Source: an optimization exercise on an open RTL-to-GDS flow (aim: small area). Production flows keep margins and buffers that such runs may drop. Where RTL was checked, it was by simulation tests only, not by an equivalence proof against the original. Some runs may be left out. An edit can pass the tests and still lose a function that they never use. No functional check of the RTL was part of run 5.

run_1/clock_wires.png
Scale bar: 200 um.
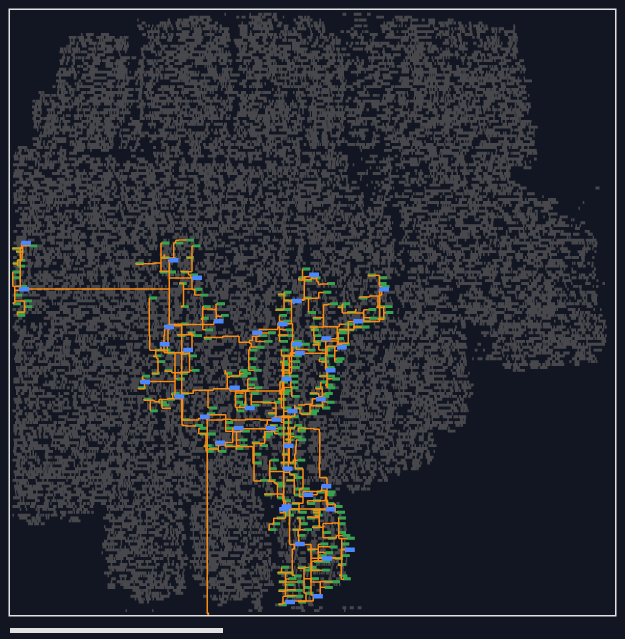
run_1/congestion_map.png
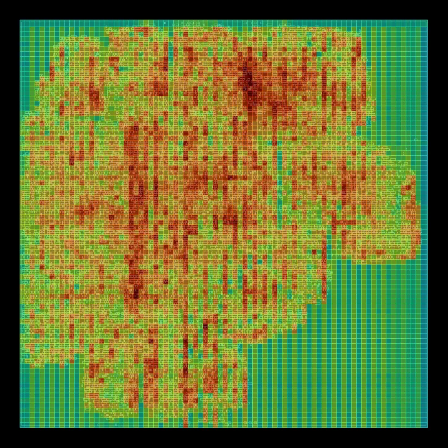
run_1/class_map.png
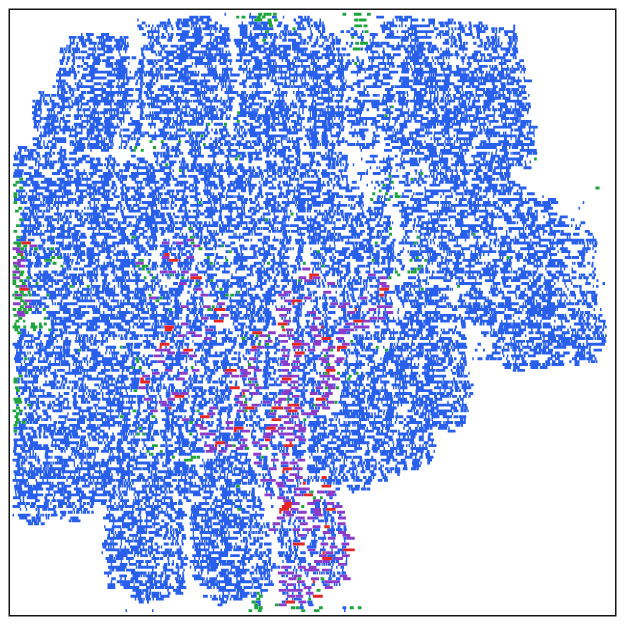
==> flow/design.v <==
module key_control( input         Clk,                 
                             Reset,               
                             fe,                  
               input [7:0]   keycode,keycode_2,
               output logic  left,attack,thump,next,ok);
	 logic[1:0] left_in,left_in_1,attack_in,thump_in;
	 enum logic [10:0] {RIGHT,LEFT,ATTACK,ATTACK_1,ATTACK_2,ATTACK_3,ATTACK_4,ATTACK_5,THUMP} curr_state, next_state;
   logic[15:0] key;
	logic left_pre;
	assign key={keycode_2,keycode};
	always_ff @ (posedge Clk)
   begin
        if (Reset)
            curr_state<=RIGHT;
		  else
            curr_state<=next_state;
   end
	always_ff @ (posedge Clk)
	begin
		if (Reset)
		begin
			left_in_1<=2'b0;
			left_pre<=1'b0;
		end
		else if (fe)
		begin
			left_in_1 <= left_in;
			left_pre<=left;
		end
	end
   always_comb
    begin
	   next_state=curr_state;
	 	left_in=left_in_1;
			attack_in=2'b0;
			thump_in=2'b0;
			thump=1'b0;
			left=1'b0;
			attack=1'b0;
			next=1'b0;
			ok=1'b0;
	case (key)
		16'h04:  
		begin
			left_in=2'b1;
			attack_in=2'b0;
			thump_in=2'b0;
		end
		16'h28:
		begin
			ok=1'b1;
		end
		16'h07:  
		begin
			left_in=2'b0;
			attack_in=2'b0;
			thump_in=2'b0;
		end
		16'h0d:
		begin
			attack_in=2'b1;
			thump_in=2'b0;
		end
		16'h2c:
		begin
			next=1'b1;
		end
		16'h0e:
		begin
			thump_in=2'b1;
			attack_in=2'b0;
		end
		16'h041a, 16'h1a04, 16'h0416, 16'h1604, 16'h0704:
		begin
			left_in=2'b1;
			attack_in=2'b0;
			thump_in=2'b0;
		end
		16'h0716, 16'h1607, 16'h071a, 16'h1a07, 16'h0407:
		begin
			left_in=2'b0;
			attack_in=2'b0;
			thump_in=2'b0;
		end
		default : ;
	endcase
	 	case (curr_state)
		RIGHT:
		begin
		if(attack_in==2'b1)
			next_state=ATTACK;
		else if(thump_in==2'b1)
			next_state=THUMP;
		else if (left_in==2'b1)
			next_state=LEFT;
		end
		LEFT:
		begin
		if(attack_in==2'b1)
			next_state=ATTACK;
		else if(thump_in==2'b1)
			next_state=THUMP;
		else if(left_in==2'b0)
			next_state=RIGHT;
			end
		ATTACK:   next_state=ATTACK_1;
		ATTACK_1: next_state=ATTACK_2;
		ATTACK_2: next_state=ATTACK_3;
		ATTACK_3: next_state=ATTACK_4;
		ATTACK_4: next_state=ATTACK_5;
		ATTACK_5:
		begin
		next_state=RIGHT;
		if(left_pre)
			next_state=LEFT;
		end
		THUMP:
		begin
		next_state=RIGHT;
		if(left_pre)
			next_state=LEFT;
		end
		default: ;
	endcase
	case (curr_state)
		RIGHT:
		begin
			left=1'b0;
			attack=1'b0;
		end
		LEFT:
		begin
			left=1'b1;
			attack=1'b0;
		end
		ATTACK, ATTACK_1, ATTACK_2, ATTACK_3, ATTACK_4, ATTACK_5:
		begin
		   attack=1'b1;
			left=left_pre;
		end
		THUMP:
		begin
		   thump=1'b1;
			attack=1'b0;
			left=left_pre;
		end
		default: ;
	endcase
	 end
endmodule
module ISDU (  input logic Clk,Reset,fe,attack,
					input [7:0]   keycode,keycode_2,
				   output logic [7:0]  state,
					output logic fly
				);
   logic[15:0] key;
	assign key={keycode_2,keycode};
	typedef enum logic [10:0] {
						start1_1, 
						start1_2, 
						start2_1, 
						start2_2, 
						start3_1, 
						start3_2, 
						attack_11_1, 
						attack_11_2, 
						attack_12_1, 
						attack_12_2, 
                  attack_12_3, 
						attack_21_1, 
						attack_21_2, 
						attack_22_1, 
                  attack_22_2, 
						attack_23_1, 
						attack_23_2, 
                  attack_23_3 
						} isdu_state_t;
	isdu_state_t State, Next_state, Next_c;
	logic set_zero, set_zero_c, fly_c;
	logic [7:0] state_c;
	logic[5:0] counter;
   always_ff @ (posedge Clk)
	begin
	if (Reset)
		counter<=6'b0;
	else if (fe)
	begin
		counter<=counter+6'd1;
		if(set_zero)
			counter<=6'b0;
	end
	end
	always_ff @ (posedge Clk)
	begin
		if (Reset)
			State <= start1_1;
		else
			State <= Next_state;
	end
	always_ff @ (posedge Clk)
	begin
		if (Reset)
		begin
			Next_state <= start1_1;
			state <= 8'h01;
			fly <= 1'b0;
			set_zero <= 1'b0;
		end
		else if (fe)
		begin
			Next_state <= Next_c;
			state <= state_c;
			fly <= fly_c;
			set_zero <= set_zero_c;
		end
	end
	always_comb
	begin
		set_zero_c=1'b0;
      state_c=8'h01;
		fly_c=1'b0;
		Next_c = State;
		case (State)
			start1_1:
            begin
            if(attack==1'b1)
                Next_c=attack_11_1;
            else
                Next_c=start1_2;
            end
         start1_2:
				begin
            if(attack==1'b1)
                Next_c=attack_11_1;
            else if(counter==6'd30)
                Next_c=start2_1;
				end
			start2_1:
            begin
				if(attack==1'b1)
					 Next_c=attack_11_1;
				else
					Next_c=start2_2;
            end
			start2_2:
				begin
				if(attack==1'b1)
					 Next_c=attack_11_1;
				else if(counter==6'd30)
					 Next_c=start3_1;
				end
			start3_1:
			   Next_c=start3_2;
			start3_2:
			   Next_c=start1_1;
		  	attack_11_1:
				begin
				Next_c=attack_11_2;
				set_zero_c=1'b1;
				end
			attack_11_2:
				begin
				if(counter==6'd10)
					Next_c=attack_12_1;
				end
			attack_12_1:
				begin
				Next_c=attack_12_2;
				set_zero_c=1'b1;
				end
			attack_12_2:
				begin
				if(counter==6'd10)
					Next_c=attack_12_3;
				end
			attack_12_3:
			begin
				if(key==16'h0d)
					Next_c=attack_21_1;
				else
					Next_c=start1_1;
			end
			attack_21_1:
				Next_c=attack_21_2;
			attack_21_2:
				begin
				if(counter==6'd10)
					Next_c=attack_22_1;
				end
			attack_22_1:
				Next_c=attack_22_2;
			attack_22_2:
			begin
			if(counter==6'd10)
				Next_c=attack_23_1;
			end
			attack_23_1:
				Next_c=attack_23_2;
			attack_23_2:
				begin
				if(counter==6'd20)
					Next_c=attack_23_3;
				end
			attack_23_3:
			begin
			if(key==16'h0d)
				Next_c=attack_11_1;
		   else
				Next_c=start1_1;
			end
			default : ;
		endcase
		case (State)
			start1_1 :
					begin
					state_c=8'h01;
               set_zero_c=1'b1;
					end
			start1_2 :
					state_c=8'h01;
			start2_1:
					begin
					state_c=8'h02;
               set_zero_c=1'b1;
					end
			start2_2 :
					state_c=8'h02;
			start3_1 :
					begin
					state_c=8'h03;
               set_zero_c=1'b1;
					end
			start3_2 :
					state_c=8'h03;
			attack_11_1:
			begin
					state_c=8'h05;
					set_zero_c=1'b1;
			end
			attack_11_2:
					state_c=8'h05;
			attack_12_1:
			begin
					state_c=8'h06;
					set_zero_c=1'b1;
			end
			attack_12_2:
					state_c=8'h06;
         attack_12_3:
					state_c=8'h06;
			attack_21_1:
			begin
					state_c=8'h07;
					set_zero_c=1'b1;
			end
			attack_21_2:
					state_c=8'h07;
			attack_22_1:
			begin
					state_c=8'h08;
					set_zero_c=1'b1;
			end
         attack_22_2:
					state_c=8'h08;
			attack_23_1:
			begin
					state_c=8'h09;
					set_zero_c=1'b1;
			end
			attack_23_2:
			begin
					state_c=8'h09;
					fly_c=1'b1;
			end
			attack_23_3:
				   state_c=8'h09;
			default : ;
		endcase
	end
endmodule
module level_state (
input logic Clk,fe,next,Reset,ok,
output logic[10:0] offset,
output logic level_reset,success,level
);
logic me_dead;
assign me_dead=1'b0;
enum logic [3:0] {LEVEL1,TRAN12,LEVEL2,SUCCESS,FAIL} State, Next_state;
always_ff @ (posedge Clk)
	begin
		if (Reset)
			State <= LEVEL1;
		else if (fe)
			State <= Next_state;
	end
always_comb begin
	Next_state =State;
	offset=11'd0;
	success=1'b0;
	level=1'b0;
	level_reset=1'b0;
    case (State)
        LEVEL1:
            begin
            if(next)
              Next_state =  TRAN12;
            end
        TRAN12:
            begin
            Next_state =  LEVEL2;
				level_reset=1'b1;
            end
		  LEVEL2:
            begin
            if(ok)
                Next_state = SUCCESS;
				 else if(me_dead)
				    Next_state = FAIL;
            end
		  SUCCESS:
		  begin
				if(next)
				Next_state =  LEVEL1;
		  end
		  FAIL:
		  begin
				if(next)
				Next_state =  LEVEL1;
		  end
        default:
            Next_state = State;
	endcase
    case(State)
        LEVEL1:
            offset=11'd0;
        TRAN12:
				offset=11'd480;
        LEVEL2:
		  begin
				offset=11'd480;
				level=1'b1;
		  end
		  SUCCESS:
		  begin
				success=1'b1;
				offset=11'd480;
		  end
		  FAIL:
				offset=11'd480;
		  default: ;
	endcase
end
endmodule
module  ball ( input         Clk,                 
                             Reset,               
                             Pos_Reset,           
                             fe,                  
               input [9:0]   DrawX, DrawY,        
               input [7:0]   keycode,keycode_2,
					input [10:0]  Screen_X_Min,
					input [7:0]   state,
					input left,level,
               output logic  is_ball,
					output logic [10:0]  roll,
					output logic [15:0]  relative_address,
					output logic [10:0]  Ball_X_Pos,Ball_Y_Pos
					);
    parameter [10:0] Map_width = 11'd1000;
    logic     [10:0] Screen_X_Max;      
	 parameter [10:0] Screen_Y_Min = 11'd170;        
    parameter [10:0] Screen_Y_Max = 11'd479;      
    parameter [10:0] Ball_X_Step = 11'd5;       
    parameter [10:0] Ball_Y_Step = 11'd5;       
    parameter [10:0] Ball_X_Size = 11'd40;         
	 parameter [10:0] Ball_Y_Size = 11'd50;         
	 parameter [10:0] Attack_Width = 11'd100;
	 parameter [10:0] Attack_Height = 11'd100;
    parameter [10:0] zero = 11'd0;
    logic [10:0] Ball_X_Motion, Ball_Y_Motion, Ball_X_Motion_c, Ball_Y_Motion_c;
    logic [10:0] Ball_X_Pos_in,  Ball_Y_Pos_in ;
	 logic [10:0] roll_c;
	assign Screen_X_Max = Screen_X_Min + 11'd639;
    always_ff @ (posedge Clk)
    begin
        if (Pos_Reset)
        begin
            Ball_X_Pos <= 11'd100;
            Ball_Y_Pos <= 11'd230;
        end
        else
        begin
            Ball_X_Pos <= Ball_X_Pos_in;
            Ball_Y_Pos <= Ball_Y_Pos_in;
        end
    end
   logic[15:0] key;
	assign key={keycode_2,keycode};
	always_ff @ (posedge Clk)
	begin
		if (Reset)
		begin
			roll <= 11'd0;
			Ball_X_Motion <= 11'd0;
			Ball_Y_Motion <= 11'd0;
			Ball_X_Pos_in <= 11'd100;
			Ball_Y_Pos_in <= 11'd230;
		end
		else if (fe)
		begin
			roll <= roll_c;
			Ball_X_Motion <= Ball_X_Motion_c;
			Ball_Y_Motion <= Ball_Y_Motion_c;
			Ball_X_Pos_in <= Ball_X_Pos + Ball_X_Motion_c;
			Ball_Y_Pos_in <= Ball_Y_Pos + Ball_Y_Motion_c;
		end
	end
	always_comb
	begin
		roll_c = Ball_X_Motion;
		if(Ball_X_Pos_in<11'd320 || Ball_X_Pos_in>(Map_width-11'd320))
			roll_c = 11'b0;
	end
	always_comb
		begin
				Ball_X_Motion_c = Ball_X_Motion;
				Ball_Y_Motion_c = Ball_Y_Motion;
				if( Ball_Y_Pos + Ball_Y_Size >= Screen_Y_Max&&((keycode==8'h16)||(keycode_2==8'h16)))   
				begin
                Ball_Y_Motion_c = 11'd0;
					 Ball_X_Motion_c = 11'd0;
				end
            else if ( Ball_Y_Pos <= Screen_Y_Min + Ball_Y_Size &&((keycode==8'h1a)||(keycode_2==8'h1a)))   
				begin
                Ball_Y_Motion_c = 11'd0;
					 Ball_X_Motion_c = 11'd0;
				end
            else if( Ball_X_Pos + Ball_X_Size >= Screen_X_Max&&((keycode==8'h07)||(keycode_2==8'h07)))   
				begin
            	 Ball_X_Motion_c = 11'd0;
					 Ball_Y_Motion_c = 11'd0;
				end
            else if ( Ball_X_Pos <= Screen_X_Min +  Ball_X_Size&&((keycode==8'h04)||(keycode_2==8'h04)))  
				begin
                Ball_X_Motion_c = 11'd0;
					 Ball_Y_Motion_c = 11'd0;
				end
				else if( level&& (Ball_Y_Pos + Ball_Y_Size) == 11'd320 &&((keycode==8'h1a)||(keycode_2==8'h1a)) && Ball_X_Pos<=(11'd558+Ball_X_Size))
				begin
                Ball_Y_Motion_c = 11'd0;
				end
				else
				begin
             case (key)
					16'h04:  
					begin
								 Ball_X_Motion_c = (~(Ball_X_Step)+1'b1);
								 Ball_Y_Motion_c = zero;
					end
					16'h07:  
					begin
								 Ball_X_Motion_c = Ball_X_Step;
								 Ball_Y_Motion_c = zero;
					end
					16'h1a:  
					begin
								 Ball_Y_Motion_c = (~(Ball_Y_Step) + 1'b1);
								 Ball_X_Motion_c = zero;
					end
					16'h16:  
					begin
								 Ball_Y_Motion_c = Ball_Y_Step;
								 Ball_X_Motion_c = zero;
					end
					16'h041a, 16'h1a04:  
					begin
								 Ball_X_Motion_c = (~(Ball_X_Step)+1'b1);
								 Ball_Y_Motion_c = (~(Ball_Y_Step) + 1'b1);
					end
					16'h0416, 16'h1604:  
					begin
								 Ball_Y_Motion_c = Ball_Y_Step;
								 Ball_X_Motion_c = (~(Ball_X_Step)+1'b1);
					end
					16'h0716, 16'h1607:  
					begin
								 Ball_X_Motion_c = Ball_X_Step;
								 Ball_Y_Motion_c = Ball_Y_Step;
					end
					16'h071a, 16'h1a07:  
					begin
								 Ball_Y_Motion_c = (~(Ball_Y_Step) + 1'b1);
								 Ball_X_Motion_c = Ball_X_Step;
					end
					16'h0704:  
					begin
								 Ball_X_Motion_c = Ball_X_Step;
								 Ball_Y_Motion_c = zero;
					end
					16'h0407:  
					begin
								 Ball_X_Motion_c = (~(Ball_X_Step)+1'b1);
								 Ball_Y_Motion_c = zero;
					end
					16'h1a16:  
					begin
								 Ball_Y_Motion_c = (~(Ball_Y_Step) + 1'b1);
								 Ball_X_Motion_c = zero;
					end
					16'h161a:  
					begin
								 Ball_Y_Motion_c = Ball_Y_Step;
								 Ball_X_Motion_c = zero;
					end
					default:
					begin
								 Ball_Y_Motion_c = zero;
								 Ball_X_Motion_c = zero;
					end
				endcase
				end
        end
    int DistX, DistY;
	 int Width_left;
	 int Width_right;
	 int Width_half_height;
    assign DistX = DrawX+Screen_X_Min - Ball_X_Pos;
    assign DistY = DrawY - Ball_Y_Pos;
    always_comb begin
		  Width_left=Ball_X_Size;
		  Width_right=Ball_X_Size;
		  Width_half_height=Ball_Y_Size;
		  if(state>=8'h05)
			  begin
			  Width_left=Ball_X_Size;
			  Width_right=Attack_Width-Width_left;
			  Width_half_height=Attack_Height/11'd2;
			  if(left)
				  begin
				  Width_right=Ball_X_Size;
				  Width_left=Attack_Width-Width_right;
				  Width_half_height=Attack_Height/11'd2;
				  end
			  end
		  if (DistX<Width_right && DistX+Width_left>0 &&  DistY*DistY < Width_half_height*Width_half_height)
            is_ball = 1'b1;
        else
            is_ball = 1'b0;
		  relative_address=16'hffff;
        if(is_ball)
			  begin
			  relative_address=(DrawX+Screen_X_Min +Ball_X_Size- Ball_X_Pos)+ (DistY+Width_half_height)*(Width_left+Width_right);
			  if(left)
					relative_address=(Ball_X_Size-DrawX-Screen_X_Min + Ball_X_Pos)+ (DistY+Width_half_height)*(Width_left+Width_right);
			  end
	end
endmodule
module  Background( input    Clk,                 
                             Reset,               
                             fe,                  
					 input [10:0]   roll,offset,
                input [9:0]   DrawX, DrawY,        
			       output logic [19:0]  relative_address,
                output logic [10:0]  Screen_X_Min
                    );
    logic [10:0] Screen_X_Min_update, Screen_X_Min_c;
	 parameter[10:0] Map_width=11'd1000;
	 parameter[10:0] Screen_width=11'd640;
    always_ff @(posedge Clk ) begin
        if(Reset)
            Screen_X_Min<=11'd10;
        else
            Screen_X_Min<=Screen_X_Min_update;
    end
    always_ff @(posedge Clk ) begin
        if(Reset)
            Screen_X_Min_update<=11'd10;
        else if(fe)
            Screen_X_Min_update<=Screen_X_Min_c;
    end
    always_comb begin
        Screen_X_Min_c=Screen_X_Min+roll;
		  if(Screen_X_Min_c<11'd5)
                Screen_X_Min_c=11'd5;
		  else if(Screen_X_Min_c>(Map_width-Screen_width))
				    Screen_X_Min_c=Map_width-Screen_width;
	 end
 assign relative_address=(Screen_X_Min+DrawX)+(DrawY+offset)*Map_width;
endmodule
module  Little_Boss ( input         Clk,                 
                             Reset,               
                             frame_clk,           
               input [9:0]   DrawX, DrawY,        
					input logic [9:0] main_X_Pos,main_Y_Pos,
               output logic  is_enemy,
					output logic[15:0]  relative_address
              );
    parameter [9:0] Screen_X_Center = 10'd320;   
    parameter [9:0] Screen_Y_Center = 10'd240;   
    parameter [9:0] Ball_X_Step = 10'd2;       
    parameter [9:0] Ball_Y_Step = 10'd1;       
    parameter [9:0] Ball_X_Size = 10'd30;         
    parameter [9:0] Ball_Y_Size = 10'd46;         
    logic [9:0] Ball_X_Pos, Ball_X_Motion, Ball_Y_Pos, Ball_Y_Motion;
    logic [9:0] Ball_X_Pos_in, Ball_X_Motion_in, Ball_Y_Pos_in, Ball_Y_Motion_in;
    logic frame_clk_delayed, frame_clk_rising_edge;
    always_ff @ (posedge Clk) begin
        if (Reset) begin
            frame_clk_delayed <= 1'b0;
            frame_clk_rising_edge <= 1'b0;
        end else begin
            frame_clk_delayed <= frame_clk;
            frame_clk_rising_edge <= (frame_clk == 1'b1) && (frame_clk_delayed == 1'b0);
        end
    end
    always_ff @ (posedge Clk)
    begin
        if (Reset)
        begin
            Ball_X_Pos <= Screen_X_Center;
            Ball_Y_Pos <= Screen_Y_Center;
            Ball_X_Motion <= Ball_X_Step;
            Ball_Y_Motion <= Ball_Y_Step;
        end
        else
        begin
            Ball_X_Pos <= Ball_X_Pos_in;
            Ball_Y_Pos <= Ball_Y_Pos_in;
            Ball_X_Motion <= Ball_X_Motion_in;
            Ball_Y_Motion <= Ball_Y_Motion_in;
        end
    end
    always_comb
    begin
        Ball_X_Pos_in = Ball_X_Pos;
        Ball_Y_Pos_in = Ball_Y_Pos;
        Ball_X_Motion_in = Ball_X_Motion;
        Ball_Y_Motion_in = Ball_Y_Motion;
		 if (frame_clk_rising_edge)
		 begin
        if ((Ball_Y_Pos>main_Y_Pos-Ball_X_Size&&Ball_Y_Pos<main_Y_Pos+Ball_X_Size)&&(Ball_X_Pos>main_X_Pos-Ball_X_Size&&Ball_X_Pos<main_X_Pos+Ball_X_Size))
        begin
        Ball_X_Pos_in = Ball_X_Pos;
        Ball_Y_Pos_in = Ball_Y_Pos;
        end
		  else
		  begin
				Ball_Y_Motion_in = 10'd0;
				Ball_X_Motion_in = 10'd0;
				if(main_X_Pos>Ball_X_Pos)
					Ball_X_Motion_in=Ball_X_Step;
				if(main_Y_Pos>Ball_Y_Pos)
					Ball_Y_Motion_in=Ball_Y_Step;
				if(main_X_Pos<Ball_X_Pos)
					Ball_X_Motion_in=(~(Ball_X_Step) + 1'b1);
				if(main_Y_Pos<Ball_Y_Pos)
					Ball_Y_Motion_in=(~(Ball_Y_Step) + 1'b1);
				Ball_X_Pos_in = Ball_X_Pos + Ball_X_Motion;
				Ball_Y_Pos_in = Ball_Y_Pos + Ball_Y_Motion;
		  end
		  end
    end
    int DistX, DistY;
    assign DistX = DrawX - Ball_X_Pos;
    assign DistY = DrawY - Ball_Y_Pos;
    always_comb begin
        if ( DistX*DistX < 900 &&  DistY*DistY < 2116  )
            is_enemy = 1'b1;
        else
            is_enemy = 1'b0;
        relative_address=16'b0;
        if(is_enemy)
            relative_address=(DrawX-Ball_X_Pos+Ball_X_Size)+ (DrawY- Ball_Y_Pos+Ball_Y_Size)*10'd60;
	 end
endmodule
module enemy ( input         Clk,                 
                             Reset,               
                             frame_clk,           
                             fe,                  
               input [9:0]   DrawX, DrawY,        
               input [10:0]  Screen_X_Min,
					input [10:0]  S_X_Pos, S_Y_Pos,
					input [10:0]  Ball_X_Pos, Ball_Y_Pos,
					input attack,fly,left,
					output logic  is_enemy,enemy_left,beida,is_en_blood_bar,
					output logic[15:0]  relative_address,
               output logic[1:0] en_move
				  );
    localparam [10:0] Map_width=11'd1000;
	 localparam [10:0] Map_X_Min=11'd0000;
    parameter [10:0] Screen_Y_Min = 11'd170;        
    parameter [10:0] Screen_Y_Max = 11'd479;      
    parameter [10:0] En_X_Step = 11'd2;       
    parameter [10:0] En_Y_Step = 11'd2;       
    parameter [10:0] En_X_Size = 11'd30;         
    parameter [10:0] En_Y_Size = 11'd46;         
	 logic beida_t,enemy_left_in,back;
	 logic beida_c,enemy_left_in_c,back_c;
	 logic [1:0] en_move_c;
	 logic[9:0] inner_counter,counter;
    logic [10:0] En_X_Pos, En_Y_Pos, En_Y_Motion;
    logic [10:0] En_X_Pos_in, En_X_Motion, En_X_Motion_in, En_Y_Pos_in, En_Y_Motion_in;
	 int DX, DY;
    assign DX = Ball_X_Pos-En_X_Pos;
    assign DY = Ball_Y_Pos-En_Y_Pos;
	 assign beida_t=(attack && (DX*DX)<((32+50)*(32+50)) && (DY*DY)<((47+50)*(47+50)));
	 typedef enum logic [3:0] {NORMAL_11,NORMAL_12,NORMAL_21,NORMAL_22,NORMAL_31,NORMAL_32,BEIDA,BACK} en_state_t;
	 en_state_t curr_state, next_state, next_state_c;
	always_ff @ (posedge Clk)
	begin
	if(Reset)
	begin
		curr_state<=NORMAL_11;
		enemy_left<=1'b0;
	end
	else
	begin
		curr_state<=next_state;
		enemy_left<=enemy_left_in;
	end
	end
	always_ff @ (posedge Clk)
	begin
	if (Reset)
	begin
		counter<=10'd0;
		inner_counter<=10'd0;
		beida<=1'b0;
		back<=1'b0;
		next_state<=NORMAL_11;
		enemy_left_in<=1'b0;
		en_move<=2'b00;
	end
	else if (fe)
	begin
		counter<=inner_counter;
		inner_counter<=counter+10'd1;
		beida<=beida_c;
		back<=back_c;
		next_state<=next_state_c;
		enemy_left_in<=enemy_left_in_c;
		en_move<=en_move_c;
	end
	end
	always_comb
	begin
	 beida_c=1'b0;
	 back_c=1'b0;
	 next_state_c=curr_state;
	 enemy_left_in_c=~(En_X_Motion_in==En_X_Step);
	 en_move_c=2'b11;
	 case(curr_state)
     NORMAL_11, NORMAL_21, NORMAL_31:
                begin
					 if(curr_state==NORMAL_11) next_state_c=NORMAL_12;
					 if(curr_state==NORMAL_21) next_state_c=NORMAL_22;
					 if(curr_state==NORMAL_31) next_state_c=NORMAL_32;
					 if(beida_t)
						next_state_c=BEIDA;
                end
	  NORMAL_12:
                begin
					 if(counter==10'd10)
						next_state_c=NORMAL_21;
					 if(beida_t)
						next_state_c=BEIDA;
                end
	  NORMAL_22:
                begin
					 if(counter==10'd10)
						next_state_c=NORMAL_31;
					 if(beida_t)
						next_state_c=BEIDA;
                end
	  NORMAL_32:
                begin
					 if(counter==10'd10)
						next_state_c=NORMAL_11;
					 if(beida_t)
						next_state_c=BEIDA;
                end
	  BEIDA:
                begin
					 if(fly)
						next_state_c=BACK;
					 else if(counter==10'd25)
						next_state_c=NORMAL_11;
                end
		BACK:
						next_state_c=NORMAL_11;
		default: ;
	endcase
	case (curr_state)
	  NORMAL_11, NORMAL_12:
                en_move_c=2'b00;
     NORMAL_21, NORMAL_22:
                en_move_c=2'b01;
     NORMAL_31, NORMAL_32:
                en_move_c=2'b10;
	  BEIDA:
					 beida_c=1'b1;
	  BACK:
					 begin
					 back_c=1'b1;
					 beida_c=1'b1;
					 end
	  default: ;
	endcase
	end
    logic frame_clk_delayed, frame_clk_rising_edge;
    always_ff @ (posedge Clk) begin
        if (Reset) begin
            frame_clk_delayed <= 1'b0;
            frame_clk_rising_edge <= 1'b0;
        end else begin
            frame_clk_delayed <= frame_clk;
            frame_clk_rising_edge <= (frame_clk == 1'b1) && (frame_clk_delayed == 1'b0);
        end
    end
    always_ff @ (posedge Clk)
    begin
        if (Reset)
        begin
            En_X_Pos <= S_X_Pos;
            En_Y_Pos <= S_Y_Pos;
            En_X_Motion <= En_X_Step;
            En_Y_Motion <= En_Y_Step;
        end
        else
        begin
            En_X_Pos <= En_X_Pos_in;
            En_Y_Pos <= En_Y_Pos_in;
            En_X_Motion <= En_X_Motion_in;
            En_Y_Motion <= En_Y_Motion_in;
        end
    end
    always_comb
    begin
        En_X_Pos_in = En_X_Pos;
        En_Y_Pos_in = En_Y_Pos;
        En_X_Motion_in = En_X_Motion;
        En_Y_Motion_in = En_Y_Motion;
        if (frame_clk_rising_edge)
        begin
				if( En_Y_Pos + En_Y_Size >= Screen_Y_Max)   
                En_Y_Motion_in = (~(En_Y_Step) + 1'b1);
            else if ( En_Y_Pos <= Screen_Y_Min + En_Y_Size)   
                En_Y_Motion_in = En_Y_Step;
            else if( En_X_Pos + En_X_Size >= Map_width)   
                En_X_Motion_in = (~(En_X_Step) + 1'b1);
            else if ( En_X_Pos <= Map_X_Min +  En_X_Size)  
                En_X_Motion_in = En_X_Step;
				if(~beida)
				begin
				En_X_Pos_in = En_X_Pos + En_X_Motion;
				En_Y_Pos_in = En_Y_Pos + En_Y_Motion;
				end
				else if(back)
				begin
					if(~left)
						En_X_Pos_in = En_X_Pos +11'd7;
					else
						En_X_Pos_in = En_X_Pos +~(11'd7)+11'd1;
				end
        end
    end
    int DistX, DistY;
    assign DistX = DrawX+Screen_X_Min - En_X_Pos;
    assign DistY = DrawY - En_Y_Pos;
    always_comb
	 begin
	 is_en_blood_bar=1'b0;
	 if(DistY+60>=0 && DistY+50<=0 && DistX+25<=50 && DistX+25>=0)
			is_en_blood_bar=1'b1;
	  if ( DistX*DistX < 900 &&  DistY*DistY < 2116  )
			is_enemy = 1'b1;
	  else
			is_enemy = 1'b0;
	  relative_address=16'hffff;
	  if(is_enemy)
		  begin
		  relative_address=(Screen_X_Min+DrawX+En_X_Size-En_X_Pos)+ (DrawY+En_Y_Size- En_Y_Pos)*(En_X_Size*2);
		  if(enemy_left)
		  relative_address=(En_X_Pos+En_X_Size-Screen_X_Min-DrawX)+ (DrawY+En_Y_Size- En_Y_Pos)*(En_X_Size*2);
		  end
	 end
endmodule
module blood_bar (
    input Clk,
    input[6:0] blood,
    input [9:0] DrawX, DrawY,
    output logic is_blood_bar,
    output logic white_q,
    output logic [15:0] relative_addr
);
logic white;
always_ff @ (posedge Clk) begin
	white_q<=white;
	relative_addr<=DrawX+ DrawY*10'd68;
end
always_comb begin
    is_blood_bar=(DrawX<10'd68 && DrawY<10'd86);
    white=1'b0;
    if(DrawX>blood && DrawX<10'd64 && DrawY>10'd74 && DrawY<10'd82)
        white=1'b1;
end
endmodule
module RGB_SUCCESS (input success,
                  input [9:0]   DrawX, DrawY,        
                  output logic [17:0] address,
                  output logic show_success);
int DistX, DistY;
always_comb begin
DistX = DrawX - 300;
DistY = DrawY - 200;
address=DistX+145+(DistY+172)*(291);
show_success=1'b0;
if(success && (DistX*DistX) < (145 *145) &&  (DistY*DistY) < (172*172))
    show_success=1'b1;
end
endmodule
module dadnme_engine (
    input  logic        Clk,
    input  logic        Reset,         
    input  logic        vs,            
    input  logic [7:0]  keycode, keycode_2,
    input  logic [9:0]  DrawX, DrawY,  
    output logic        is_ball,
    output logic [15:0] me_addr,
    output logic [7:0]  me_state,
    output logic        is_enemy,
    output logic [15:0] en_addr,
    output logic [1:0]  en_move,
    output logic        en_beida,
    output logic        is_en_blood_bar,
    output logic        is_enemy3,
    output logic [15:0] en_addr3,
    output logic        is_blood_bar,
    output logic [15:0] bb_addr,
    output logic        bb_white,
    output logic [19:0] bg_addr,
    output logic        show_success,
    output logic [17:0] success_addr,
    output logic        level
);
    logic vs_q, fe;
    always_ff @ (posedge Clk) begin
        if (Reset) vs_q <= 1'b0;
        else       vs_q <= vs;
    end
    assign fe = vs & ~vs_q;
    logic left, attack, thump, next, ok, fly;
    logic [7:0] state;
    logic [10:0] Screen_X_Min, roll, offset;
    logic [10:0] Ball_X_Pos, Ball_Y_Pos;
    logic level_reset, success;
    key_control key_contro(.Clk(Clk), .Reset(Reset), .fe(fe), .keycode(keycode), .keycode_2(keycode_2),
                           .left(left), .attack(attack), .thump(thump), .next(next), .ok(ok));
    ISDU state_machine(.Clk(Clk), .Reset(Reset), .fe(fe), .attack(attack), .keycode(keycode), .keycode_2(keycode_2),
                       .state(state), .fly(fly));
    assign me_state = state;
    level_state ls(.Clk(Clk), .fe(fe), .next(next), .Reset(Reset), .ok(ok),
                   .offset(offset), .level_reset(level_reset), .success(success), .level(level));
    ball ball_instance(.Clk(Clk), .Reset(Reset), .Pos_Reset(Reset || level_reset), .fe(fe),
                       .DrawX(DrawX), .DrawY(DrawY), .keycode(keycode), .keycode_2(keycode_2),
                       .Screen_X_Min(Screen_X_Min), .state(state), .left(left), .level(level),
                       .is_ball(is_ball), .roll(roll), .relative_address(me_addr),
                       .Ball_X_Pos(Ball_X_Pos), .Ball_Y_Pos(Ball_Y_Pos));
    Background bg(.Clk(Clk), .Reset(Reset), .fe(fe), .roll(roll), .offset(offset),
                  .DrawX(DrawX), .DrawY(DrawY), .relative_address(bg_addr), .Screen_X_Min(Screen_X_Min));
    Little_Boss lb(.Clk(Clk), .Reset(Reset), .frame_clk(vs), .DrawX(DrawX), .DrawY(DrawY),
                   .main_X_Pos(Ball_X_Pos[9:0]), .main_Y_Pos(Ball_Y_Pos[9:0]),
                   .is_enemy(is_enemy3), .relative_address(en_addr3));
    logic is_enemy1, is_enemy2, enemy_left1, enemy_left2, beida1, beida2;
    logic is_en_blood_bar1, is_en_blood_bar2;
    logic [15:0] en_addr1, en_addr2;
    logic [1:0] en_move1, en_move2;
    enemy en2(.Clk(Clk), .Reset(Reset), .frame_clk(vs), .fe(fe), .DrawX(DrawX), .DrawY(DrawY),
              .Screen_X_Min(Screen_X_Min), .S_X_Pos(11'd100), .S_Y_Pos(11'd200),
              .Ball_X_Pos(Ball_X_Pos), .Ball_Y_Pos(Ball_Y_Pos), .attack(attack), .fly(fly), .left(left),
              .is_enemy(is_enemy2), .enemy_left(enemy_left2), .beida(beida2), .is_en_blood_bar(is_en_blood_bar2),
              .relative_address(en_addr2), .en_move(en_move2));
    enemy en1(.Clk(Clk), .Reset(Reset), .frame_clk(vs), .fe(fe), .DrawX(DrawX), .DrawY(DrawY),
              .Screen_X_Min(Screen_X_Min), .S_X_Pos(11'd200), .S_Y_Pos(11'd100),
              .Ball_X_Pos(Ball_X_Pos), .Ball_Y_Pos(Ball_Y_Pos), .attack(attack), .fly(fly), .left(left),
              .is_enemy(is_enemy1), .enemy_left(enemy_left1), .beida(beida1), .is_en_blood_bar(is_en_blood_bar1),
              .relative_address(en_addr1), .en_move(en_move1));
    assign is_en_blood_bar = is_en_blood_bar1 || is_en_blood_bar2;
    assign is_enemy = is_enemy1 || is_enemy2;
    always_comb begin
        if ({is_enemy2, is_enemy1} == 2'b10) begin
            en_addr  = en_addr2;
            en_move  = en_move2;
            en_beida = beida2;
        end else begin
            en_addr  = en_addr1;
            en_move  = en_move1;
            en_beida = beida1;
        end
    end
    blood_bar me_bb(.Clk(Clk), .blood(7'd0), .DrawX(DrawX), .DrawY(DrawY),
                    .is_blood_bar(is_blood_bar), .white_q(bb_white), .relative_addr(bb_addr));
    RGB_SUCCESS rgb_s(.success(success), .DrawX(DrawX), .DrawY(DrawY),
                      .address(success_addr), .show_success(show_success));
endmodule
==> flow/run.sh <==
#!/bin/bash
# synth_recipe.tcl (not shown) runs the flow's synth.tcl, then flattens the netlist and writes it again
# the make line also repeats each setting of config.mk as NAME=value (left out here)
make -C /OpenROAD-flow-scripts/flow DESIGN_CONFIG=/design/flow/config.mk WORK_HOME=/design/flow/orfs CLKGATE_MAP_FILE= SYNTH_SCRIPT=/design/flow/synth_recipe.tcl finish
==> flow/config.mk <==
export PLATFORM = sky130hd
export DESIGN_NAME = dadnme_engine
export DESIGN_NICKNAME = dadnme_engine
export VERILOG_FILES = /design/flow/design.v
export SDC_FILE = /design/flow/constraint.sdc
export NUM_CORES = 4
export LEC_CHECK = 0
export CAP_MARGIN = 20
export CORE_MARGIN = 2
export CORE_UTILIZATION = 40
export SLEW_MARGIN = 20
==> flow/constraint.sdc <==
create_clock -name core_clock -period 25.0 [get_ports {Clk}]
set_input_delay 5.0000 -clock core_clock [delete_from_list [all_inputs] [get_ports {Clk}]]
set_output_delay 5.0000 -clock core_clock [all_outputs]
set_load 0.01 [all_outputs]
==> reports/metrics.csv, run 1 <==
metric,value,unit
outcome,timing/DRC/antenna clean,
avgViaCountPerCell,5.10,
syn-cell-area,127000,um2
grt-ovfl-total,0,
fin_ws,0.688,ns
hpwl,310000,um
yosysWarnings,10,
setup_viol,0,
crit_top_cell,fa_1,
fill_cells,32086,
yosys.area.top_type_share,0.370,
critPathLaunchType,primary input,
synthMuxAreaShare,0.00545,
netlist_instances,14845,
synth_top_family_by_area,adder cells,
crit_fanout,37,
synth_top_cell_by_area,fa_1,
cts-htree-levels,2,
pin_count,160,
area_growth,6.64,%
dpl_worst_slack,0.581,ns
final_common_cell,inv_1,
finalWeightedCongestion,0.995,
drt-pass1-iter-count,6,
avgSynthCellArea,8.58,um2
layout.cells.non_filler,19138,
min_to,ball_instance.Ball_Y_Pos[7]$_SDFF_PP1_,
finalInstanceArea,136000,um2
fin_skew,0.0532,ns
period_share,0.972,
final_nets,19008,
clockBufferDepth,3,
synth_fa_ha_area_frac,0.536,
die_h,568,um
hold_buffers,0,
yosysSeqAreaShare,0.0495,
cts_tree,built,
final_antenna_net_count,0,
r2r_cells,34,
fmax,0.0411,GHz
placedCellCount,19053,
port_buffers,155,
routed_wl,357000,um
synth_cell_types,103,
r2r_slack,14.48,ns
synth-seq-cells,315,
crit_path_end_kind,output port,
die_w,568,um
-- clock_wires.png (at the start) --
Key: flip-flops = green [count 315]; clock wires = orange [length 5,430 um]; clock-net drivers = blue [count 43]
There are 44 routed clock nets.
Skew-Pair Late Insertion Delay: 0.62 ns

-- congestion_map.png (at the start) --
GR Util All Layers: 0.224
Most Crowded Layer GR: met2
WL/cell: 18.7 um

-- class_map.png (at the start) --
Key: remaining buffers and delay cells = green [cells 323, share of their area 2.1%]; remaining logic cells = blue [cells 14,235, share of their area 92%]; sequential cells = purple [cells 315, share of their area 4.8%]; clock drivers and dummy loads = red [cells 78, share of their area 1.1%]
Core Footprint: 318,000 um2
# rows: 207

-- run 1: worst max-delay path: cells and delay by family --
kind                       cells  cell delay [ns]
and+or+nand+nor               11             2.47
adders and majority gates     11             5.08
buffers and inverters         11             2.51
AOI/OAI and AO/OA             12             3.36
xor gates and xnor gates       2             0.86
-- run 1: final cells by class --
| type | instances | share of cell area |
|---|---|---|
| Timing Repair Buffer | 323 | 0.0206 |
| Sequential cell | 315 | 0.0464 |
| Tap cell | 4180 | 0.0385 |
| Multi-Input combinational cell | 10547 | 0.782 |
| Antenna cell | 7 | 0.000129 |
| Inverter | 3688 | 0.102 |
| Clock buffer | 57 | 0.00875 |
| Clock inverter | 21 | 0.00186 |
-- run 1: registers in the layout, indices dropped and copies added, names as in the netlist, 10 cells and up, named ones only --
| name | cells |
|---|---|
| en2.counter | 10 |
| ball_instance.Ball_X_Pos_in | 11 |
| ball_instance.roll | 11 |
| me_bb.relative_addr | 16 |
| ball_instance.Ball_X_Motion | 11 |
| ball_instance.Ball_X_Pos | 11 |
| en1.En_Y_Pos | 10 |
| state_machine.Next_state | 11 |
| en1.counter | 10 |
| en2.inner_counter | 10 |
| en2.En_Y_Pos | 10 |
| en1.inner_counter | 10 |
| en1.En_X_Motion | 11 |
| en1.En_X_Pos | 11 |
| en2.En_X_Pos | 11 |
| state_machine.State | 11 |
| en2.En_X_Motion | 11 |
| bg.Screen_X_Min_update | 11 |
| bg.Screen_X_Min | 11 |
| ball_instance.Ball_Y_Pos | 11 |
| lb.Ball_Y_Pos | 10 |
| ball_instance.Ball_Y_Pos_in | 11 |
-- run 1: worst max path at each step --
stage,startpoint,to,depth (start not counted),slack [ns]
3_5_place_dp,DrawX[5],en_move[0],48,0.58
2_1_floorplan,DrawX[2],en_addr[0],48,3.61
6_report,DrawX[1],en_addr[8],47,0.69
5_1_grt,DrawX[1],en_move[1],52,0.01
3_3_place_gp,DrawX[1],en_move[0],49,0.73
4_1_cts,DrawX[5],en_move[0],48,0.55
-- run 1: per-layer routing --
layer,vias to the layer above,routed length [um],share of wire,GRT usage
li1,46889,-,-,-
met2,2166,163000,0.46,0.369
met4,8,17100,0.048,0.0888
met1,47995,160000,0.45,0.302
met5,-,49,0.00014,0
met3,467,16800,0.047,0.0221
-- run 1: what timing repair did --
action                                  4_1_cts  5_1_grt
resized for setup                             0        1
hold endpoints to repair                      0        0
endpoints found under the setup margin        0        8
run_1/port_trees.png
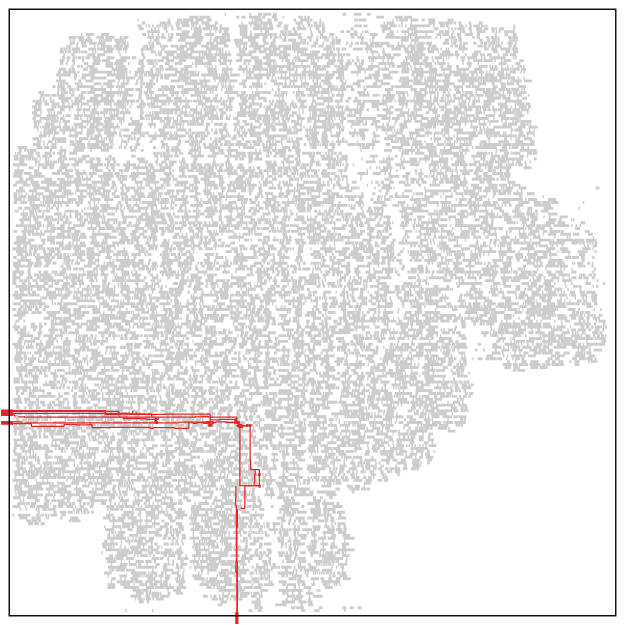

--- run 2 (changed files replaced; the others as in run 1) ---
==> flow/design.v <==
module dadnme_engine (
    input  logic        Clk,
    input  logic        Reset,         
    input  logic        vs,            
    input  logic [7:0]  keycode, keycode_2,
    input  logic [9:0]  DrawX, DrawY,  
    output logic        is_ball,
    output logic [15:0] me_addr,
    output logic [7:0]  me_state,
    output logic        is_enemy,
    output logic [15:0] en_addr,
    output logic [1:0]  en_move,
    output logic        en_beida,
    output logic        is_en_blood_bar,
    output logic        is_enemy3,
    output logic [15:0] en_addr3,
    output logic        is_blood_bar,
    output logic [15:0] bb_addr,
    output logic        bb_white,
    output logic [19:0] bg_addr,
    output logic        show_success,
    output logic [17:0] success_addr,
    output logic        level
);
    logic vs_q, fe_d;
    wire  fe = vs & ~vs_q;
    always_ff @(posedge Clk) begin
        vs_q <= ~Reset & vs;
        fe_d <= ~Reset & fe;
    end
    wire [15:0] key = {keycode_2, keycode};
    wire k_next = (key == 16'h002c);
    wire k_ok   = (key == 16'h0028);
    wire k_att  = (key == 16'h000d);
    wire k_th   = (key == 16'h000e);
    wire set_l  = (key == 16'h0004) | (key == 16'h041a) | (key == 16'h1a04) |
                  (key == 16'h0416) | (key == 16'h1604) | (key == 16'h0704);
    wire set_r  = (key == 16'h0007) | (key == 16'h0716) | (key == 16'h1607) |
                  (key == 16'h071a) | (key == 16'h1a07) | (key == 16'h0407);
    wire kA = (keycode == 8'h04) | (keycode_2 == 8'h04);
    wire kD = (keycode == 8'h07) | (keycode_2 == 8'h07);
    wire kW = (keycode == 8'h1a) | (keycode_2 == 8'h1a);
    wire kS = (keycode == 8'h16) | (keycode_2 == 8'h16);
    logic [2:0] kc_ph;
    logic       kc_l, left_in_1, left_pre;
    wire left_in = set_l | (~set_r & left_in_1);
    wire left    = (kc_ph == 3'd0) ? kc_l : left_pre;
    wire attack  = (kc_ph != 3'd0) & (kc_ph != 3'd7);
    always_ff @(posedge Clk) begin
        if (Reset) begin
            kc_ph <= 3'd0;
            kc_l  <= 1'b0;
        end else if (kc_ph == 3'd0) begin
            if (k_att)      kc_ph <= 3'd1;
            else if (k_th)  kc_ph <= 3'd7;
            kc_l <= left_in;
        end else if (kc_ph == 3'd6 || kc_ph == 3'd7) begin
            kc_ph <= 3'd0;
            kc_l  <= left_pre;
        end else begin
            kc_ph <= kc_ph + 3'd1;
        end
    end
    always_ff @(posedge Clk) begin
        if (Reset) begin
            left_in_1 <= 1'b0;
            left_pre  <= 1'b0;
        end else if (fe) begin
            left_in_1 <= left_in;
            left_pre  <= left;
        end
    end
    localparam [4:0] S11 = 5'd0,  S12 = 5'd1,  S21 = 5'd2,  S22 = 5'd3,
                     S31 = 5'd4,  S32 = 5'd5,
                     A111 = 5'd6,  A112 = 5'd7,
                     A121 = 5'd8,  A122 = 5'd9,  A123 = 5'd10,
                     A211 = 5'd11, A212 = 5'd12,
                     A221 = 5'd13, A222 = 5'd14,
                     A231 = 5'd15, A232 = 5'd16, A233 = 5'd17;
    logic [4:0] is_n, is_nc;
    logic [3:0] is_st, is_stc;
    logic       fly, set_zero, is_szc;
    logic [5:0] is_cnt;
    wire c10 = (is_cnt == 6'd10);
    wire c20 = (is_cnt == 6'd20);
    wire c30 = (is_cnt == 6'd30);
    always_comb begin
        is_nc = is_n;
        case (is_n)
            S11:  is_nc = attack ? A111 : S12;
            S12:  if (attack) is_nc = A111; else if (c30) is_nc = S21;
            S21:  is_nc = attack ? A111 : S22;
            S22:  if (attack) is_nc = A111; else if (c30) is_nc = S31;
            S31:  is_nc = S32;
            S32:  is_nc = S11;
            A111: is_nc = A112;
            A112: if (c10) is_nc = A121;
            A121: is_nc = A122;
            A122: if (c10) is_nc = A123;
            A123: is_nc = k_att ? A211 : S11;
            A211: is_nc = A212;
            A212: if (c10) is_nc = A221;
            A221: is_nc = A222;
            A222: if (c10) is_nc = A231;
            A231: is_nc = A232;
            A232: if (c20) is_nc = A233;
            A233: is_nc = k_att ? A111 : S11;
            default: ;
        endcase
        case (is_n)
            S11, S12:             is_stc = 4'd1;
            S21, S22:             is_stc = 4'd2;
            S31, S32:             is_stc = 4'd3;
            A111, A112:           is_stc = 4'd5;
            A121, A122, A123:     is_stc = 4'd6;
            A211, A212:           is_stc = 4'd7;
            A221, A222:           is_stc = 4'd8;
            A231, A232, A233:     is_stc = 4'd9;
            default:              is_stc = 4'd1;
        endcase
        case (is_n)
            S11, S21, S31, A111, A121, A211, A221, A231: is_szc = 1'b1;
            default:                                     is_szc = 1'b0;
        endcase
    end
    always_ff @(posedge Clk) begin
        if (Reset) begin
            is_n     <= S11;
            is_st    <= 4'd1;
            fly      <= 1'b0;
            set_zero <= 1'b0;
            is_cnt   <= 6'd0;
        end else if (fe) begin
            is_n     <= is_nc;
            is_st    <= is_stc;
            fly      <= (is_n == A232);
            set_zero <= is_szc;
            is_cnt   <= set_zero ? 6'd0 : is_cnt + 6'd1;
        end
    end
    assign me_state = {4'd0, is_st};
    wire me_att = (is_st >= 4'd5);
    logic [1:0] ls;
    always_ff @(posedge Clk) begin
        if (Reset) ls <= 2'd0;
        else if (fe) begin
            case (ls)
                2'd0: if (k_next) ls <= 2'd1;
                2'd1: ls <= 2'd2;
                2'd2: if (k_ok) ls <= 2'd3;
                2'd3: if (k_next) ls <= 2'd0;
            endcase
        end
    end
    assign level = (ls == 2'd2);
    wire success   = (ls == 2'd3);
    wire pos_reset = (ls == 2'd1);
    logic [8:0] sxm;
    logic [1:0] roll;      
    logic [1:0] sxm_d;     
    always_ff @(posedge Clk) begin
        if (Reset) begin
            sxm   <= 9'd10;
            sxm_d <= 2'b00;
        end else begin
            if (fe)
                sxm_d <= (roll[1] & ~(roll[0] ? (sxm == 9'd5) : (sxm == 9'd360))) ? roll : 2'b00;
            if (fe_d && sxm_d[1])
                sxm <= sxm_d[0] ? sxm - 9'd5 : sxm + 9'd5;
        end
    end
    logic [10:0] bx;
    logic [8:0]  by;           
    logic [1:0]  bxm, bym;     
    logic        roll_off;     
    logic [1:0]  bxm_c, bym_c;
    always_comb begin
        if (((by >= 9'd429) & kS) | ((by <= 9'd220) & kW) |
            (((bx + 11'd40) >= ({2'b0, sxm} + 11'd639)) & kD) |
            ((bx <= ({2'b0, sxm} + 11'd40)) & kA)) begin
            bxm_c = 2'b00;
            bym_c = 2'b00;
        end else if (level & (by == 9'd270) & kW & (bx <= 11'd598)) begin
            bxm_c = bxm;
            bym_c = 2'b00;
        end else begin
            bxm_c = 2'b00;
            bym_c = 2'b00;
            case (key)
                16'h0004, 16'h0407:          bxm_c = 2'b11;
                16'h0007, 16'h0704:          bxm_c = 2'b10;
                16'h001a, 16'h1a16:          bym_c = 2'b11;
                16'h0016, 16'h161a:          bym_c = 2'b10;
                16'h041a, 16'h1a04: begin bxm_c = 2'b11; bym_c = 2'b11; end
                16'h0416, 16'h1604: begin bxm_c = 2'b11; bym_c = 2'b10; end
                16'h0716, 16'h1607: begin bxm_c = 2'b10; bym_c = 2'b10; end
                16'h071a, 16'h1a07: begin bxm_c = 2'b10; bym_c = 2'b11; end
                default: ;
            endcase
        end
    end
    wire [10:0] bx_n = bxm[1] ? (bxm[0] ? bx - 11'd5 : bx + 11'd5) : bx;
    wire [8:0]  by_n = bym[1] ? (bym[0] ? by - 9'd5 : by + 9'd5) : by;
    always_ff @(posedge Clk) begin
        if (Reset) begin
            bxm      <= 2'b00;
            bym      <= 2'b00;
            roll     <= 2'b00;
            roll_off <= 1'b1;
        end else begin
            if (fe) begin
                bxm  <= bxm_c;
                bym  <= bym_c;
                roll <= roll_off ? 2'b00 : bxm;
            end
            if (fe_d)
                roll_off <= (bx_n < 11'd320) | (bx_n > 11'd680);
        end
    end
    always_ff @(posedge Clk) begin
        if (Reset | pos_reset) begin
            bx <= 11'd100;
            by <= 9'd230;
        end else if (fe_d) begin
            bx <= bx_n;
            by <= by_n;
        end
    end
    wire [10:0] xs  = {1'b0, DrawX} + {2'b0, sxm};                  
    wire [11:0] bdx = {1'b0, xs} - {1'b0, bx};                      
    wire [12:0] ba  = left ? 13'd40 - {bdx[11], bdx} : 13'd40 + {bdx[11], bdx};
    wire [10:0] bb  = {1'b0, DrawY} + 11'd50 - {2'b0, by};          
    wire ba_ok = ~ba[12] & (ba != 13'd0) & (ba <= (me_att ? 13'd99 : 13'd79));
    wire bb_ok = ~bb[10] & (bb != 11'd0) & (bb <= 11'd99);
    assign is_ball = ba_ok & bb_ok;
    wire [8:0]  bb5   = {2'b0, bb[6:0]} + {bb[6:0], 2'b0};            
    wire [13:0] me_a  = {7'd0, ba[6:0]} + {1'b0, bb5, 4'd0} + (me_att ? {3'd0, bb5, 2'd0} : 14'd0);
    assign me_addr = is_ball ? {2'b00, me_a} : 16'hffff;
    logic [10:0] fcnt;
    always_ff @(posedge Clk) begin
        if (Reset)   fcnt <= 11'd0;
        else if (fe) fcnt <= fcnt + 11'd1;
    end
    wire ec10 = (fcnt[10:1] == 10'd10);
    wire ec25 = (fcnt[10:1] == 10'd25);
    logic        is_e1, is_e2, el1, el2, bar1, bar2;
    logic [5:0]  s1, s2;
    logic [6:0]  t1, t2;
    logic [2:0]  p1, p2;
    dn_enemy #(.SX(11'd200), .SY(9'd100)) en1 (
        .Clk(Clk), .Reset(Reset), .fe(fe), .fe_d(fe_d), .xs(xs), .DrawY(DrawY),
        .bx(bx), .by(by), .attack(attack), .fly(fly), .left(left), .c10(ec10), .c25(ec25),
        .hit(is_e1), .bar(bar1), .s(s1), .t(t1), .el(el1), .p(p1));
    dn_enemy #(.SX(11'd100), .SY(9'd200)) en2 (
        .Clk(Clk), .Reset(Reset), .fe(fe), .fe_d(fe_d), .xs(xs), .DrawY(DrawY),
        .bx(bx), .by(by), .attack(attack), .fly(fly), .left(left), .c10(ec10), .c25(ec25),
        .hit(is_e2), .bar(bar2), .s(s2), .t(t2), .el(el2), .p(p2));
    assign is_enemy        = is_e1 | is_e2;
    assign is_en_blood_bar = bar1 | bar2;
    wire        sel2 = is_e2 & ~is_e1;
    wire [5:0]  es   = sel2 ? s2 : s1;
    wire [6:0]  et   = sel2 ? t2 : t1;
    wire        eel  = sel2 ? el2 : el1;
    wire [2:0]  ep   = sel2 ? p2 : p1;
    wire [5:0]  esx  = eel ? 6'd60 - es : es;
    wire [12:0] en_a = {7'd0, esx} + {et, 6'd0} - {4'd0, et, 2'd0};
    assign en_addr  = is_enemy ? {3'b000, en_a} : 16'hffff;
    assign en_move  = ep[2:1];
    assign en_beida = ep[2] & ep[1];
    logic [9:0] lbx, lby;
    logic [1:0] lbxm, lbym;    
    wire  [9:0] mx = bx[9:0];
    wire  [9:0] my = {1'b0, by};
    always_ff @(posedge Clk) begin
        if (Reset) begin
            lbx  <= 10'd320;
            lby  <= 10'd240;
            lbxm <= 2'b10;
            lbym <= 2'b10;
        end else if (fe_d) begin
            if (!((lby > my - 10'd30) && (lby < my + 10'd30) &&
                  (lbx > mx - 10'd30) && (lbx < mx + 10'd30))) begin
                lbxm <= (mx > lbx) ? 2'b10 : (mx < lbx) ? 2'b11 : 2'b00;
                lbym <= (my > lby) ? 2'b10 : (my < lby) ? 2'b11 : 2'b00;
                lbx  <= lbxm[1] ? (lbxm[0] ? lbx - 10'd2 : lbx + 10'd2) : lbx;
                lby  <= lbym[1] ? (lbym[0] ? lby - 10'd1 : lby + 10'd1) : lby;
            end
        end
    end
    wire [10:0] lba = {1'b0, DrawX} + 11'd30 - {1'b0, lbx};
    wire [10:0] lbb = {1'b0, DrawY} + 11'd46 - {1'b0, lby};
    assign is_enemy3 = ~lba[10] & (lba != 11'd0) & (lba <= 11'd59) &
                       ~lbb[10] & (lbb != 11'd0) & (lbb <= 11'd91);
    wire [12:0] lb_a = {7'd0, lba[5:0]} + {lbb[6:0], 6'd0} - {4'd0, lbb[6:0], 2'd0};
    assign en_addr3 = is_enemy3 ? {3'b000, lb_a} : 16'h0000;
    wire [11:0] y3 = {2'b0, DrawY} + {1'b0, DrawY, 1'b0};             
    assign bg_addr = {DrawY, 10'd0} + {9'd0, xs} - {5'd0, y3, 3'd0} +
                     ((ls != 2'd0) ? 20'd480000 : 20'd0);
    wire [14:0] y17 = {5'd0, DrawY} + {1'b0, DrawY, 4'd0};                  
    always_ff @(posedge Clk) begin
        bb_addr  <= {6'd0, DrawX} + {y17[13:0], 2'd0};
        bb_white <= (DrawX != 10'd0) & (DrawX < 10'd64) & (DrawY > 10'd74) & (DrawY < 10'd82);
    end
    assign is_blood_bar = (DrawX < 10'd68) & (DrawY < 10'd86);
    assign success_addr = {8'd0, DrawX} + {y17[13:0], 4'd0} + {3'd0, y17} + {7'd0, DrawY, 1'b0} - 18'd8303;
    assign show_success = success & (DrawX >= 10'd156) & (DrawX <= 10'd444) &
                          (DrawY >= 10'd29) & (DrawY <= 10'd371);
endmodule
module dn_enemy #(parameter [10:0] SX = 11'd200, parameter [8:0] SY = 9'd100) (
    input  logic        Clk, Reset, fe, fe_d,
    input  logic [10:0] xs,           
    input  logic [9:0]  DrawY,
    input  logic [10:0] bx,
    input  logic [8:0]  by,
    input  logic        attack, fly, left, c10, c25,
    output logic        hit, bar, el,
    output logic [5:0]  s,            
    output logic [6:0]  t,            
    output logic [2:0]  p             
);
    localparam [2:0] N11 = 3'd0, N12 = 3'd1, N21 = 3'd2, N22 = 3'd3,
                     N31 = 3'd4, N32 = 3'd5, BEIDA = 3'd6, BACK = 3'd7;
    logic [2:0]  n, nc;
    logic [10:0] ex;
    logic [8:0]  ey;              
    logic        xm, ym;          
    wire [11:0] dx = {1'b0, bx} - {1'b0, ex};
    wire [9:0]  dy = {1'b0, by} - {1'b0, ey};
    wire [11:0] dxo = dx + 12'd81;
    wire [9:0]  dyo = dy + 10'd96;
    wire near = (dxo <= 12'd162) & (dyo <= 10'd192);
    wire beida_t = attack & near;
    always_comb begin
        nc = n;
        case (n)
            N11: nc = N12;
            N12: if (c10) nc = N21;
            N21: nc = N22;
            N22: if (c10) nc = N31;
            N31: nc = N32;
            N32: if (c10) nc = N11;
            BEIDA: if (fly) nc = BACK; else if (c25) nc = N11;
            BACK: nc = N11;
        endcase
        if (beida_t && !(n == BEIDA || n == BACK)) nc = BEIDA;
    end
    wire beida = p[2] & p[1];
    wire back  = &p;
    always_ff @(posedge Clk) begin
        if (Reset) begin
            n  <= N11;
            p  <= N11;
            el <= 1'b0;
            ex <= SX;
            ey <= SY;
            xm <= 1'b0;
            ym <= 1'b0;
        end else begin
            if (fe) begin
                n <= nc;
                p <= n;
            end
            if (fe_d) begin
                el <= xm;
                if (ey >= 9'd433)      ym <= 1'b1;
                else if (ey <= 9'd216) ym <= 1'b0;
                else if ((ex + 11'd30) >= 11'd1000) xm <= 1'b1;
                else if (ex <= 11'd30) xm <= 1'b0;
                if (!beida) begin
                    ex <= xm ? ex - 11'd2 : ex + 11'd2;
                    ey <= ym ? ey - 9'd2 : ey + 9'd2;
                end else if (back) begin
                    ex <= left ? ex - 11'd7 : ex + 11'd7;
                end
            end
        end
    end
    wire [12:0] sa = {2'b0, xs} + 13'd30 - {2'b0, ex};      
    wire [10:0] ta = {1'b0, DrawY} + 11'd46 - {2'b0, ey};    
    assign hit = ~sa[12] & (sa != 13'd0) & (sa <= 13'd59) &
                 ~ta[10] & (ta != 11'd0) & (ta <= 11'd91);
    wire [10:0] tao = ta + 11'd14;
    assign bar = ~sa[12] & (sa >= 13'd5) & (sa <= 13'd55) &
                 (tao <= 11'd10);
    assign s = sa[5:0];
    assign t = ta[6:0];
endmodule
run_2/port_trees.png
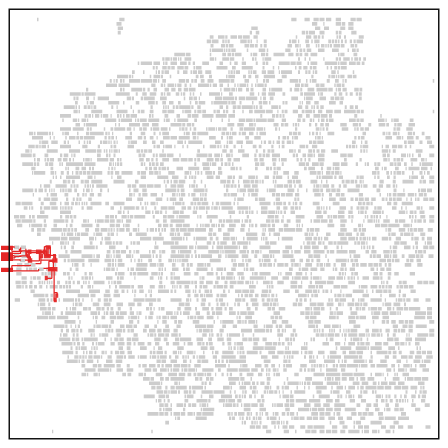
Key: `keycode` = red [direction input, end cells 16, buffers 8, wire 247 um]
PortBufs: 152
I/O pin cnt: 160

run_2/class_map.png
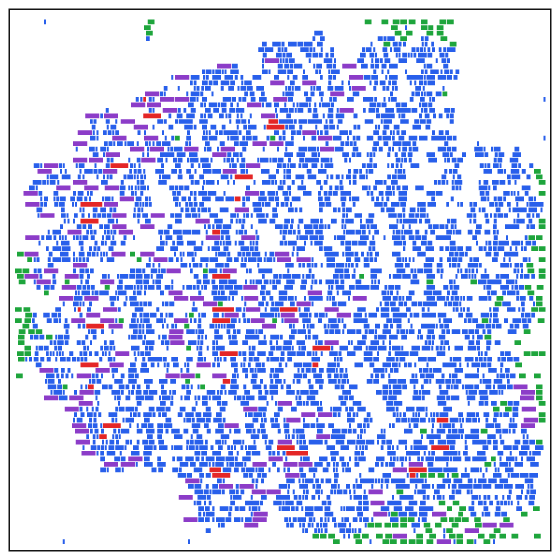
Key: remaining logic cells = blue [cells 3,294, share of their area 80%]; clock drivers and dummy loads = red [cells 32, share of their area 2.2%]; remaining buffers and delay cells = green [cells 177, share of their area 5.8%]; sequential cells = purple [cells 173, share of their area 12%]
Core Footprint: 67,500 um2
post-route cell area: 30,500 um2
Seq area share: 0.114

==> run 2 against run 1 <==
Against the previous run: core utilization grew 2.3 points; clock skew shrank 0.036 ns; routed wire length shrank 77%; critical path type unchanged.
==> reports/metrics.csv, run 2 <==
metric,value,unit,change
outcome,timing/DRC/antenna clean,,
avgSynthCellArea,7.70,um2,-10%
fin_skew,0.0174,ns,-0.0358 ns
crit_path_end_kind,output port,,
hold_buffers,0,,unchanged
yosysSeqAreaShare,0.126,,+0.0770
period_share,0.774,,-0.199
syn-cell-area,27400,um2,-79%
grt-ovfl-total,0,,unchanged
r2r_slack,20.44,ns,+5.96 ns
fmax,0.0517,GHz,+26%
min_path_type,reg -> reg,,
final_nets,4278,,-77%
clockBufferDepth,2,,-1
synth_top_cell_by_area,ha_1,,
synth-seq-cells,173,,-45%
cts-htree-levels,4,,+2
top_register,bb_addr,,
r2r_cells,16,,-53%
cts_tree,built,,
min_to,roll[1]$_SDFFE_PP0P_,,
fill_cells,6880,,-79%
grtUsageTotal,0.228,,+0.00420
routed_wl,81600,um,-77%
netlist_instances,3555,,-76%
cts-resized-gates,0,,unchanged
drt-pass1-iter-count,6,,unchanged
final_common_cell,ha_1,,
area_growth,11.2,%,
synth_cell_types,99,,-3.9%
clkLatencyLatePin,0.50,ns,-0.12 ns
yosys.area.top_type_share,0.239,,-0.131
hpwl,66000,um,-79%
largest_reg_flops,16,,unchanged
finalWeightedCongestion,0.968,,-2.6%
run_2/congestion_map.png
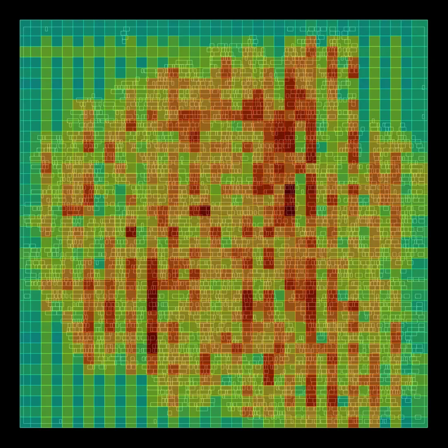
GR Util met2: 0.368
grt met3 use: 0.0255
WL/cell: 17.9 um
Final Util: 0.451
GR Util met1: 0.319

run_2/chip.png
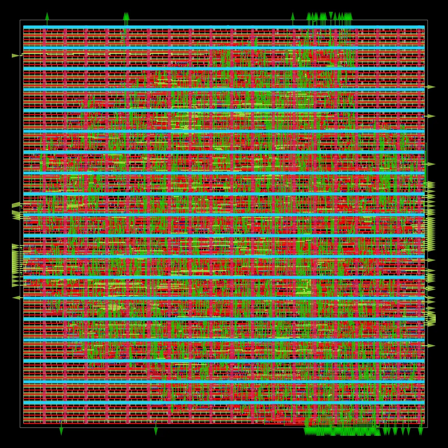
Die Footprint: 70,600 um2
Die X: 266 um
# rows: 95

## run 2: metal layers
metal / global-route usage / part of all wire
met5: 0 / 0
met4: 0.0671 / 0.025
met1: 0.319 / 0.49
met2: 0.368 / 0.44
met3: 0.0255 / 0.044
## run 2: cells by family after synthesis
logic type	Yosys count	synth area share
buffers and inverters	465	0.0656
other	1	0.000137
flip-flops	173	0.126
XOR/XNOR	290	0.0930
adder cells (fa/ha/maj)	576	0.278
AO/OA/AOI/OAI	965	0.231
AND/OR/NAND/NOR	1044	0.190
multiplexers	41	0.0159
## run 2: final cells by class
type | count | area (um2) | share of cell area
Inverter | 371 | 1390 | 0.0457
Tap cell | 873 | 1090 | 0.0359
Clock inverter | 14 | 201 | 0.00661
Clock buffer | 18 | 439 | 0.0144
Sequential cell | 173 | 3460 | 0.114
Timing Repair Buffer | 177 | 1710 | 0.0560
Multi-Input combinational cell | 2923 | 22200 | 0.728
## run 2: through the flow
step | setup slack, ns | utilization | instances | hold WS [ns]
final | 5.65 | 0.451 | 4549 | 0.455
after detailed placement | 5.76 | 0.442 | 4517 | 0.445
after floorplan | 8.00 | - | 3561 | 0.427
after global placement | 5.93 | 0.442 | 4517 | 0.439
after CTS | 5.76 | 0.451 | 4549 | 0.455
after global routing | 5.00 | 0.451 | 4549 | 0.489
## run 2: worst max-delay path: cells and delay by family
kind            cells  cell delay (ns)
buf+inv             2             1.16
compound gates     16             3.05
xor+xnor            2             0.50
simple gates        8             1.92
fa+ha+maj           5             1.69
mux                 3             1.04
## run 2: worst max-delay path by stage
| stage | start | to | slack [ns] |
|---|---|---|---|
| CTS | DrawX[0] | en_addr[12] | 5.76 |
| detailed placement | DrawX[0] | en_addr[12] | 5.76 |
| global placement | DrawX[0] | en_addr[12] | 5.93 |
| finish | DrawX[0] | en_addr[12] | 5.65 |
| floorplan | DrawX[0] | en_addr[12] | 8.00 |
| global route | DrawX[0] | en_addr[12] | 5.00 |
run_2/clock_wires.png
Scale bar: 100 um.
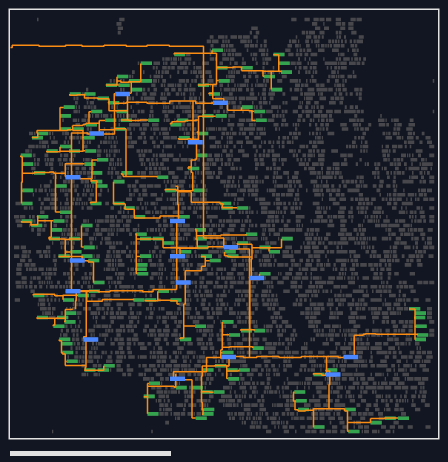

==> run 3: a larger rewrite; changed files in full <==
==> flow/design.v <==
module dadnme_engine (
    input  logic        Clk,
    input  logic        Reset,         
    input  logic        vs,            
    input  logic [7:0]  keycode, keycode_2,
    input  logic [9:0]  DrawX, DrawY,  
    output logic        is_ball,
    output logic [15:0] me_addr,
    output logic [7:0]  me_state,
    output logic        is_enemy,
    output logic [15:0] en_addr,
    output logic [1:0]  en_move,
    output logic        en_beida,
    output logic        is_en_blood_bar,
    output logic        is_enemy3,
    output logic [15:0] en_addr3,
    output logic        is_blood_bar,
    output logic [15:0] bb_addr,
    output logic        bb_white,
    output logic [19:0] bg_addr,
    output logic        show_success,
    output logic [17:0] success_addr,
    output logic        level
);
    function automatic [24:0] add(input [23:0] x, input [23:0] y, input ci);
        logic c;
        c = ci;
        for (int i = 0; i < 24; i++) begin
            add[i] = x[i] ^ y[i] ^ c;
            c = (x[i] & y[i]) | (c & (x[i] ^ y[i]));
        end
        add[24] = c;
    endfunction
    function automatic logic uge(input [23:0] x, input [23:0] y);
        logic r;
        r = 1'b1;
        for (int i = 0; i < 24; i++)
            r = (x[i] ^ y[i]) ? x[i] : r;
        uge = r;
    endfunction
    function automatic logic sge(input [23:0] x, input [23:0] y);
        sge = uge({~x[23], x[22:0]}, {~y[23], y[22:0]});
    endfunction
    function automatic logic sin(input [23:0] x, input [23:0] lo, input [23:0] hi);
        sin = sge(x, lo) & sge(hi, x);
    endfunction
    logic vs_q, fe_d;
    wire  fe = vs & ~vs_q;
    always_ff @(posedge Clk) begin
        vs_q <= ~Reset & vs;
        fe_d <= ~Reset & fe;
    end
    wire [15:0] key = {keycode_2, keycode};
    wire k_next = (key == 16'h002c);
    wire k_ok   = (key == 16'h0028);
    wire k_att  = (key == 16'h000d);
    wire k_th   = (key == 16'h000e);
    wire set_l  = (key == 16'h0004) | (key == 16'h041a) | (key == 16'h1a04) |
                  (key == 16'h0416) | (key == 16'h1604) | (key == 16'h0704);
    wire set_r  = (key == 16'h0007) | (key == 16'h0716) | (key == 16'h1607) |
                  (key == 16'h071a) | (key == 16'h1a07) | (key == 16'h0407);
    wire kA = (keycode == 8'h04) | (keycode_2 == 8'h04);
    wire kD = (keycode == 8'h07) | (keycode_2 == 8'h07);
    wire kW = (keycode == 8'h1a) | (keycode_2 == 8'h1a);
    wire kS = (keycode == 8'h16) | (keycode_2 == 8'h16);
    logic [2:0] kc_ph;
    logic       kc_l, left_in_1, left_pre;
    wire left_in = set_l | (~set_r & left_in_1);
    wire left    = (kc_ph == 3'd0) ? kc_l : left_pre;
    wire attack  = (kc_ph != 3'd0) & (kc_ph != 3'd7);
    always_ff @(posedge Clk) begin
        if (Reset) begin
            kc_ph <= 3'd0;
            kc_l  <= 1'b0;
        end else if (kc_ph == 3'd0) begin
            if (k_att)      kc_ph <= 3'd1;
            else if (k_th)  kc_ph <= 3'd7;
            kc_l <= left_in;
        end else if (kc_ph == 3'd6 || kc_ph == 3'd7) begin
            kc_ph <= 3'd0;
            kc_l  <= left_pre;
        end else begin
            kc_ph <= add({21'd0, kc_ph}, 24'd0, 1'b1);
        end
    end
    always_ff @(posedge Clk) begin
        if (Reset) begin
            left_in_1 <= 1'b0;
            left_pre  <= 1'b0;
        end else if (fe) begin
            left_in_1 <= left_in;
            left_pre  <= left;
        end
    end
    localparam [4:0] S11  = {3'd1, 2'd0}, S12  = {3'd1, 2'd1},
                     S21  = {3'd2, 2'd0}, S22  = {3'd2, 2'd1},
                     S31  = {3'd3, 2'd0}, S32  = {3'd3, 2'd1},
                     A111 = {3'd5, 2'd0}, A112 = {3'd5, 2'd1},
                     A121 = {3'd6, 2'd0}, A122 = {3'd6, 2'd1}, A123 = {3'd6, 2'd2},
                     A211 = {3'd7, 2'd0}, A212 = {3'd7, 2'd1},
                     A221 = {3'd0, 2'd0}, A222 = {3'd0, 2'd1},
                     A231 = {3'd4, 2'd0}, A232 = {3'd4, 2'd1}, A233 = {3'd4, 2'd2};
    logic [4:0] is_n, is_nc, is_p;
    logic [5:0] is_cnt;
    wire c10 = (is_cnt == 6'd10);
    wire c20 = (is_cnt == 6'd20);
    wire c30 = (is_cnt == 6'd30);
    always_comb begin
        is_nc = is_n;
        case (is_n)
            S11:  is_nc = attack ? A111 : S12;
            S12:  if (attack) is_nc = A111; else if (c30) is_nc = S21;
            S21:  is_nc = attack ? A111 : S22;
            S22:  if (attack) is_nc = A111; else if (c30) is_nc = S31;
            S31:  is_nc = S32;
            S32:  is_nc = S11;
            A111: is_nc = A112;
            A112: if (c10) is_nc = A121;
            A121: is_nc = A122;
            A122: if (c10) is_nc = A123;
            A123: is_nc = k_att ? A211 : S11;
            A211: is_nc = A212;
            A212: if (c10) is_nc = A221;
            A221: is_nc = A222;
            A222: if (c10) is_nc = A231;
            A231: is_nc = A232;
            A232: if (c20) is_nc = A233;
            A233: is_nc = k_att ? A111 : S11;
            default: ;
        endcase
    end
    wire [2:0] is_g     = is_p[4:2];
    wire       set_zero = (is_p[1:0] == 2'd0);
    wire       fly      = (is_p == A232);
    always_ff @(posedge Clk) begin
        if (Reset) begin
            is_n   <= S11;
            is_p   <= S12;
            is_cnt <= 6'd0;
        end else if (fe) begin
            is_n   <= is_nc;
            is_p   <= is_n;
            is_cnt <= set_zero ? 6'd0 : add({18'd0, is_cnt}, 24'd0, 1'b1);
        end
    end
    assign me_state = {4'd0, ~is_g[1] & ~is_g[0], is_g[2] & (is_g[1] | is_g[0]),
                       is_g[1], is_g[0] | (is_g[2] & ~is_g[1])};
    wire me_att = is_g[2] | ~(is_g[1] | is_g[0]);       
    logic [1:0] ls;
    always_ff @(posedge Clk) begin
        if (Reset) ls <= 2'd0;
        else if (fe) begin
            case (ls)
                2'd0: if (k_next) ls <= 2'd1;
                2'd1: ls <= 2'd2;
                2'd2: if (k_ok) ls <= 2'd3;
                2'd3: if (k_next) ls <= 2'd0;
            endcase
        end
    end
    assign level = (ls == 2'd2);
    wire success   = (ls == 2'd3);
    wire pos_reset = (ls == 2'd1);
    logic [8:0] sxm30;
    logic [1:0] roll;      
    logic [1:0] sxm_d;     
    always_ff @(posedge Clk) begin
        if (Reset) begin
            sxm30 <= 9'd40;
        end else begin
            if (fe)
                sxm_d <= (roll[1] & ~(roll[0] ? (sxm30 == 9'd35) : (sxm30 == 9'd390))) ? roll : 2'b00;
            if (fe_d && sxm_d[1])
                sxm30 <= add({15'd0, sxm30}, sxm_d[0] ? 24'hfffffb : 24'd5, 1'b0);
        end
    end
    logic [10:0] bx;
    logic [8:0]  byq;
    logic [1:0]  bxm, bym;     
    logic        roll_off;     
    logic [1:0]  bxm_c, bym_c;
    wire  [24:0] bsx = add({13'd0, bx}, ~{15'd0, sxm30}, 1'b1);    
    always_comb begin
        if ((uge({15'd0, byq}, 24'd379) & kS) | (uge(24'd170, {15'd0, byq}) & kW) |
            (uge(24'd2007, {13'd0, bx}) & sge(bsx[23:0], 24'd569) & kD) |
            (sge(24'd10, bsx[23:0]) & kA)) begin
            bxm_c = 2'b00;
            bym_c = 2'b00;
        end else if (level & (byq == 9'd220) & kW & uge(24'd598, {13'd0, bx})) begin
            bxm_c = bxm;
            bym_c = 2'b00;
        end else begin
            bxm_c = 2'b00;
            bym_c = 2'b00;
            case (key)
                16'h0004, 16'h0407:          bxm_c = 2'b11;
                16'h0007, 16'h0704:          bxm_c = 2'b10;
                16'h001a, 16'h1a16:          bym_c = 2'b11;
                16'h0016, 16'h161a:          bym_c = 2'b10;
                16'h041a, 16'h1a04: begin bxm_c = 2'b11; bym_c = 2'b11; end
                16'h0416, 16'h1604: begin bxm_c = 2'b11; bym_c = 2'b10; end
                16'h0716, 16'h1607: begin bxm_c = 2'b10; bym_c = 2'b10; end
                16'h071a, 16'h1a07: begin bxm_c = 2'b10; bym_c = 2'b11; end
                default: ;
            endcase
        end
    end
    wire [24:0] bx_n  = add({13'd0, bx},  {24{bxm[1] & bxm[0]}} & 24'hfffffb | {24{bxm[1] & ~bxm[0]}} & 24'd5, 1'b0);
    wire [24:0] byq_n = add({15'd0, byq}, {24{bym[1] & bym[0]}} & 24'hfffffb | {24{bym[1] & ~bym[0]}} & 24'd5, 1'b0);
    always_ff @(posedge Clk) begin
        if (Reset) begin
            roll     <= 2'b00;
            roll_off <= 1'b1;
        end else begin
            if (fe)
                roll <= roll_off ? 2'b00 : bxm;
            if (fe_d)
                roll_off <= ~uge({13'd0, bx_n[10:0]}, 24'd320) | ~uge(24'd680, {13'd0, bx_n[10:0]});
        end
    end
    always_ff @(posedge Clk) begin
        if (fe) begin
            bxm <= bxm_c;
            bym <= bym_c;
        end
    end
    always_ff @(posedge Clk) begin
        if (Reset | pos_reset) begin
            bx  <= 11'd100;
            byq <= 9'd180;
        end else if (fe_d) begin
            bx  <= bx_n[10:0];
            byq <= byq_n[8:0];
        end
    end
    wire [24:0] xs30 = add({14'd0, DrawX}, {15'd0, sxm30}, 1'b0);            
    wire [24:0] d30  = add({13'd0, xs30[10:0]}, ~{13'd0, bx}, 1'b1);         
    wire [24:0] bb   = add({14'd0, DrawY}, ~{15'd0, byq}, 1'b1);             
    wire al = me_att & left, ar = me_att & ~left;
    wire ba_ok = (sge(d30[23:0], -24'sd9) | (al & sge(d30[23:0], -24'sd29))) &
                 (sge(24'd69, d30[23:0]) | (ar & sge(24'd89, d30[23:0])));
    wire bb_ok = sin(bb[23:0], 24'd1, 24'd99);
    assign is_ball = ba_ok & bb_ok;
    wire [24:0] ba   = add({17'd0, d30[6:0] ^ {7{left}}}, left ? 24'd71 : 24'd10, 1'b0);
    wire [24:0] bb5  = add({17'd0, bb[6:0]}, {15'd0, bb[6:0], 2'd0}, 1'b0);   
    wire [24:0] bbt  = add({11'd0, bb5[8:0], 4'd0}, me_att ? {13'd0, bb5[8:0], 2'd0} : 24'd0, 1'b0);
    wire [24:0] me_a = add({10'd0, bbt[13:0]}, {17'd0, ba[6:0]}, 1'b0);
    assign me_addr = is_ball ? {2'b00, me_a[13:0]} : 16'hffff;
    logic [10:0] fcnt;
    always_ff @(posedge Clk) begin
        if (Reset)   fcnt <= 11'd0;
        else if (fe) fcnt <= add({13'd0, fcnt}, 24'd0, 1'b1);
    end
    wire ec10 = (fcnt[10:1] == 10'd10);
    wire ec25 = (fcnt[10:1] == 10'd25);
    logic        is_e1, is_e2, el1, el2, bar1, bar2;
    logic [5:0]  s1, s2;
    logic [6:0]  t1, t2;
    logic [2:0]  p1, p2;
    dn_enemy #(.SX(11'd200), .SYQ(9'd54)) en1 (
        .Clk(Clk), .Reset(Reset), .fe(fe), .fe_d(fe_d), .xs30(xs30[10:0]), .DrawY(DrawY),
        .bx(bx), .byq(byq), .attack(attack), .fly(fly), .left(left), .c10(ec10), .c25(ec25),
        .hit(is_e1), .bar(bar1), .s(s1), .t(t1), .el(el1), .p(p1));
    dn_enemy #(.SX(11'd100), .SYQ(9'd154)) en2 (
        .Clk(Clk), .Reset(Reset), .fe(fe), .fe_d(fe_d), .xs30(xs30[10:0]), .DrawY(DrawY),
        .bx(bx), .byq(byq), .attack(attack), .fly(fly), .left(left), .c10(ec10), .c25(ec25),
        .hit(is_e2), .bar(bar2), .s(s2), .t(t2), .el(el2), .p(p2));
    assign is_enemy        = is_e1 | is_e2;
    assign is_en_blood_bar = bar1 | bar2;
    wire        sel2 = is_e2 & ~is_e1;
    wire [5:0]  es   = sel2 ? s2 : s1;
    wire [6:0]  et   = sel2 ? t2 : t1;
    wire        eel  = sel2 ? el2 : el1;
    wire [2:0]  ep   = sel2 ? p2 : p1;
    wire [24:0] esx  = add({18'd0, es ^ {6{eel}}}, eel ? 24'd61 : 24'd0, 1'b0);
    wire [24:0] et15 = add({13'd0, et, 4'd0}, ~{17'd0, et}, 1'b1);
    wire [24:0] en_a = add({11'd0, et15[10:0], 2'd0}, {18'd0, esx[5:0]}, 1'b0);
    assign en_addr  = is_enemy ? {3'b000, en_a[12:0]} : 16'hffff;
    assign en_move  = ep[2:1];
    assign en_beida = ep[2] & ep[1];
    logic [9:0] lbx;
    logic [8:0] lbyq;
    logic [1:0] lbxm, lbym;    
    wire  [24:0] lbdx = add({14'd0, bx[9:0]}, ~{14'd0, lbx}, 1'b1);     
    wire  [24:0] lbdy = add({15'd0, lbyq}, ~{15'd0, byq}, 1'b1);        
    wire  lb_near = uge({14'd0, bx[9:0]}, 24'd30) & uge(24'd993, {14'd0, bx[9:0]}) &
                    sin(lbdx[23:0], -24'sd29, 24'd29) & sin(lbdy[23:0], -24'sd25, 24'd33);
    wire  lbx_gt = sge(lbdx[23:0], 24'd1);      
    wire  lbx_lt = sge(-24'sd1, lbdx[23:0]);    
    wire  lby_gt = sge(24'd3, lbdy[23:0]);      
    wire  lby_lt = sge(lbdy[23:0], 24'd5);      
    wire  [24:0] lbx_n  = add({14'd0, lbx}, {24{lbxm[1] & lbxm[0]}} & 24'hfffffe | {24{lbxm[1] & ~lbxm[0]}} & 24'd2, 1'b0);
    wire  [24:0] lbyq_n = add({15'd0, lbyq}, {24{lbym[1] & lbym[0]}} | {23'd0, lbym[1] & ~lbym[0]}, 1'b0);
    always_ff @(posedge Clk) begin
        if (Reset) begin
            lbx  <= 10'd320;
            lbyq <= 9'd194;
            lbxm <= 2'b10;
            lbym <= 2'b10;
        end else if (fe_d && !lb_near) begin
            lbxm <= {lbx_gt | lbx_lt, lbx_lt};
            lbym <= {lby_gt | lby_lt, lby_lt};
            lbx  <= lbx_n[9:0];
            lbyq <= lbyq_n[8:0];
        end
    end
    wire [24:0] lba  = add({14'd0, DrawX}, ~{14'd0, lbx}, 1'b1);       
    wire [24:0] lbb  = add({14'd0, DrawY}, ~{15'd0, lbyq}, 1'b1);      
    assign is_enemy3 = sin(lba[23:0], -24'sd29, 24'd29) & sin(lbb[23:0], 24'd1, 24'd91);
    wire [24:0] lbs  = add({18'd0, lba[5:0]}, 24'd30, 1'b0);
    wire [24:0] lt15 = add({13'd0, lbb[6:0], 4'd0}, ~{17'd0, lbb[6:0]}, 1'b1);
    wire [24:0] lb_a = add({11'd0, lt15[10:0], 2'd0}, {18'd0, lbs[5:0]}, 1'b0);
    assign en_addr3 = is_enemy3 ? {3'b000, lb_a[12:0]} : 16'h0000;
    wire [24:0] y3  = add({14'd0, DrawY}, {13'd0, DrawY, 1'b0}, 1'b0);      
    wire [24:0] bg1 = add({4'd0, DrawY, 10'd0}, {13'd0, xs30[10:0]}, 1'b0);
    wire [24:0] bg2 = add(bg1[23:0], ~{9'd0, y3[11:0], 3'd0}, 1'b1);
    wire [24:0] bg3 = add(bg2[23:0], (ls != 2'd0) ? 24'd479970 : 24'hffffe2, 1'b0);
    assign bg_addr = bg3[19:0];
    wire [24:0] y17 = add({14'd0, DrawY}, {10'd0, DrawY, 4'd0}, 1'b0);      
    wire [24:0] bbx = add({14'd0, DrawX}, {8'd0, y17[13:0], 2'd0}, 1'b0);   
    always_ff @(posedge Clk) begin
        bb_addr  <= bbx[15:0];
        bb_white <= (DrawX != 10'd0) & ~DrawX[9] & ~DrawX[8] & ~DrawX[7] & ~DrawX[6] &
                    uge({14'd0, DrawY}, 24'd75) & uge(24'd81, {14'd0, DrawY});
    end
    assign is_blood_bar = ~uge({14'd0, DrawX}, 24'd68) & ~uge({14'd0, DrawY}, 24'd86);
    wire [24:0] sc1 = add({14'd0, DrawX}, {13'd0, DrawY, 1'b0}, 1'b0);
    wire [24:0] sc2 = add(sc1[23:0], {9'd0, y17[14:0]}, 1'b0);
    wire [24:0] sc3 = add(sc2[23:0], {6'd0, y17[13:0], 4'd0}, 1'b0);
    wire [24:0] sc4 = add(sc3[23:0], 24'hffdf91, 1'b0);
    assign success_addr = sc4[17:0];
    assign show_success = success & uge({14'd0, DrawX}, 24'd156) & uge(24'd444, {14'd0, DrawX}) &
                          uge({14'd0, DrawY}, 24'd29) & uge(24'd371, {14'd0, DrawY});
endmodule
module dn_enemy #(parameter [10:0] SX = 11'd200, parameter [8:0] SYQ = 9'd54) (
    input  logic        Clk, Reset, fe, fe_d,
    input  logic [10:0] xs30,         
    input  logic [9:0]  DrawY,
    input  logic [10:0] bx,
    input  logic [8:0]  byq,          
    input  logic        attack, fly, left, c10, c25,
    output logic        hit, bar, el,
    output logic [5:0]  s,            
    output logic [6:0]  t,            
    output logic [2:0]  p             
);
    function automatic [24:0] add(input [23:0] x, input [23:0] y, input ci);
        logic c;
        c = ci;
        for (int i = 0; i < 24; i++) begin
            add[i] = x[i] ^ y[i] ^ c;
            c = (x[i] & y[i]) | (c & (x[i] ^ y[i]));
        end
        add[24] = c;
    endfunction
    function automatic logic uge(input [23:0] x, input [23:0] y);
        logic r;
        r = 1'b1;
        for (int i = 0; i < 24; i++)
            r = (x[i] ^ y[i]) ? x[i] : r;
        uge = r;
    endfunction
    function automatic logic sge(input [23:0] x, input [23:0] y);
        sge = uge({~x[23], x[22:0]}, {~y[23], y[22:0]});
    endfunction
    function automatic logic sin(input [23:0] x, input [23:0] lo, input [23:0] hi);
        sin = sge(x, lo) & sge(hi, x);
    endfunction
    localparam [2:0] N11 = 3'd0, N12 = 3'd1, N21 = 3'd2, N22 = 3'd3,
                     N31 = 3'd4, N32 = 3'd5, BEIDA = 3'd6, BACK = 3'd7;
    logic [2:0]  n, nc;
    logic [10:0] ex;
    logic [8:0]  eyq;
    logic        xm, ym;          
    wire [24:0] dx = add({13'd0, bx}, ~{13'd0, ex}, 1'b1);       
    wire [24:0] dy = add({15'd0, byq}, ~{15'd0, eyq}, 1'b1);     
    wire near = sin(dx[23:0], -24'sd81, 24'd81) & sin(dy[23:0], -24'sd100, 24'd92);
    wire beida_t = attack & near;
    always_comb begin
        nc = n;
        case (n)
            N11: nc = N12;
            N12: if (c10) nc = N21;
            N21: nc = N22;
            N22: if (c10) nc = N31;
            N31: nc = N32;
            N32: if (c10) nc = N11;
            BEIDA: if (fly) nc = BACK; else if (c25) nc = N11;
            BACK: nc = N11;
        endcase
        if (beida_t && !(n == BEIDA || n == BACK)) nc = BEIDA;
    end
    wire beida = p[2] & p[1];
    wire back  = &p;
    wire [23:0] ex_step = ~beida ? (xm ? 24'hfffffe : 24'd2) :
                          back   ? (left ? 24'hfffff9 : 24'd7) : 24'd0;
    wire [24:0] ex_n  = add({13'd0, ex}, ex_step, 1'b0);
    wire [24:0] eyq_n = add({15'd0, eyq}, ~beida ? (ym ? 24'hfffffe : 24'd2) : 24'd0, 1'b0);
    always_ff @(posedge Clk) begin
        if (Reset) begin
            n   <= N11;
            p   <= N11;
            el  <= 1'b0;
            ex  <= SX;
            eyq <= SYQ;
            xm  <= 1'b0;
            ym  <= 1'b0;
        end else begin
            if (fe) begin
                n <= nc;
                p <= n;
            end
            if (fe_d) begin
                el <= xm;
                if (uge({15'd0, eyq}, 24'd387))      ym <= 1'b1;
                else if (uge(24'd170, {15'd0, eyq})) ym <= 1'b0;
                else if (uge({13'd0, ex}, 24'd970) & uge(24'd2017, {13'd0, ex})) xm <= 1'b1;
                else if (uge(24'd30, {13'd0, ex}))   xm <= 1'b0;
                ex  <= ex_n[10:0];
                eyq <= eyq_n[8:0];
            end
        end
    end
    wire [24:0] sa = add({13'd0, xs30}, ~{13'd0, ex}, 1'b1);       
    wire [24:0] ta = add({14'd0, DrawY}, ~{15'd0, eyq}, 1'b1);     
    assign hit = sin(sa[23:0], 24'd1, 24'd59) & sin(ta[23:0], 24'd1, 24'd91);
    assign bar = sin(sa[23:0], 24'd5, 24'd55) & sin(ta[23:0], -24'sd14, -24'sd4);
    assign s = sa[5:0];
    assign t = ta[6:0];
endmodule
run_3/clock_wires.png
Scale bar: 50 um.
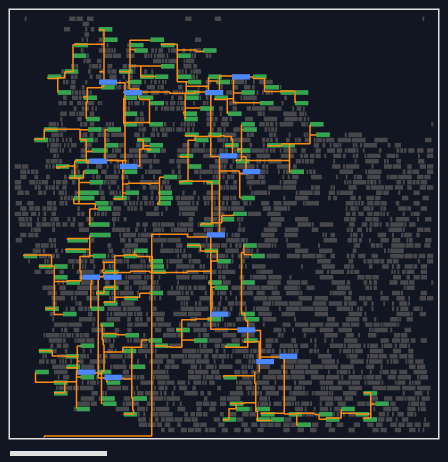
Key: clock-net drivers = blue [count 17]; flip-flops = green [count 170]; clock wires = orange [length 2,650 um]
There are 18 routed clock nets.

run_3/route_heat.png
Scale bar: 50 um. The die is cut into 22 by 22 equal tiles; dark blue is low, red is high, scaled to the fullest tile. Values are wire area over tile area, all layers added.
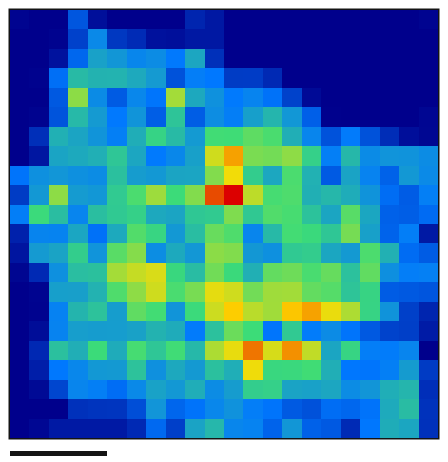
18% of the tiles are nearly empty. The densest ninth of the die: center. 17% of the tiles are over half the peak.
WL/cell: 19.2 um
DRT Wirelength: 52,400 um
vias: 14,291

run_3/class_map.png
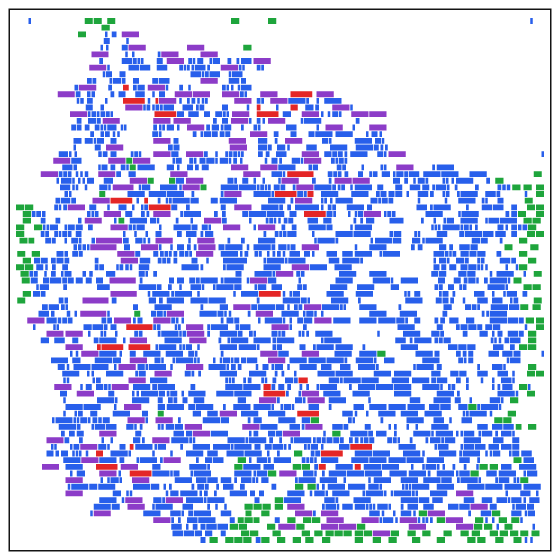
Key: clock drivers and dummy loads = red [cells 32, share of their area 2.8%]; remaining buffers and delay cells = green [cells 165, share of their area 7.8%]; remaining logic cells = blue [cells 1,749, share of their area 73%]; sequential cells = purple [cells 170, share of their area 17%]
# rows: 79
Seq area share: 0.162

run_3/congestion_map.png
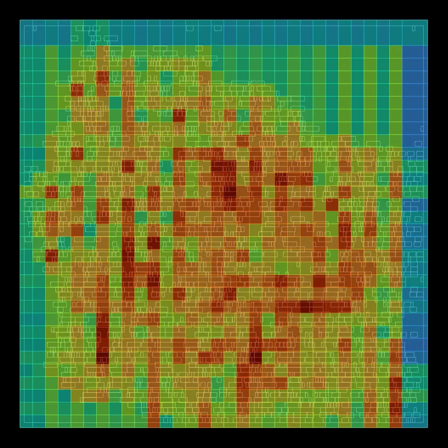
GR Util met2: 0.368
GR Util All Layers: 0.223
GR Util met1: 0.300

==> run 3 against run 2 <==
Against the previous run: sequential share of layout area up 4.8 points; design area shrank 30%; non-clock buffer count is 12 lower; global-route usage decreased by 0.47 points; critical endpoint unchanged; still clean; hold slack gained 0.0063 ns; via count is 44% lower; critical path depth is 5 higher.
==> reports/metrics.csv, run 3 <==
metric,value,unit,change
core,46500,um2,-31%
die-area,48700,um2,-31%
cts_tree,built,,
critical-path-top-delay-family,adder cells,,
holdWs,0.462,ns,+0.00632 ns
finalInstanceArea,21400,um2,-30%
placedCellCount,2691,,-40%
hold_buffers,0,,unchanged
synth_top_cell_by_area,fa_1,,
synth_cell_types,87,,-12%
yosysSeqAreaShare,0.184,,+0.0578
drc_errors,0,,
root_buffer,clkbuf_16,,
area_growth,13.8,%,
port_buffers,152,,unchanged
min_path_type,reg -> reg,,
grt_pass1_vias,14693,,
fmax,0.0480,GHz,-7.1%
die_w,221,um,-17%
grt_antenna_before_repair,0,,
multi_input_area,13600,um2,-39%
syn-cell-area,18800,um2,-31%
clockBufferDepth,2,,unchanged
cts-resized-gates,0,,unchanged
netlist_instances,1986,,-44%
outcome,timing/DRC/antenna clean,,
layout.cells.non_filler,2723,,-40%
hpwl,43000,um,-35%
cp_num_buf_inv,7,,+5
fill_cells,4489,,-35%
seq_area,3470,um2,+0.11%
final_core_util,0.461,,+0.00940
clkLatencyLatePin,0.46,ns,-0.04 ns
critPathLaunchType,primary input,,
top_register,bb_addr,,
dpl_worst_slack,4.19,ns,-1.57 ns
yosys.area.top_type_share,0.314,,+0.0753
final_common_cell,inv_1,,
finalWeightedCongestion,0.897,,-7.4%
hold_violations,0,,
fin_ws,4.18,ns,-1.48 ns
largest_reg_flops,16,,unchanged
cts-htree-levels,4,,unchanged
fin_setup_tns,0,ns,
grt-ovfl-total,0,,unchanged
run 3: cell types whose count changed after synthesis, moves of 34 or more:
| cell | previous run | this run |
|---|---|---|
| ha_1 | 523 | 164 |
| fa_1 | 53 | 295 |
| a21oi_1 | 259 | 77 |
| xnor2_1 | 212 | 35 |
| nor2_1 | 286 | 123 |
| o21ai_0 | 188 | 58 |
| nand2_1 | 223 | 146 |
| nor3_1 | 102 | 33 |
| a21o_1 | 77 | 11 |
| xor2_1 | 77 | 13 |
| o21a_1 | 58 | 1 |
| nor2b_1 | 65 | 11 |
| o21bai_1 | 42 | 3 |
| nand3_1 | 70 | 36 |
run 3: per-layer routing:
layer / track usage / share of wire / wire [um]
met5: 0 / 0 / 0
met4: 0.0573 / 0.018 / 920
met3: 0.0449 / 0.061 / 3180
met2: 0.368 / 0.47 / 24600
met1: 0.300 / 0.45 / 23600
run 3: tightest hold or removal path, delay by kind of cell (launching register included):
family	cells	cell delay, ns
AO/OA/AOI/OAI	1	0.05
flip-flops	1	0.32
AND/OR/NAND/NOR	1	0.05
run 3: logic make-up (layout without fill, tap and decap cells):
logic type | Yosys count | count (layout) | share of synthesized area
muxes | 55 | 55 | 0.0297
AOI/OAI and AO/OA | 289 | 289 | 0.104
other | 1 | 7 | 0.000200
buffers and inverters | 441 | 565 | 0.0937
xor gates and xnor gates | 48 | 48 | 0.0224
and+or+nand+nor | 523 | 523 | 0.142
DFF | 170 | 170 | 0.184
adders and majority gates | 459 | 459 | 0.423
run 3: final timing paths:
check	endpoint	slack, ns	cells past startpoint	startpoint
max	en_addr[12]	4.18	41	DrawX[0]
min	roll[1]$_SDFFE_PP0P_	0.46	2	roll[1]$_SDFFE_PP0P_
max reg2reg	en2.n[1]$_SDFFE_PP0P_	18.60	24	bx[0]$_SDFFE_PP0P_
min reg2reg	roll[1]$_SDFFE_PP0P_	0.46	2	roll[1]$_SDFFE_PP0P_
run 3: cell type report:
class                      instances  area share
clock inverter                    14     0.00696
tap                              607      0.0355
multi-input combinational       1381       0.635
sequential                       170       0.162
timing repair buffer             165      0.0756
inverter                         368      0.0646
clock buffer                      18      0.0201
run_3/port_trees.png
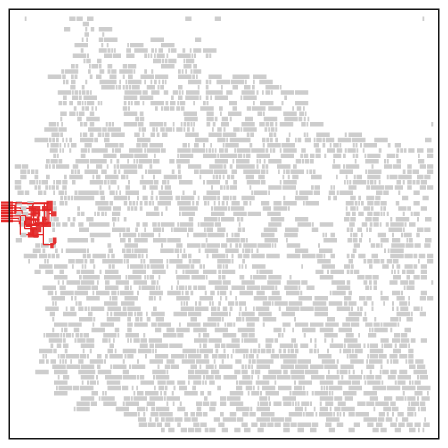

==> run 4, diff against run 3 <==
--- a/flow/config.mk
+++ b/flow/config.mk
@@ -9,3 +9,3 @@
 export CORE_MARGIN = 2
-export CORE_UTILIZATION = 40
+export CORE_UTILIZATION = 70
 export SLEW_MARGIN = 20
run_4/port_trees.png
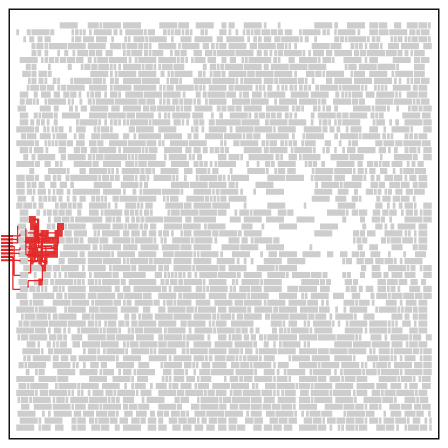
Key: `keycode` = red [direction input, end cells 21, buffers 8, wire 277 um]

run_4/class_map.png
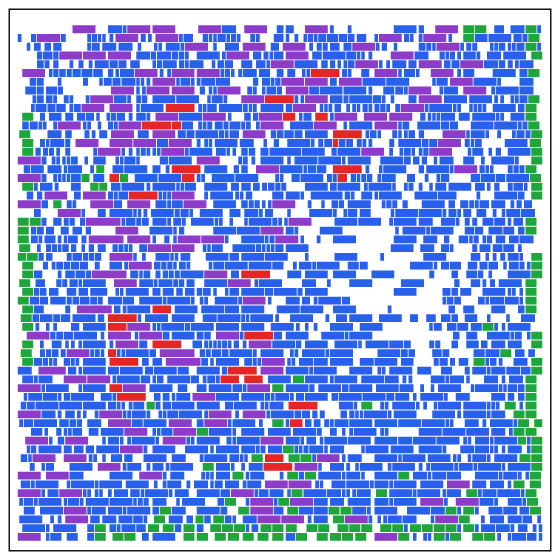
Key: sequential cells = purple [cells 170, share of their area 17%]; remaining logic cells = blue [cells 1,749, share of their area 73%]; remaining buffers and delay cells = green [cells 162, share of their area 7.7%]; clock drivers and dummy loads = red [cells 32, share of their area 2.9%]
Final Util: 0.803
post-route cell area: 21,100 um2

==> run 4 against run 3 <==
Against the previous run: sequential cell count unchanged; register-to-register slack worse by 0.10 ns; design area fell by 1.6%; fmax fell by 2.0%; die area fell by 42%; critical endpoint unchanged; highest routed layer unchanged.
==> reports/metrics.csv, run 4 <==
metric,value,unit,change
outcome,timing/DRC/antenna clean,,
drt-pass1-iter-count,8,,
top_register,bb_addr,,
fin_ws,3.76,ns,-0.421 ns
grt_max_degree,76,,
layout.cells.non_filler,2448,,-10%
finalWeightedCongestion,0.966,,+7.8%
worstSetupPathType,in -> out,,
synthMostInstantiatedCell,inv_1,,
clkLatencyLatePin,0.46,ns,about the same
synth_top_cell_by_area,fa_1,,
root_buffer,clkbuf_16,,
holdWs,0.475,ns,+0.0136 ns
r2r_slack,18.50,ns,-0.10 ns
placedCellCount,2416,,-10%
crit_top_cell,fa_1,,
grt_pass1_vias,15835,,+7.8%
core,26200,um2,-44%
min_path_type,reg -> reg,,
grt-ovfl-total,0,,unchanged
largest_reg_flops,16,,unchanged
ys.flop_type,dfxtp_1,,
drc_errors,0,,unchanged
die_w,168,um,-24%
cts_tree,built,,
grt_antenna_before_repair,1,,+1
max_cap_violations,0,,
post_cts_buffers,0,,
netlist_instances,1986,,unchanged
hold_violations,0,,unchanged
hold_buffers,0,,unchanged
critPathLaunchType,primary input,,
port_buffers,152,,unchanged
clockBufferDepth,2,,unchanged
area_growth,12.0,%,
cts-resized-gates,0,,unchanged
syn-cell-area,18800,um2,unchanged
yosysSeqAreaShare,0.184,,unchanged
cts-htree-levels,4,,unchanged
async_reset_ff_frac,0,,
critPathArrivalTime,16.24,ns,
fin_setup_tns,0,ns,unchanged
die_h,168,um,
final_common_cell,inv_1,,
die-area,28200,um2,-42%
dpl_worst_slack,3.97,ns,-0.214 ns
cpPeakStageDelay,0.68,ns,
fmax,0.0471,GHz,-2.0%
ys_top_cells_by_count,"inv_1 (368), fa_1 (295), dfxtp_1 (164), ha_1 (164), nand2_1 (146)",,
yosys.area.top_type_share,0.314,,unchanged
rows,59,,-25%
synth_cell_types,87,,unchanged
hpwl,41600,um,-3.4%
run_4/route_heat.png
Scale bar: 50 um. The die is cut into 34 by 34 equal tiles; dark blue is low, red is high, scaled to the fullest tile. Values are wire area over tile area, all layers added.
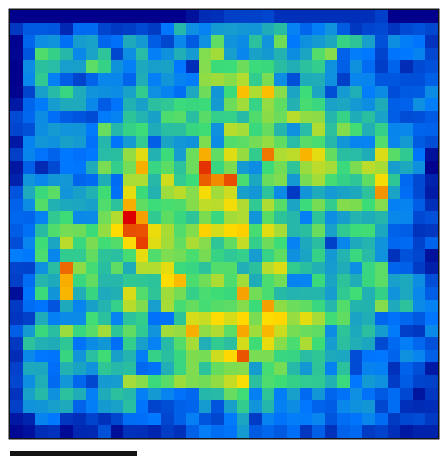
The fullest tile reaches 0.84. 2.2% of the tiles are nearly empty. The mean over all tiles is 0.32.
vias: 15,310
GR Util All Layers: 0.386
WL/cell: 21.4 um
DRT Wirelength: 52,400 um

run_4/congestion_map.png
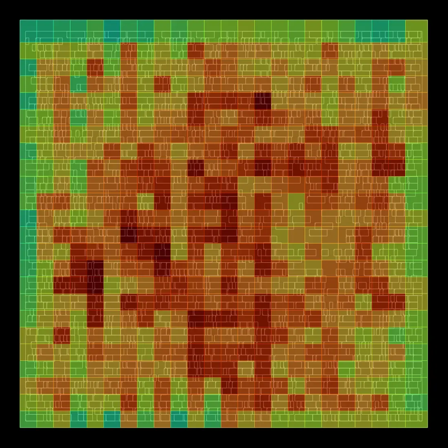
GR Util met2: 0.643
GR Util met1: 0.499
grt met3 use: 0.0809

==> run 4: critical path, delay by kind of cell <==
kind | cells | cell delay [ns]
buffers and inverters | 7 | 1.63
muxes | 1 | 0.14
xor gates and xnor gates | 2 | 0.24
adders and majority gates | 22 | 7.15
AOI/OAI and AO/OA | 4 | 0.60
and+or+nand+nor | 5 | 1.49
==> run 4: worst paths after layout <==
kind / from / to / depth (start not counted)
max: DrawX[0] / en_addr[12] / 41
min: en2.p[0]$_SDFFE_PP0P_ / en2.p[0]$_SDFFE_PP0P_ / 2
max reg2reg: kc_ph[0]$_SDFFE_PP0P_ / en1.ex[10]$_SDFFE_PP0P_ / 19
min reg2reg: en2.p[0]$_SDFFE_PP0P_ / en2.p[0]$_SDFFE_PP0P_ / 2
==> run 4: routing by layer <==
| layer | track usage | vias up | share of wire | routed length [um] |
|---|---|---|---|---|
| met5 | 0 | - | 0 | 0 |
| met3 | 0.0809 | 192 | 0.098 | 5150 |
| li1 | - | 6771 | - | - |
| met4 | 0.155 | 0 | 0.041 | 2130 |
| met1 | 0.499 | 7514 | 0.38 | 19900 |
| met2 | 0.643 | 833 | 0.48 | 25300 |
==> run 4: kinds of logic (layout without fill, tap and decap cells) <==
logic type | Yosys count | in the layout | synth area share
flip-flops | 170 | 170 | 0.184
other | 1 | 7 | 0.000200
AND/OR/NAND/NOR | 523 | 523 | 0.142
buffers and inverters | 441 | 562 | 0.0937
AO/OA/AOI/OAI | 289 | 289 | 0.104
adder cells (fa/ha/maj) | 459 | 459 | 0.423
XOR/XNOR | 48 | 48 | 0.0224
multiplexers | 55 | 55 | 0.0297
==> run 4: cell type report <==
| cell class | count | area [um2] |
|---|---|---|
| tap | 335 | 419 |
| multi-input combinational | 1381 | 13600 |
| inverter | 368 | 1380 |
| sequential | 170 | 3470 |
| clock inverter | 15 | 176 |
| timing repair buffer | 162 | 1590 |
| fill | 1631 | 5150 |
| clock buffer | 17 | 425 |
run_4/clock_wires.png
Scale bar: 50 um.
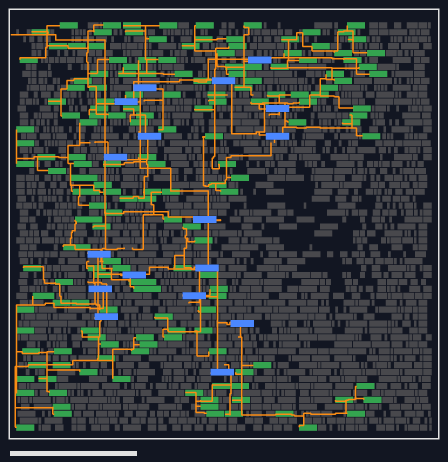

==> run 5, diff against run 4 <==
--- a/flow/design.v
+++ b/flow/design.v
@@ -275,4 +275,3 @@
     wire [24:0] esx  = add({18'd0, es ^ {6{eel}}}, eel ? 24'd61 : 24'd0, 1'b0);
-    wire [24:0] et15 = add({13'd0, et, 4'd0}, ~{17'd0, et}, 1'b1);
-    wire [24:0] en_a = add({11'd0, et15[10:0], 2'd0}, {18'd0, esx[5:0]}, 1'b0);
+    wire [24:0] en_a = add({11'd0, et, esx[5:0]}, ~{15'd0, et, 2'd0}, 1'b1);
     assign en_addr  = is_enemy ? {3'b000, en_a[12:0]} : 16'hffff;
@@ -310,4 +309,3 @@
     wire [24:0] lbs  = add({18'd0, lba[5:0]}, 24'd30, 1'b0);
-    wire [24:0] lt15 = add({13'd0, lbb[6:0], 4'd0}, ~{17'd0, lbb[6:0]}, 1'b1);
-    wire [24:0] lb_a = add({11'd0, lt15[10:0], 2'd0}, {18'd0, lbs[5:0]}, 1'b0);
+    wire [24:0] lb_a = add({11'd0, lbb[6:0], lbs[5:0]}, ~{15'd0, lbb[6:0], 2'd0}, 1'b1);
     assign en_addr3 = is_enemy3 ? {3'b000, lb_a[12:0]} : 16'h0000;
==> flow/flow/run.sh (new file) <==
#!/bin/bash
# Standard layout; only the port buffers use the smallest buffer cell
# (buf_1) instead of the one buffer_ports picks by default.
set -euo pipefail
bash standard.sh "BUFFER_PORTS_ARGS=-buffer_cell sky130_fd_sc_hd__buf_1" finish > standard_flow.log 2>&1
==> flow/standard.sh (new file) <==
#!/bin/bash
# synth_recipe.tcl (not shown) runs the flow's synth.tcl, then flattens the netlist and writes it again
# the make line also repeats each setting of config.mk as NAME=value (left out here)
make -C /OpenROAD-flow-scripts/flow DESIGN_CONFIG=/design/flow/config.mk WORK_HOME=/design/flow/orfs CLKGATE_MAP_FILE= SYNTH_SCRIPT=/design/flow/synth_recipe.tcl "${@:-finish}"
removed: flow/run.sh
run_5/clock_wires.png
Scale bar: 50 um.
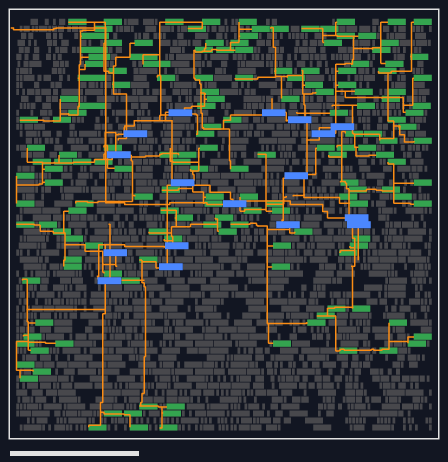
Key: flip-flops = green [count 170]; clock-net drivers = blue [count 17]; clock wires = orange [length 2,500 um]
Position of the flops: spread over the die.

run_5/port_trees.png
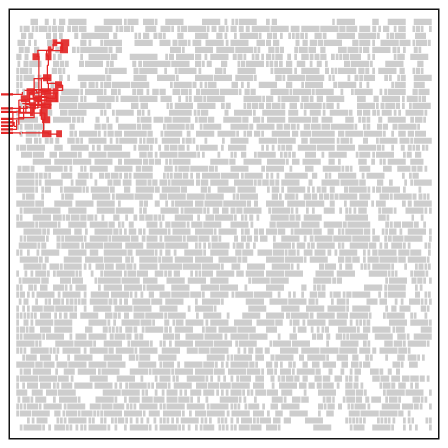
Key: `keycode` = red [direction input, end cells 22, buffers 8, wire 344 um]

==> run 5 against run 4 <==
Against the previous run: sequential share of layout area grew 1.1 points; cell count shrank 1.2%; still clean; critical endpoint unchanged; hold slack lost 0.0097 ns; design area shrank 6.0%; register-to-register slack gained 0.25 ns; count of clock-buffer cells in the layout grew 1.
==> reports/metrics.csv, run 5 <==
metric,value,unit,change
top_register,bb_addr,,
grt_max_degree,72,,-5.3%
largest_reg_flops,16,,unchanged
cpPeakStageDelay,0.54,ns,-0.14 ns
critical-path-top-delay-family,adder cells,,
fill_cells,1886,,+16%
grt-ovfl-total,0,,unchanged
final_common_cell,inv_1,,
cts-htree-levels,4,,unchanged
hold_buffers,0,,unchanged
ys_top_cells_by_count,"inv_1 (349), fa_1 (295), nand2_1 (169), dfxtp_1 (164), ha_1 (146)",,
ys.flop_type,dfxtp_1,,
drt-wirelength-per-cell,20.4,um,-4.9%
cp.depth,44,,+7.3%
r2r_cells,23,,+4
worstSetupPathType,in -> out,,
critPathLaunchType,primary input,,
worst_hold_path.num_cells,2,,unchanged
hold_violations,0,,unchanged
yosys.area.top_type_share,0.320,,+0.00545
drt-pass1-iter-count,6,,-2
root_buffer,clkbuf_16,,
synth_top_cell_by_area,fa_1,,
clockBufferDepth,2,,unchanged
core,26000,um2,-0.85%
clkLatencyLatePin,0.45,ns,about the same
netlist_instances,1961,,-1.3%
min_path_type,reg -> reg,,
port_buffers,152,,unchanged
cp_num_buf_inv,11,,+4
critPathArrivalTime,15.76,ns,-0.48 ns
cts_tree,built,,
hpwl,39100,um,-5.9%
grt_pass1_vias,15022,,-5.1%
grt_antenna_before_repair,0,,-1
outcome,timing/DRC/antenna clean,,
async_reset_ff_frac,0,,unchanged
synthMostInstantiatedCell,inv_1,,
finalWeightedCongestion,0.964,,-0.21%
num_vias,14751,,-3.7%
fin_ws,4.24,ns,+0.487 ns
area_growth,7.14,%,
post_cts_buffers,0,,unchanged
grtUsageTotal,0.364,,-0.0225
drc_errors,0,,unchanged
holdWs,0.465,ns,-0.00970 ns
r2r_slack,18.75,ns,+0.25 ns
max_cap_violations,0,,unchanged
run_5/chip.png
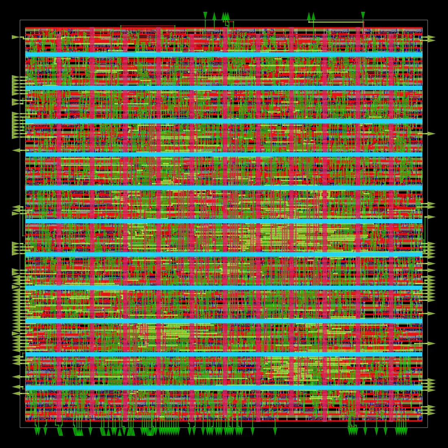
# rows: 59
DRT Wirelength: 49,300 um
Final Util: 0.762
Die H: 166 um

run_5/class_map.png
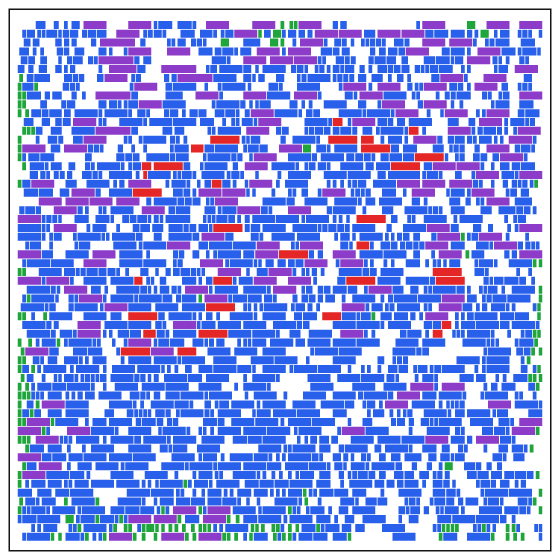
Key: clock drivers and dummy loads = red [cells 32, share of their area 3.0%]; sequential cells = purple [cells 170, share of their area 18%]; remaining buffers and delay cells = green [cells 160, share of their area 3.3%]; remaining logic cells = blue [cells 1,722, share of their area 76%]

## run 5: changes by cell type in the layout (fill, tap and decap cells not counted), sizes merged, moves of 10 or more
cell	previous run	this run
inv	374	362
nand2	146	169
clkdlybuf4s50	151	0
and2	19	9
ha	164	146
buf	11	159
## run 5: worst paths after layout
| check | startpoint | to |
|---|---|---|
| setup reg to reg | bx[1]$_SDFFE_PP0P_ | en2.n[1]$_SDFFE_PP0P_ |
| setup / recovery | DrawX[0] | en_addr[12] |
| hold reg to reg | roll[1]$_SDFFE_PP0P_ | roll[1]$_SDFFE_PP0P_ |
| hold / removal | roll[1]$_SDFFE_PP0P_ | roll[1]$_SDFFE_PP0P_ |
## run 5: per-layer routing
layer	wire length (um)	global-route usage
met1	19500	0.475
met2	23300	0.593
met3	3950	0.0689
met4	2550	0.169
met5	0	0
## run 5: worst register-to-register path: cells and delay by family (launching register included)
family                     cells  cell delay, ns
and+or+nand+nor                1            0.28
buffers and inverters          8            0.89
AOI/OAI and AO/OA              4            1.19
adders and majority gates     10            3.35
DFF                            1            0.43
## run 5: through the flow
stage | area [um2] | cells
2_1_floorplan | 18500 | 1967
3_3_place_gp | 19200 | 2387
3_5_place_dp | 19200 | 2387
4_1_cts | 19800 | 2419
5_1_grt | 19800 | 2419
6_report | 19800 | 2419
## run 5: area by class of cell
cell class	count	area, um2	area share
clock inverter	14	154	0.00778
clock buffer	18	429	0.0217
sequential	170	3470	0.175
multi-input combinational	1366	13400	0.675
timing repair buffer	160	634	0.0321
inverter	356	1340	0.0675
tap	335	419	0.0212
## run 5: kinds of logic (layout without fill, tap and decap cells)
| kind of cell | after synthesis | count (layout) | synth area share |
|---|---|---|---|
| compound gates | 285 | 285 | 0.106 |
| xor+xnor | 47 | 47 | 0.0223 |
| fa+ha+maj | 441 | 441 | 0.419 |
| other cells | 1 | 7 | 0.000203 |
| simple gates | 538 | 538 | 0.148 |
| flops | 170 | 170 | 0.187 |
| mux | 48 | 48 | 0.0266 |
| buf+inv | 431 | 548 | 0.0911 |
run_5/congestion_map.png
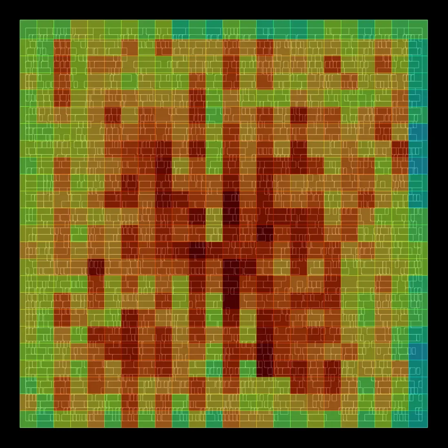

==> run 6, diff against run 5 <==
--- a/flow/design.v
+++ b/flow/design.v
@@ -221,3 +221,6 @@
     always_ff @(posedge Clk) begin
-        if (fe) begin
+        if (Reset) begin
+            bxm <= 2'b00;
+            bym <= 2'b00;
+        end else if (fe) begin
             bxm <= bxm_c;
@@ -279,19 +282,19 @@
     assign en_beida = ep[2] & ep[1];
-    logic [9:0] lbx;
-    logic [8:0] lbyq;
+    logic [8:0] nlh;           
+    logic [8:0] nlq;           
     logic [1:0] lbxm, lbym;    
-    wire  [24:0] lbdx = add({14'd0, bx[9:0]}, ~{14'd0, lbx}, 1'b1);     
-    wire  [24:0] lbdy = add({15'd0, lbyq}, ~{15'd0, byq}, 1'b1);        
+    wire  [24:0] lbdx = add({14'd0, bx[9:0]}, {{14{1'b1}}, nlh, 1'b1}, 1'b1);    
+    wire  [24:0] lbdy = add({15'd0, byq}, {{15{1'b1}}, nlq}, 1'b1);             
     wire  lb_near = uge({14'd0, bx[9:0]}, 24'd30) & uge(24'd993, {14'd0, bx[9:0]}) &
-                    sin(lbdx[23:0], -24'sd29, 24'd29) & sin(lbdy[23:0], -24'sd25, 24'd33);
+                    sin(lbdx[23:0], -24'sd29, 24'd29) & sin(lbdy[23:0], -24'sd33, 24'd25);
     wire  lbx_gt = sge(lbdx[23:0], 24'd1);      
     wire  lbx_lt = sge(-24'sd1, lbdx[23:0]);    
-    wire  lby_gt = sge(24'd3, lbdy[23:0]);      
-    wire  lby_lt = sge(lbdy[23:0], 24'd5);      
-    wire  [24:0] lbx_n  = add({14'd0, lbx}, {24{lbxm[1] & lbxm[0]}} & 24'hfffffe | {24{lbxm[1] & ~lbxm[0]}} & 24'd2, 1'b0);
-    wire  [24:0] lbyq_n = add({15'd0, lbyq}, {24{lbym[1] & lbym[0]}} | {23'd0, lbym[1] & ~lbym[0]}, 1'b0);
+    wire  lby_gt = sge(lbdy[23:0], -24'sd3);    
+    wire  lby_lt = sge(-24'sd5, lbdy[23:0]);    
+    wire  [24:0] nlh_n = add({15'd0, nlh}, {24{lbxm[1] & ~lbxm[0]}} | {23'd0, lbxm[1] & lbxm[0]}, 1'b0);
+    wire  [24:0] nlq_n = add({15'd0, nlq}, {24{lbym[1] & ~lbym[0]}} | {23'd0, lbym[1] & lbym[0]}, 1'b0);
     always_ff @(posedge Clk) begin
         if (Reset) begin
-            lbx  <= 10'd320;
-            lbyq <= 9'd194;
+            nlh  <= ~9'd160;
+            nlq  <= ~9'd194;
             lbxm <= 2'b10;
@@ -301,8 +304,8 @@
             lbym <= {lby_gt | lby_lt, lby_lt};
-            lbx  <= lbx_n[9:0];
-            lbyq <= lbyq_n[8:0];
+            nlh  <= nlh_n[8:0];
+            nlq  <= nlq_n[8:0];
         end
     end
-    wire [24:0] lba  = add({14'd0, DrawX}, ~{14'd0, lbx}, 1'b1);       
-    wire [24:0] lbb  = add({14'd0, DrawY}, ~{15'd0, lbyq}, 1'b1);      
+    wire [24:0] lba  = add({14'd0, DrawX}, {{14{1'b1}}, nlh, 1'b1}, 1'b1);    
+    wire [24:0] lbb  = add({14'd0, DrawY}, {{15{1'b1}}, nlq}, 1'b1);          
     assign is_enemy3 = sin(lba[23:0], -24'sd29, 24'd29) & sin(lbb[23:0], 24'd1, 24'd91);
@@ -369,7 +372,7 @@
     logic [2:0]  n, nc;
-    logic [10:0] ex;
-    logic [8:0]  eyq;
+    logic [10:0] nex;             
+    logic [7:0]  neh;             
     logic        xm, ym;          
-    wire [24:0] dx = add({13'd0, bx}, ~{13'd0, ex}, 1'b1);       
-    wire [24:0] dy = add({15'd0, byq}, ~{15'd0, eyq}, 1'b1);     
+    wire [24:0] dx = add({13'd0, bx}, {{13{1'b1}}, nex}, 1'b1);          
+    wire [24:0] dy = add({15'd0, byq}, {{15{1'b1}}, neh, 1'b1}, 1'b1);   
     wire near = sin(dx[23:0], -24'sd81, 24'd81) & sin(dy[23:0], -24'sd100, 24'd92);
@@ -392,6 +395,6 @@
     wire back  = &p;
-    wire [23:0] ex_step = ~beida ? (xm ? 24'hfffffe : 24'd2) :
-                          back   ? (left ? 24'hfffff9 : 24'd7) : 24'd0;
-    wire [24:0] ex_n  = add({13'd0, ex}, ex_step, 1'b0);
-    wire [24:0] eyq_n = add({15'd0, eyq}, ~beida ? (ym ? 24'hfffffe : 24'd2) : 24'd0, 1'b0);
+    wire [23:0] nex_step = ~beida ? (xm ? 24'd2 : 24'hfffffe) :
+                           back   ? (left ? 24'd7 : 24'hfffff9) : 24'd0;
+    wire [24:0] nex_n = add({13'd0, nex}, nex_step, 1'b0);
+    wire [24:0] neh_n = add({16'd0, neh}, ~beida ? (ym ? 24'd1 : 24'hffffff) : 24'd0, 1'b0);
     always_ff @(posedge Clk) begin
@@ -401,4 +404,4 @@
             el  <= 1'b0;
-            ex  <= SX;
-            eyq <= SYQ;
+            nex <= ~SX;
+            neh <= ~SYQ[8:1];
             xm  <= 1'b0;
@@ -412,8 +415,8 @@
                 el <= xm;
-                if (uge({15'd0, eyq}, 24'd387))      ym <= 1'b1;
-                else if (uge(24'd170, {15'd0, eyq})) ym <= 1'b0;
-                else if (uge({13'd0, ex}, 24'd970) & uge(24'd2017, {13'd0, ex})) xm <= 1'b1;
-                else if (uge(24'd30, {13'd0, ex}))   xm <= 1'b0;
-                ex  <= ex_n[10:0];
-                eyq <= eyq_n[8:0];
+                if (uge(24'd61, {16'd0, neh}))       ym <= 1'b1;    
+                else if (uge({16'd0, neh}, 24'd170)) ym <= 1'b0;    
+                else if (uge({13'd0, nex}, 24'd30) & uge(24'd1077, {13'd0, nex})) xm <= 1'b1;   
+                else if (uge({13'd0, nex}, 24'd2017)) xm <= 1'b0;   
+                nex <= nex_n[10:0];
+                neh <= neh_n[7:0];
             end
@@ -421,4 +424,4 @@
     end
-    wire [24:0] sa = add({13'd0, xs30}, ~{13'd0, ex}, 1'b1);       
-    wire [24:0] ta = add({14'd0, DrawY}, ~{15'd0, eyq}, 1'b1);     
+    wire [24:0] sa = add({13'd0, xs30}, {{13{1'b1}}, nex}, 1'b1);         
+    wire [24:0] ta = add({14'd0, DrawY}, {{15{1'b1}}, neh, 1'b1}, 1'b1);  
     assign hit = sin(sa[23:0], 24'd1, 24'd59) & sin(ta[23:0], 24'd1, 24'd91);
==> flow/flow/run.sh (replaced) <==
#!/bin/bash
# The standard layout (standard.sh) with two changes:
# - synthesis runs Yosys's synth with -noabc, so the gate-level adders are
#   not restructured before ORFS's full-adder extraction (the final ABC
#   mapping still runs); registers and their names are unchanged;
# - the port buffers use the smallest buffer cell, buf_1.
set -euo pipefail
bash standard.sh "SYNTH_ARGS=-noabc" "BUFFER_PORTS_ARGS=-buffer_cell sky130_fd_sc_hd__buf_1" finish > standard_flow.log 2>&1
--- a/flow/config.mk
+++ b/flow/config.mk
@@ -10,2 +10,3 @@
 export CORE_UTILIZATION = 70
+export CTS_BUF_LIST = sky130_fd_sc_hd__clkbuf_8 sky130_fd_sc_hd__clkbuf_16
 export SLEW_MARGIN = 20
run_6/congestion_map.png
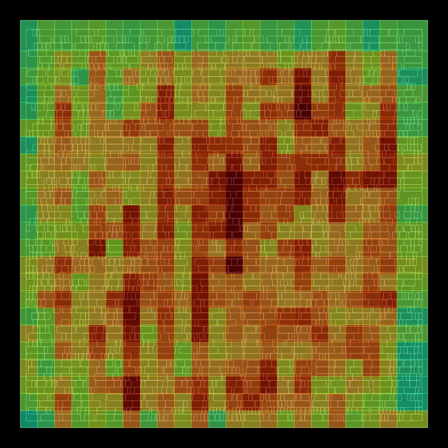
GR Util met1: 0.459
GR Util met2: 0.580
grt met3 use: 0.0735
GR Util All Layers: 0.353

run_6/clock_wires.png
Scale bar: 50 um.
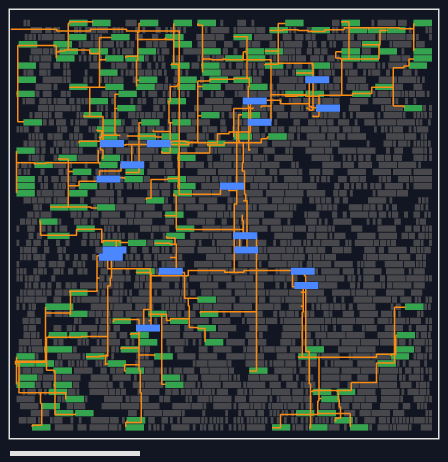
Key: clock-net drivers = blue [count 17]; flip-flops = green [count 170]; clock wires = orange [length 2,640 um]
There are 18 routed clock nets.
Skew-Pair Late Insertion Delay: 0.45 ns
Final Skew: 0.0175 ns

==> run 6 against run 5 <==
Against the previous run: routed wire length down 7.7%; via count fell by 6.9%; still clean; first-iteration DRC count down 18%; sequential share of layout area rose by 0.11 points; clock skew about the same; core utilization rose by 1.0 points; sequential cell count stayed put; synthesized area is 2.9% lower.
==> reports/metrics.csv, run 6 <==
metric,value,unit,change
critPathLaunchType,primary input,,
port_buffers,152,,unchanged
area_growth,8.34,%,
final_core_util,0.772,,+0.0103
grt_max_degree,54,,-25%
cts-htree-levels,4,,unchanged
grt_antenna_before_repair,0,,unchanged
drt-wirelength-per-cell,20.3,um,-0.31%
finalWeightedCongestion,0.929,,-3.7%
async_reset_ff_frac,0,,unchanged
synth-compound-area-share,0.0942,,-0.0120
synth_fa_ha_area_frac,0.444,,+0.0256
tightestPinTransition,0.987,ns,
final_cell_mix,"fa_1 (300), inv_1 (176), dfxtp_1 (167)",,
hold_buffers,0,,unchanged
synthMuxAreaShare,0.0475,,+0.0209
drc_errors,0,,unchanged
max_cap_violations,0,,unchanged
min_path_type,reg -> reg,,
netlist_instances,1768,,-9.8%
final_common_cell,fa_1,,
final_antenna_net_count,0,,
clockBufferDepth,2,,unchanged
synth_xor_area_frac,0.0190,,-0.00325
grt_pass1_vias,13817,,-8.0%
cpPeakStageDelay,0.53,ns,about the same
ys.flop_type,dfxtp_1,,
drt-pass1-iter-count,6,,unchanged
post_cts_buffers,0,,unchanged
yosys.area.top_type_share,0.335,,+0.0150
top_register,bb_addr,,
largest_reg_flops,16,,unchanged
ys_top_cells_by_count,"fa_1 (300), inv_1 (176), dfxtp_1 (168), ha_1 (157), nand2_1 (155)",,
synthMostInstantiatedCell,fa_1,,
synth_top_family_by_area,adder cells,,
root_buffer,clkbuf_16,,
hold_violations,0,,unchanged
outcome,timing/DRC/antenna clean,,
placed_cell_area,18800,um2,-2.1%
critPathArrivalTime,17.22,ns,+1.46 ns
grt-ovfl-total,0,,unchanged
synth-simple-area-share,0.148,,+0.000389
hpwl,35500,um,-9.3%
core,25200,um2,-3.1%
num_vias,13730,,-6.9%
run_6/chip.png
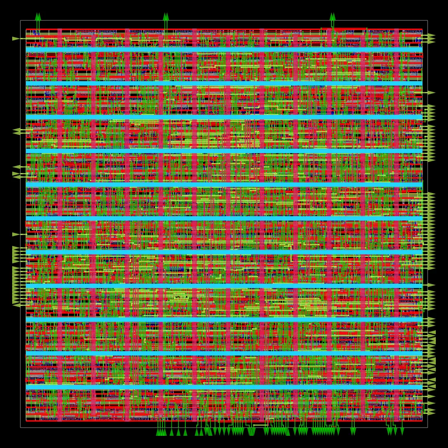
DRT Wirelength: 45,500 um
post-route cell area: 19,400 um2
Die Footprint: 26,900 um2
Die H: 164 um

run_6/port_trees.png
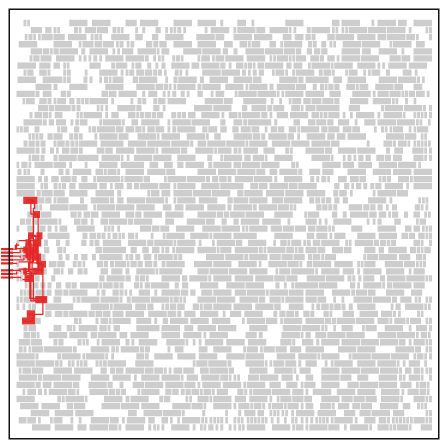
Key: `keycode` = red [direction input, end cells 21, buffers 8, wire 304 um]

[run 6: cell type report]
class | count | area (um2)
repair buffers | 174 | 737
clock inverters | 15 | 196
clock buffers | 17 | 425
fillers | 1734 | 5740
flip-flops and latches | 170 | 3430
well taps | 330 | 413
inverters | 179 | 672
multi-input cells | 1354 | 13600
[run 6: path summary, 6_finish.rpt]
path,startpoint,end,slack (ns),cells after the start
setup reg to reg,bx[0]$_SDFFE_PP0P_,en2.n[1]$_SDFFE_PP0P_,17.85,19
setup / recovery,DrawX[0],en_addr[12],2.78,35
hold reg to reg,roll[1]$_SDFFE_PP0P_,roll[1]$_SDFFE_PP0P_,0.45,2
hold / removal,roll[1]$_SDFFE_PP0P_,roll[1]$_SDFFE_PP0P_,0.45,2
[run 6: metal layers]
| metal | vias up | wire length (um) | global-route usage |
|---|---|---|---|
| li1 | 6269 | - | - |
| met5 | - | 0 | 0 |
| met2 | 611 | 21600 | 0.580 |
| met4 | 0 | 1800 | 0.142 |
| met3 | 120 | 3940 | 0.0735 |
| met1 | 6730 | 18100 | 0.459 |
[run 6: stage by stage]
stage / instances / hold slack [ns] / worst slack [ns]
final: 2239 / 0.453 / 2.78
after global routing: 2239 / 0.470 / 2.28
after CTS: 2239 / 0.453 / 2.79
after detailed placement: 2207 / 0.441 / 2.83
after global placement: 2207 / 0.435 / 3.06
after floorplan: 1774 / 0.428 / 4.01
[run 6: worst max-delay path: cells and delay by family]
family                     cells  cell delay (ns)
muxes                          2             0.80
and+or+nand+nor                4             1.23
buffers and inverters          4             0.76
adders and majority gates     25             9.39

==> separate check: timing with driven ports <==
How much do the figures lean on ideal ports? The routed layouts below were timed once more, with nothing changed but the port constraints.
Step 1 sets driving cells, clkbuf_16 on the clock port and buf_2 on the other inputs (assumed; they add their load-dependent delay and slew).
Step 2 adds t to the input delays and takes it off the output delays; t is the mean of the earliest and latest rising clock arrival at the registers after step 1. Input paths then give back, and output paths get back, about the clock's delay inside the block.
Slacks: no drivers / after step 1 / after step 2; pairs: no drivers / after step 1.
run	t, ns	setup slack, ns	cell pins on the clock port's net
run 1	0.653	0.688 / 0.658 / 0.658	1
run 2	0.548	5.654 / 5.631 / 5.631	1
run 3	0.506	4.177 / 4.155 / 4.155	1
run 4	0.502	3.755 / 3.732 / 3.732	1
run 5	0.493	4.242 / 4.219 / 4.219	1
run 6	0.487	2.784 / 2.763 / 2.763	1
After both steps setup and hold are still met in every run listed. The setup slack of run 1, which loses most, moves by -0.030 ns with the drivers and by -0.030 ns with both steps.
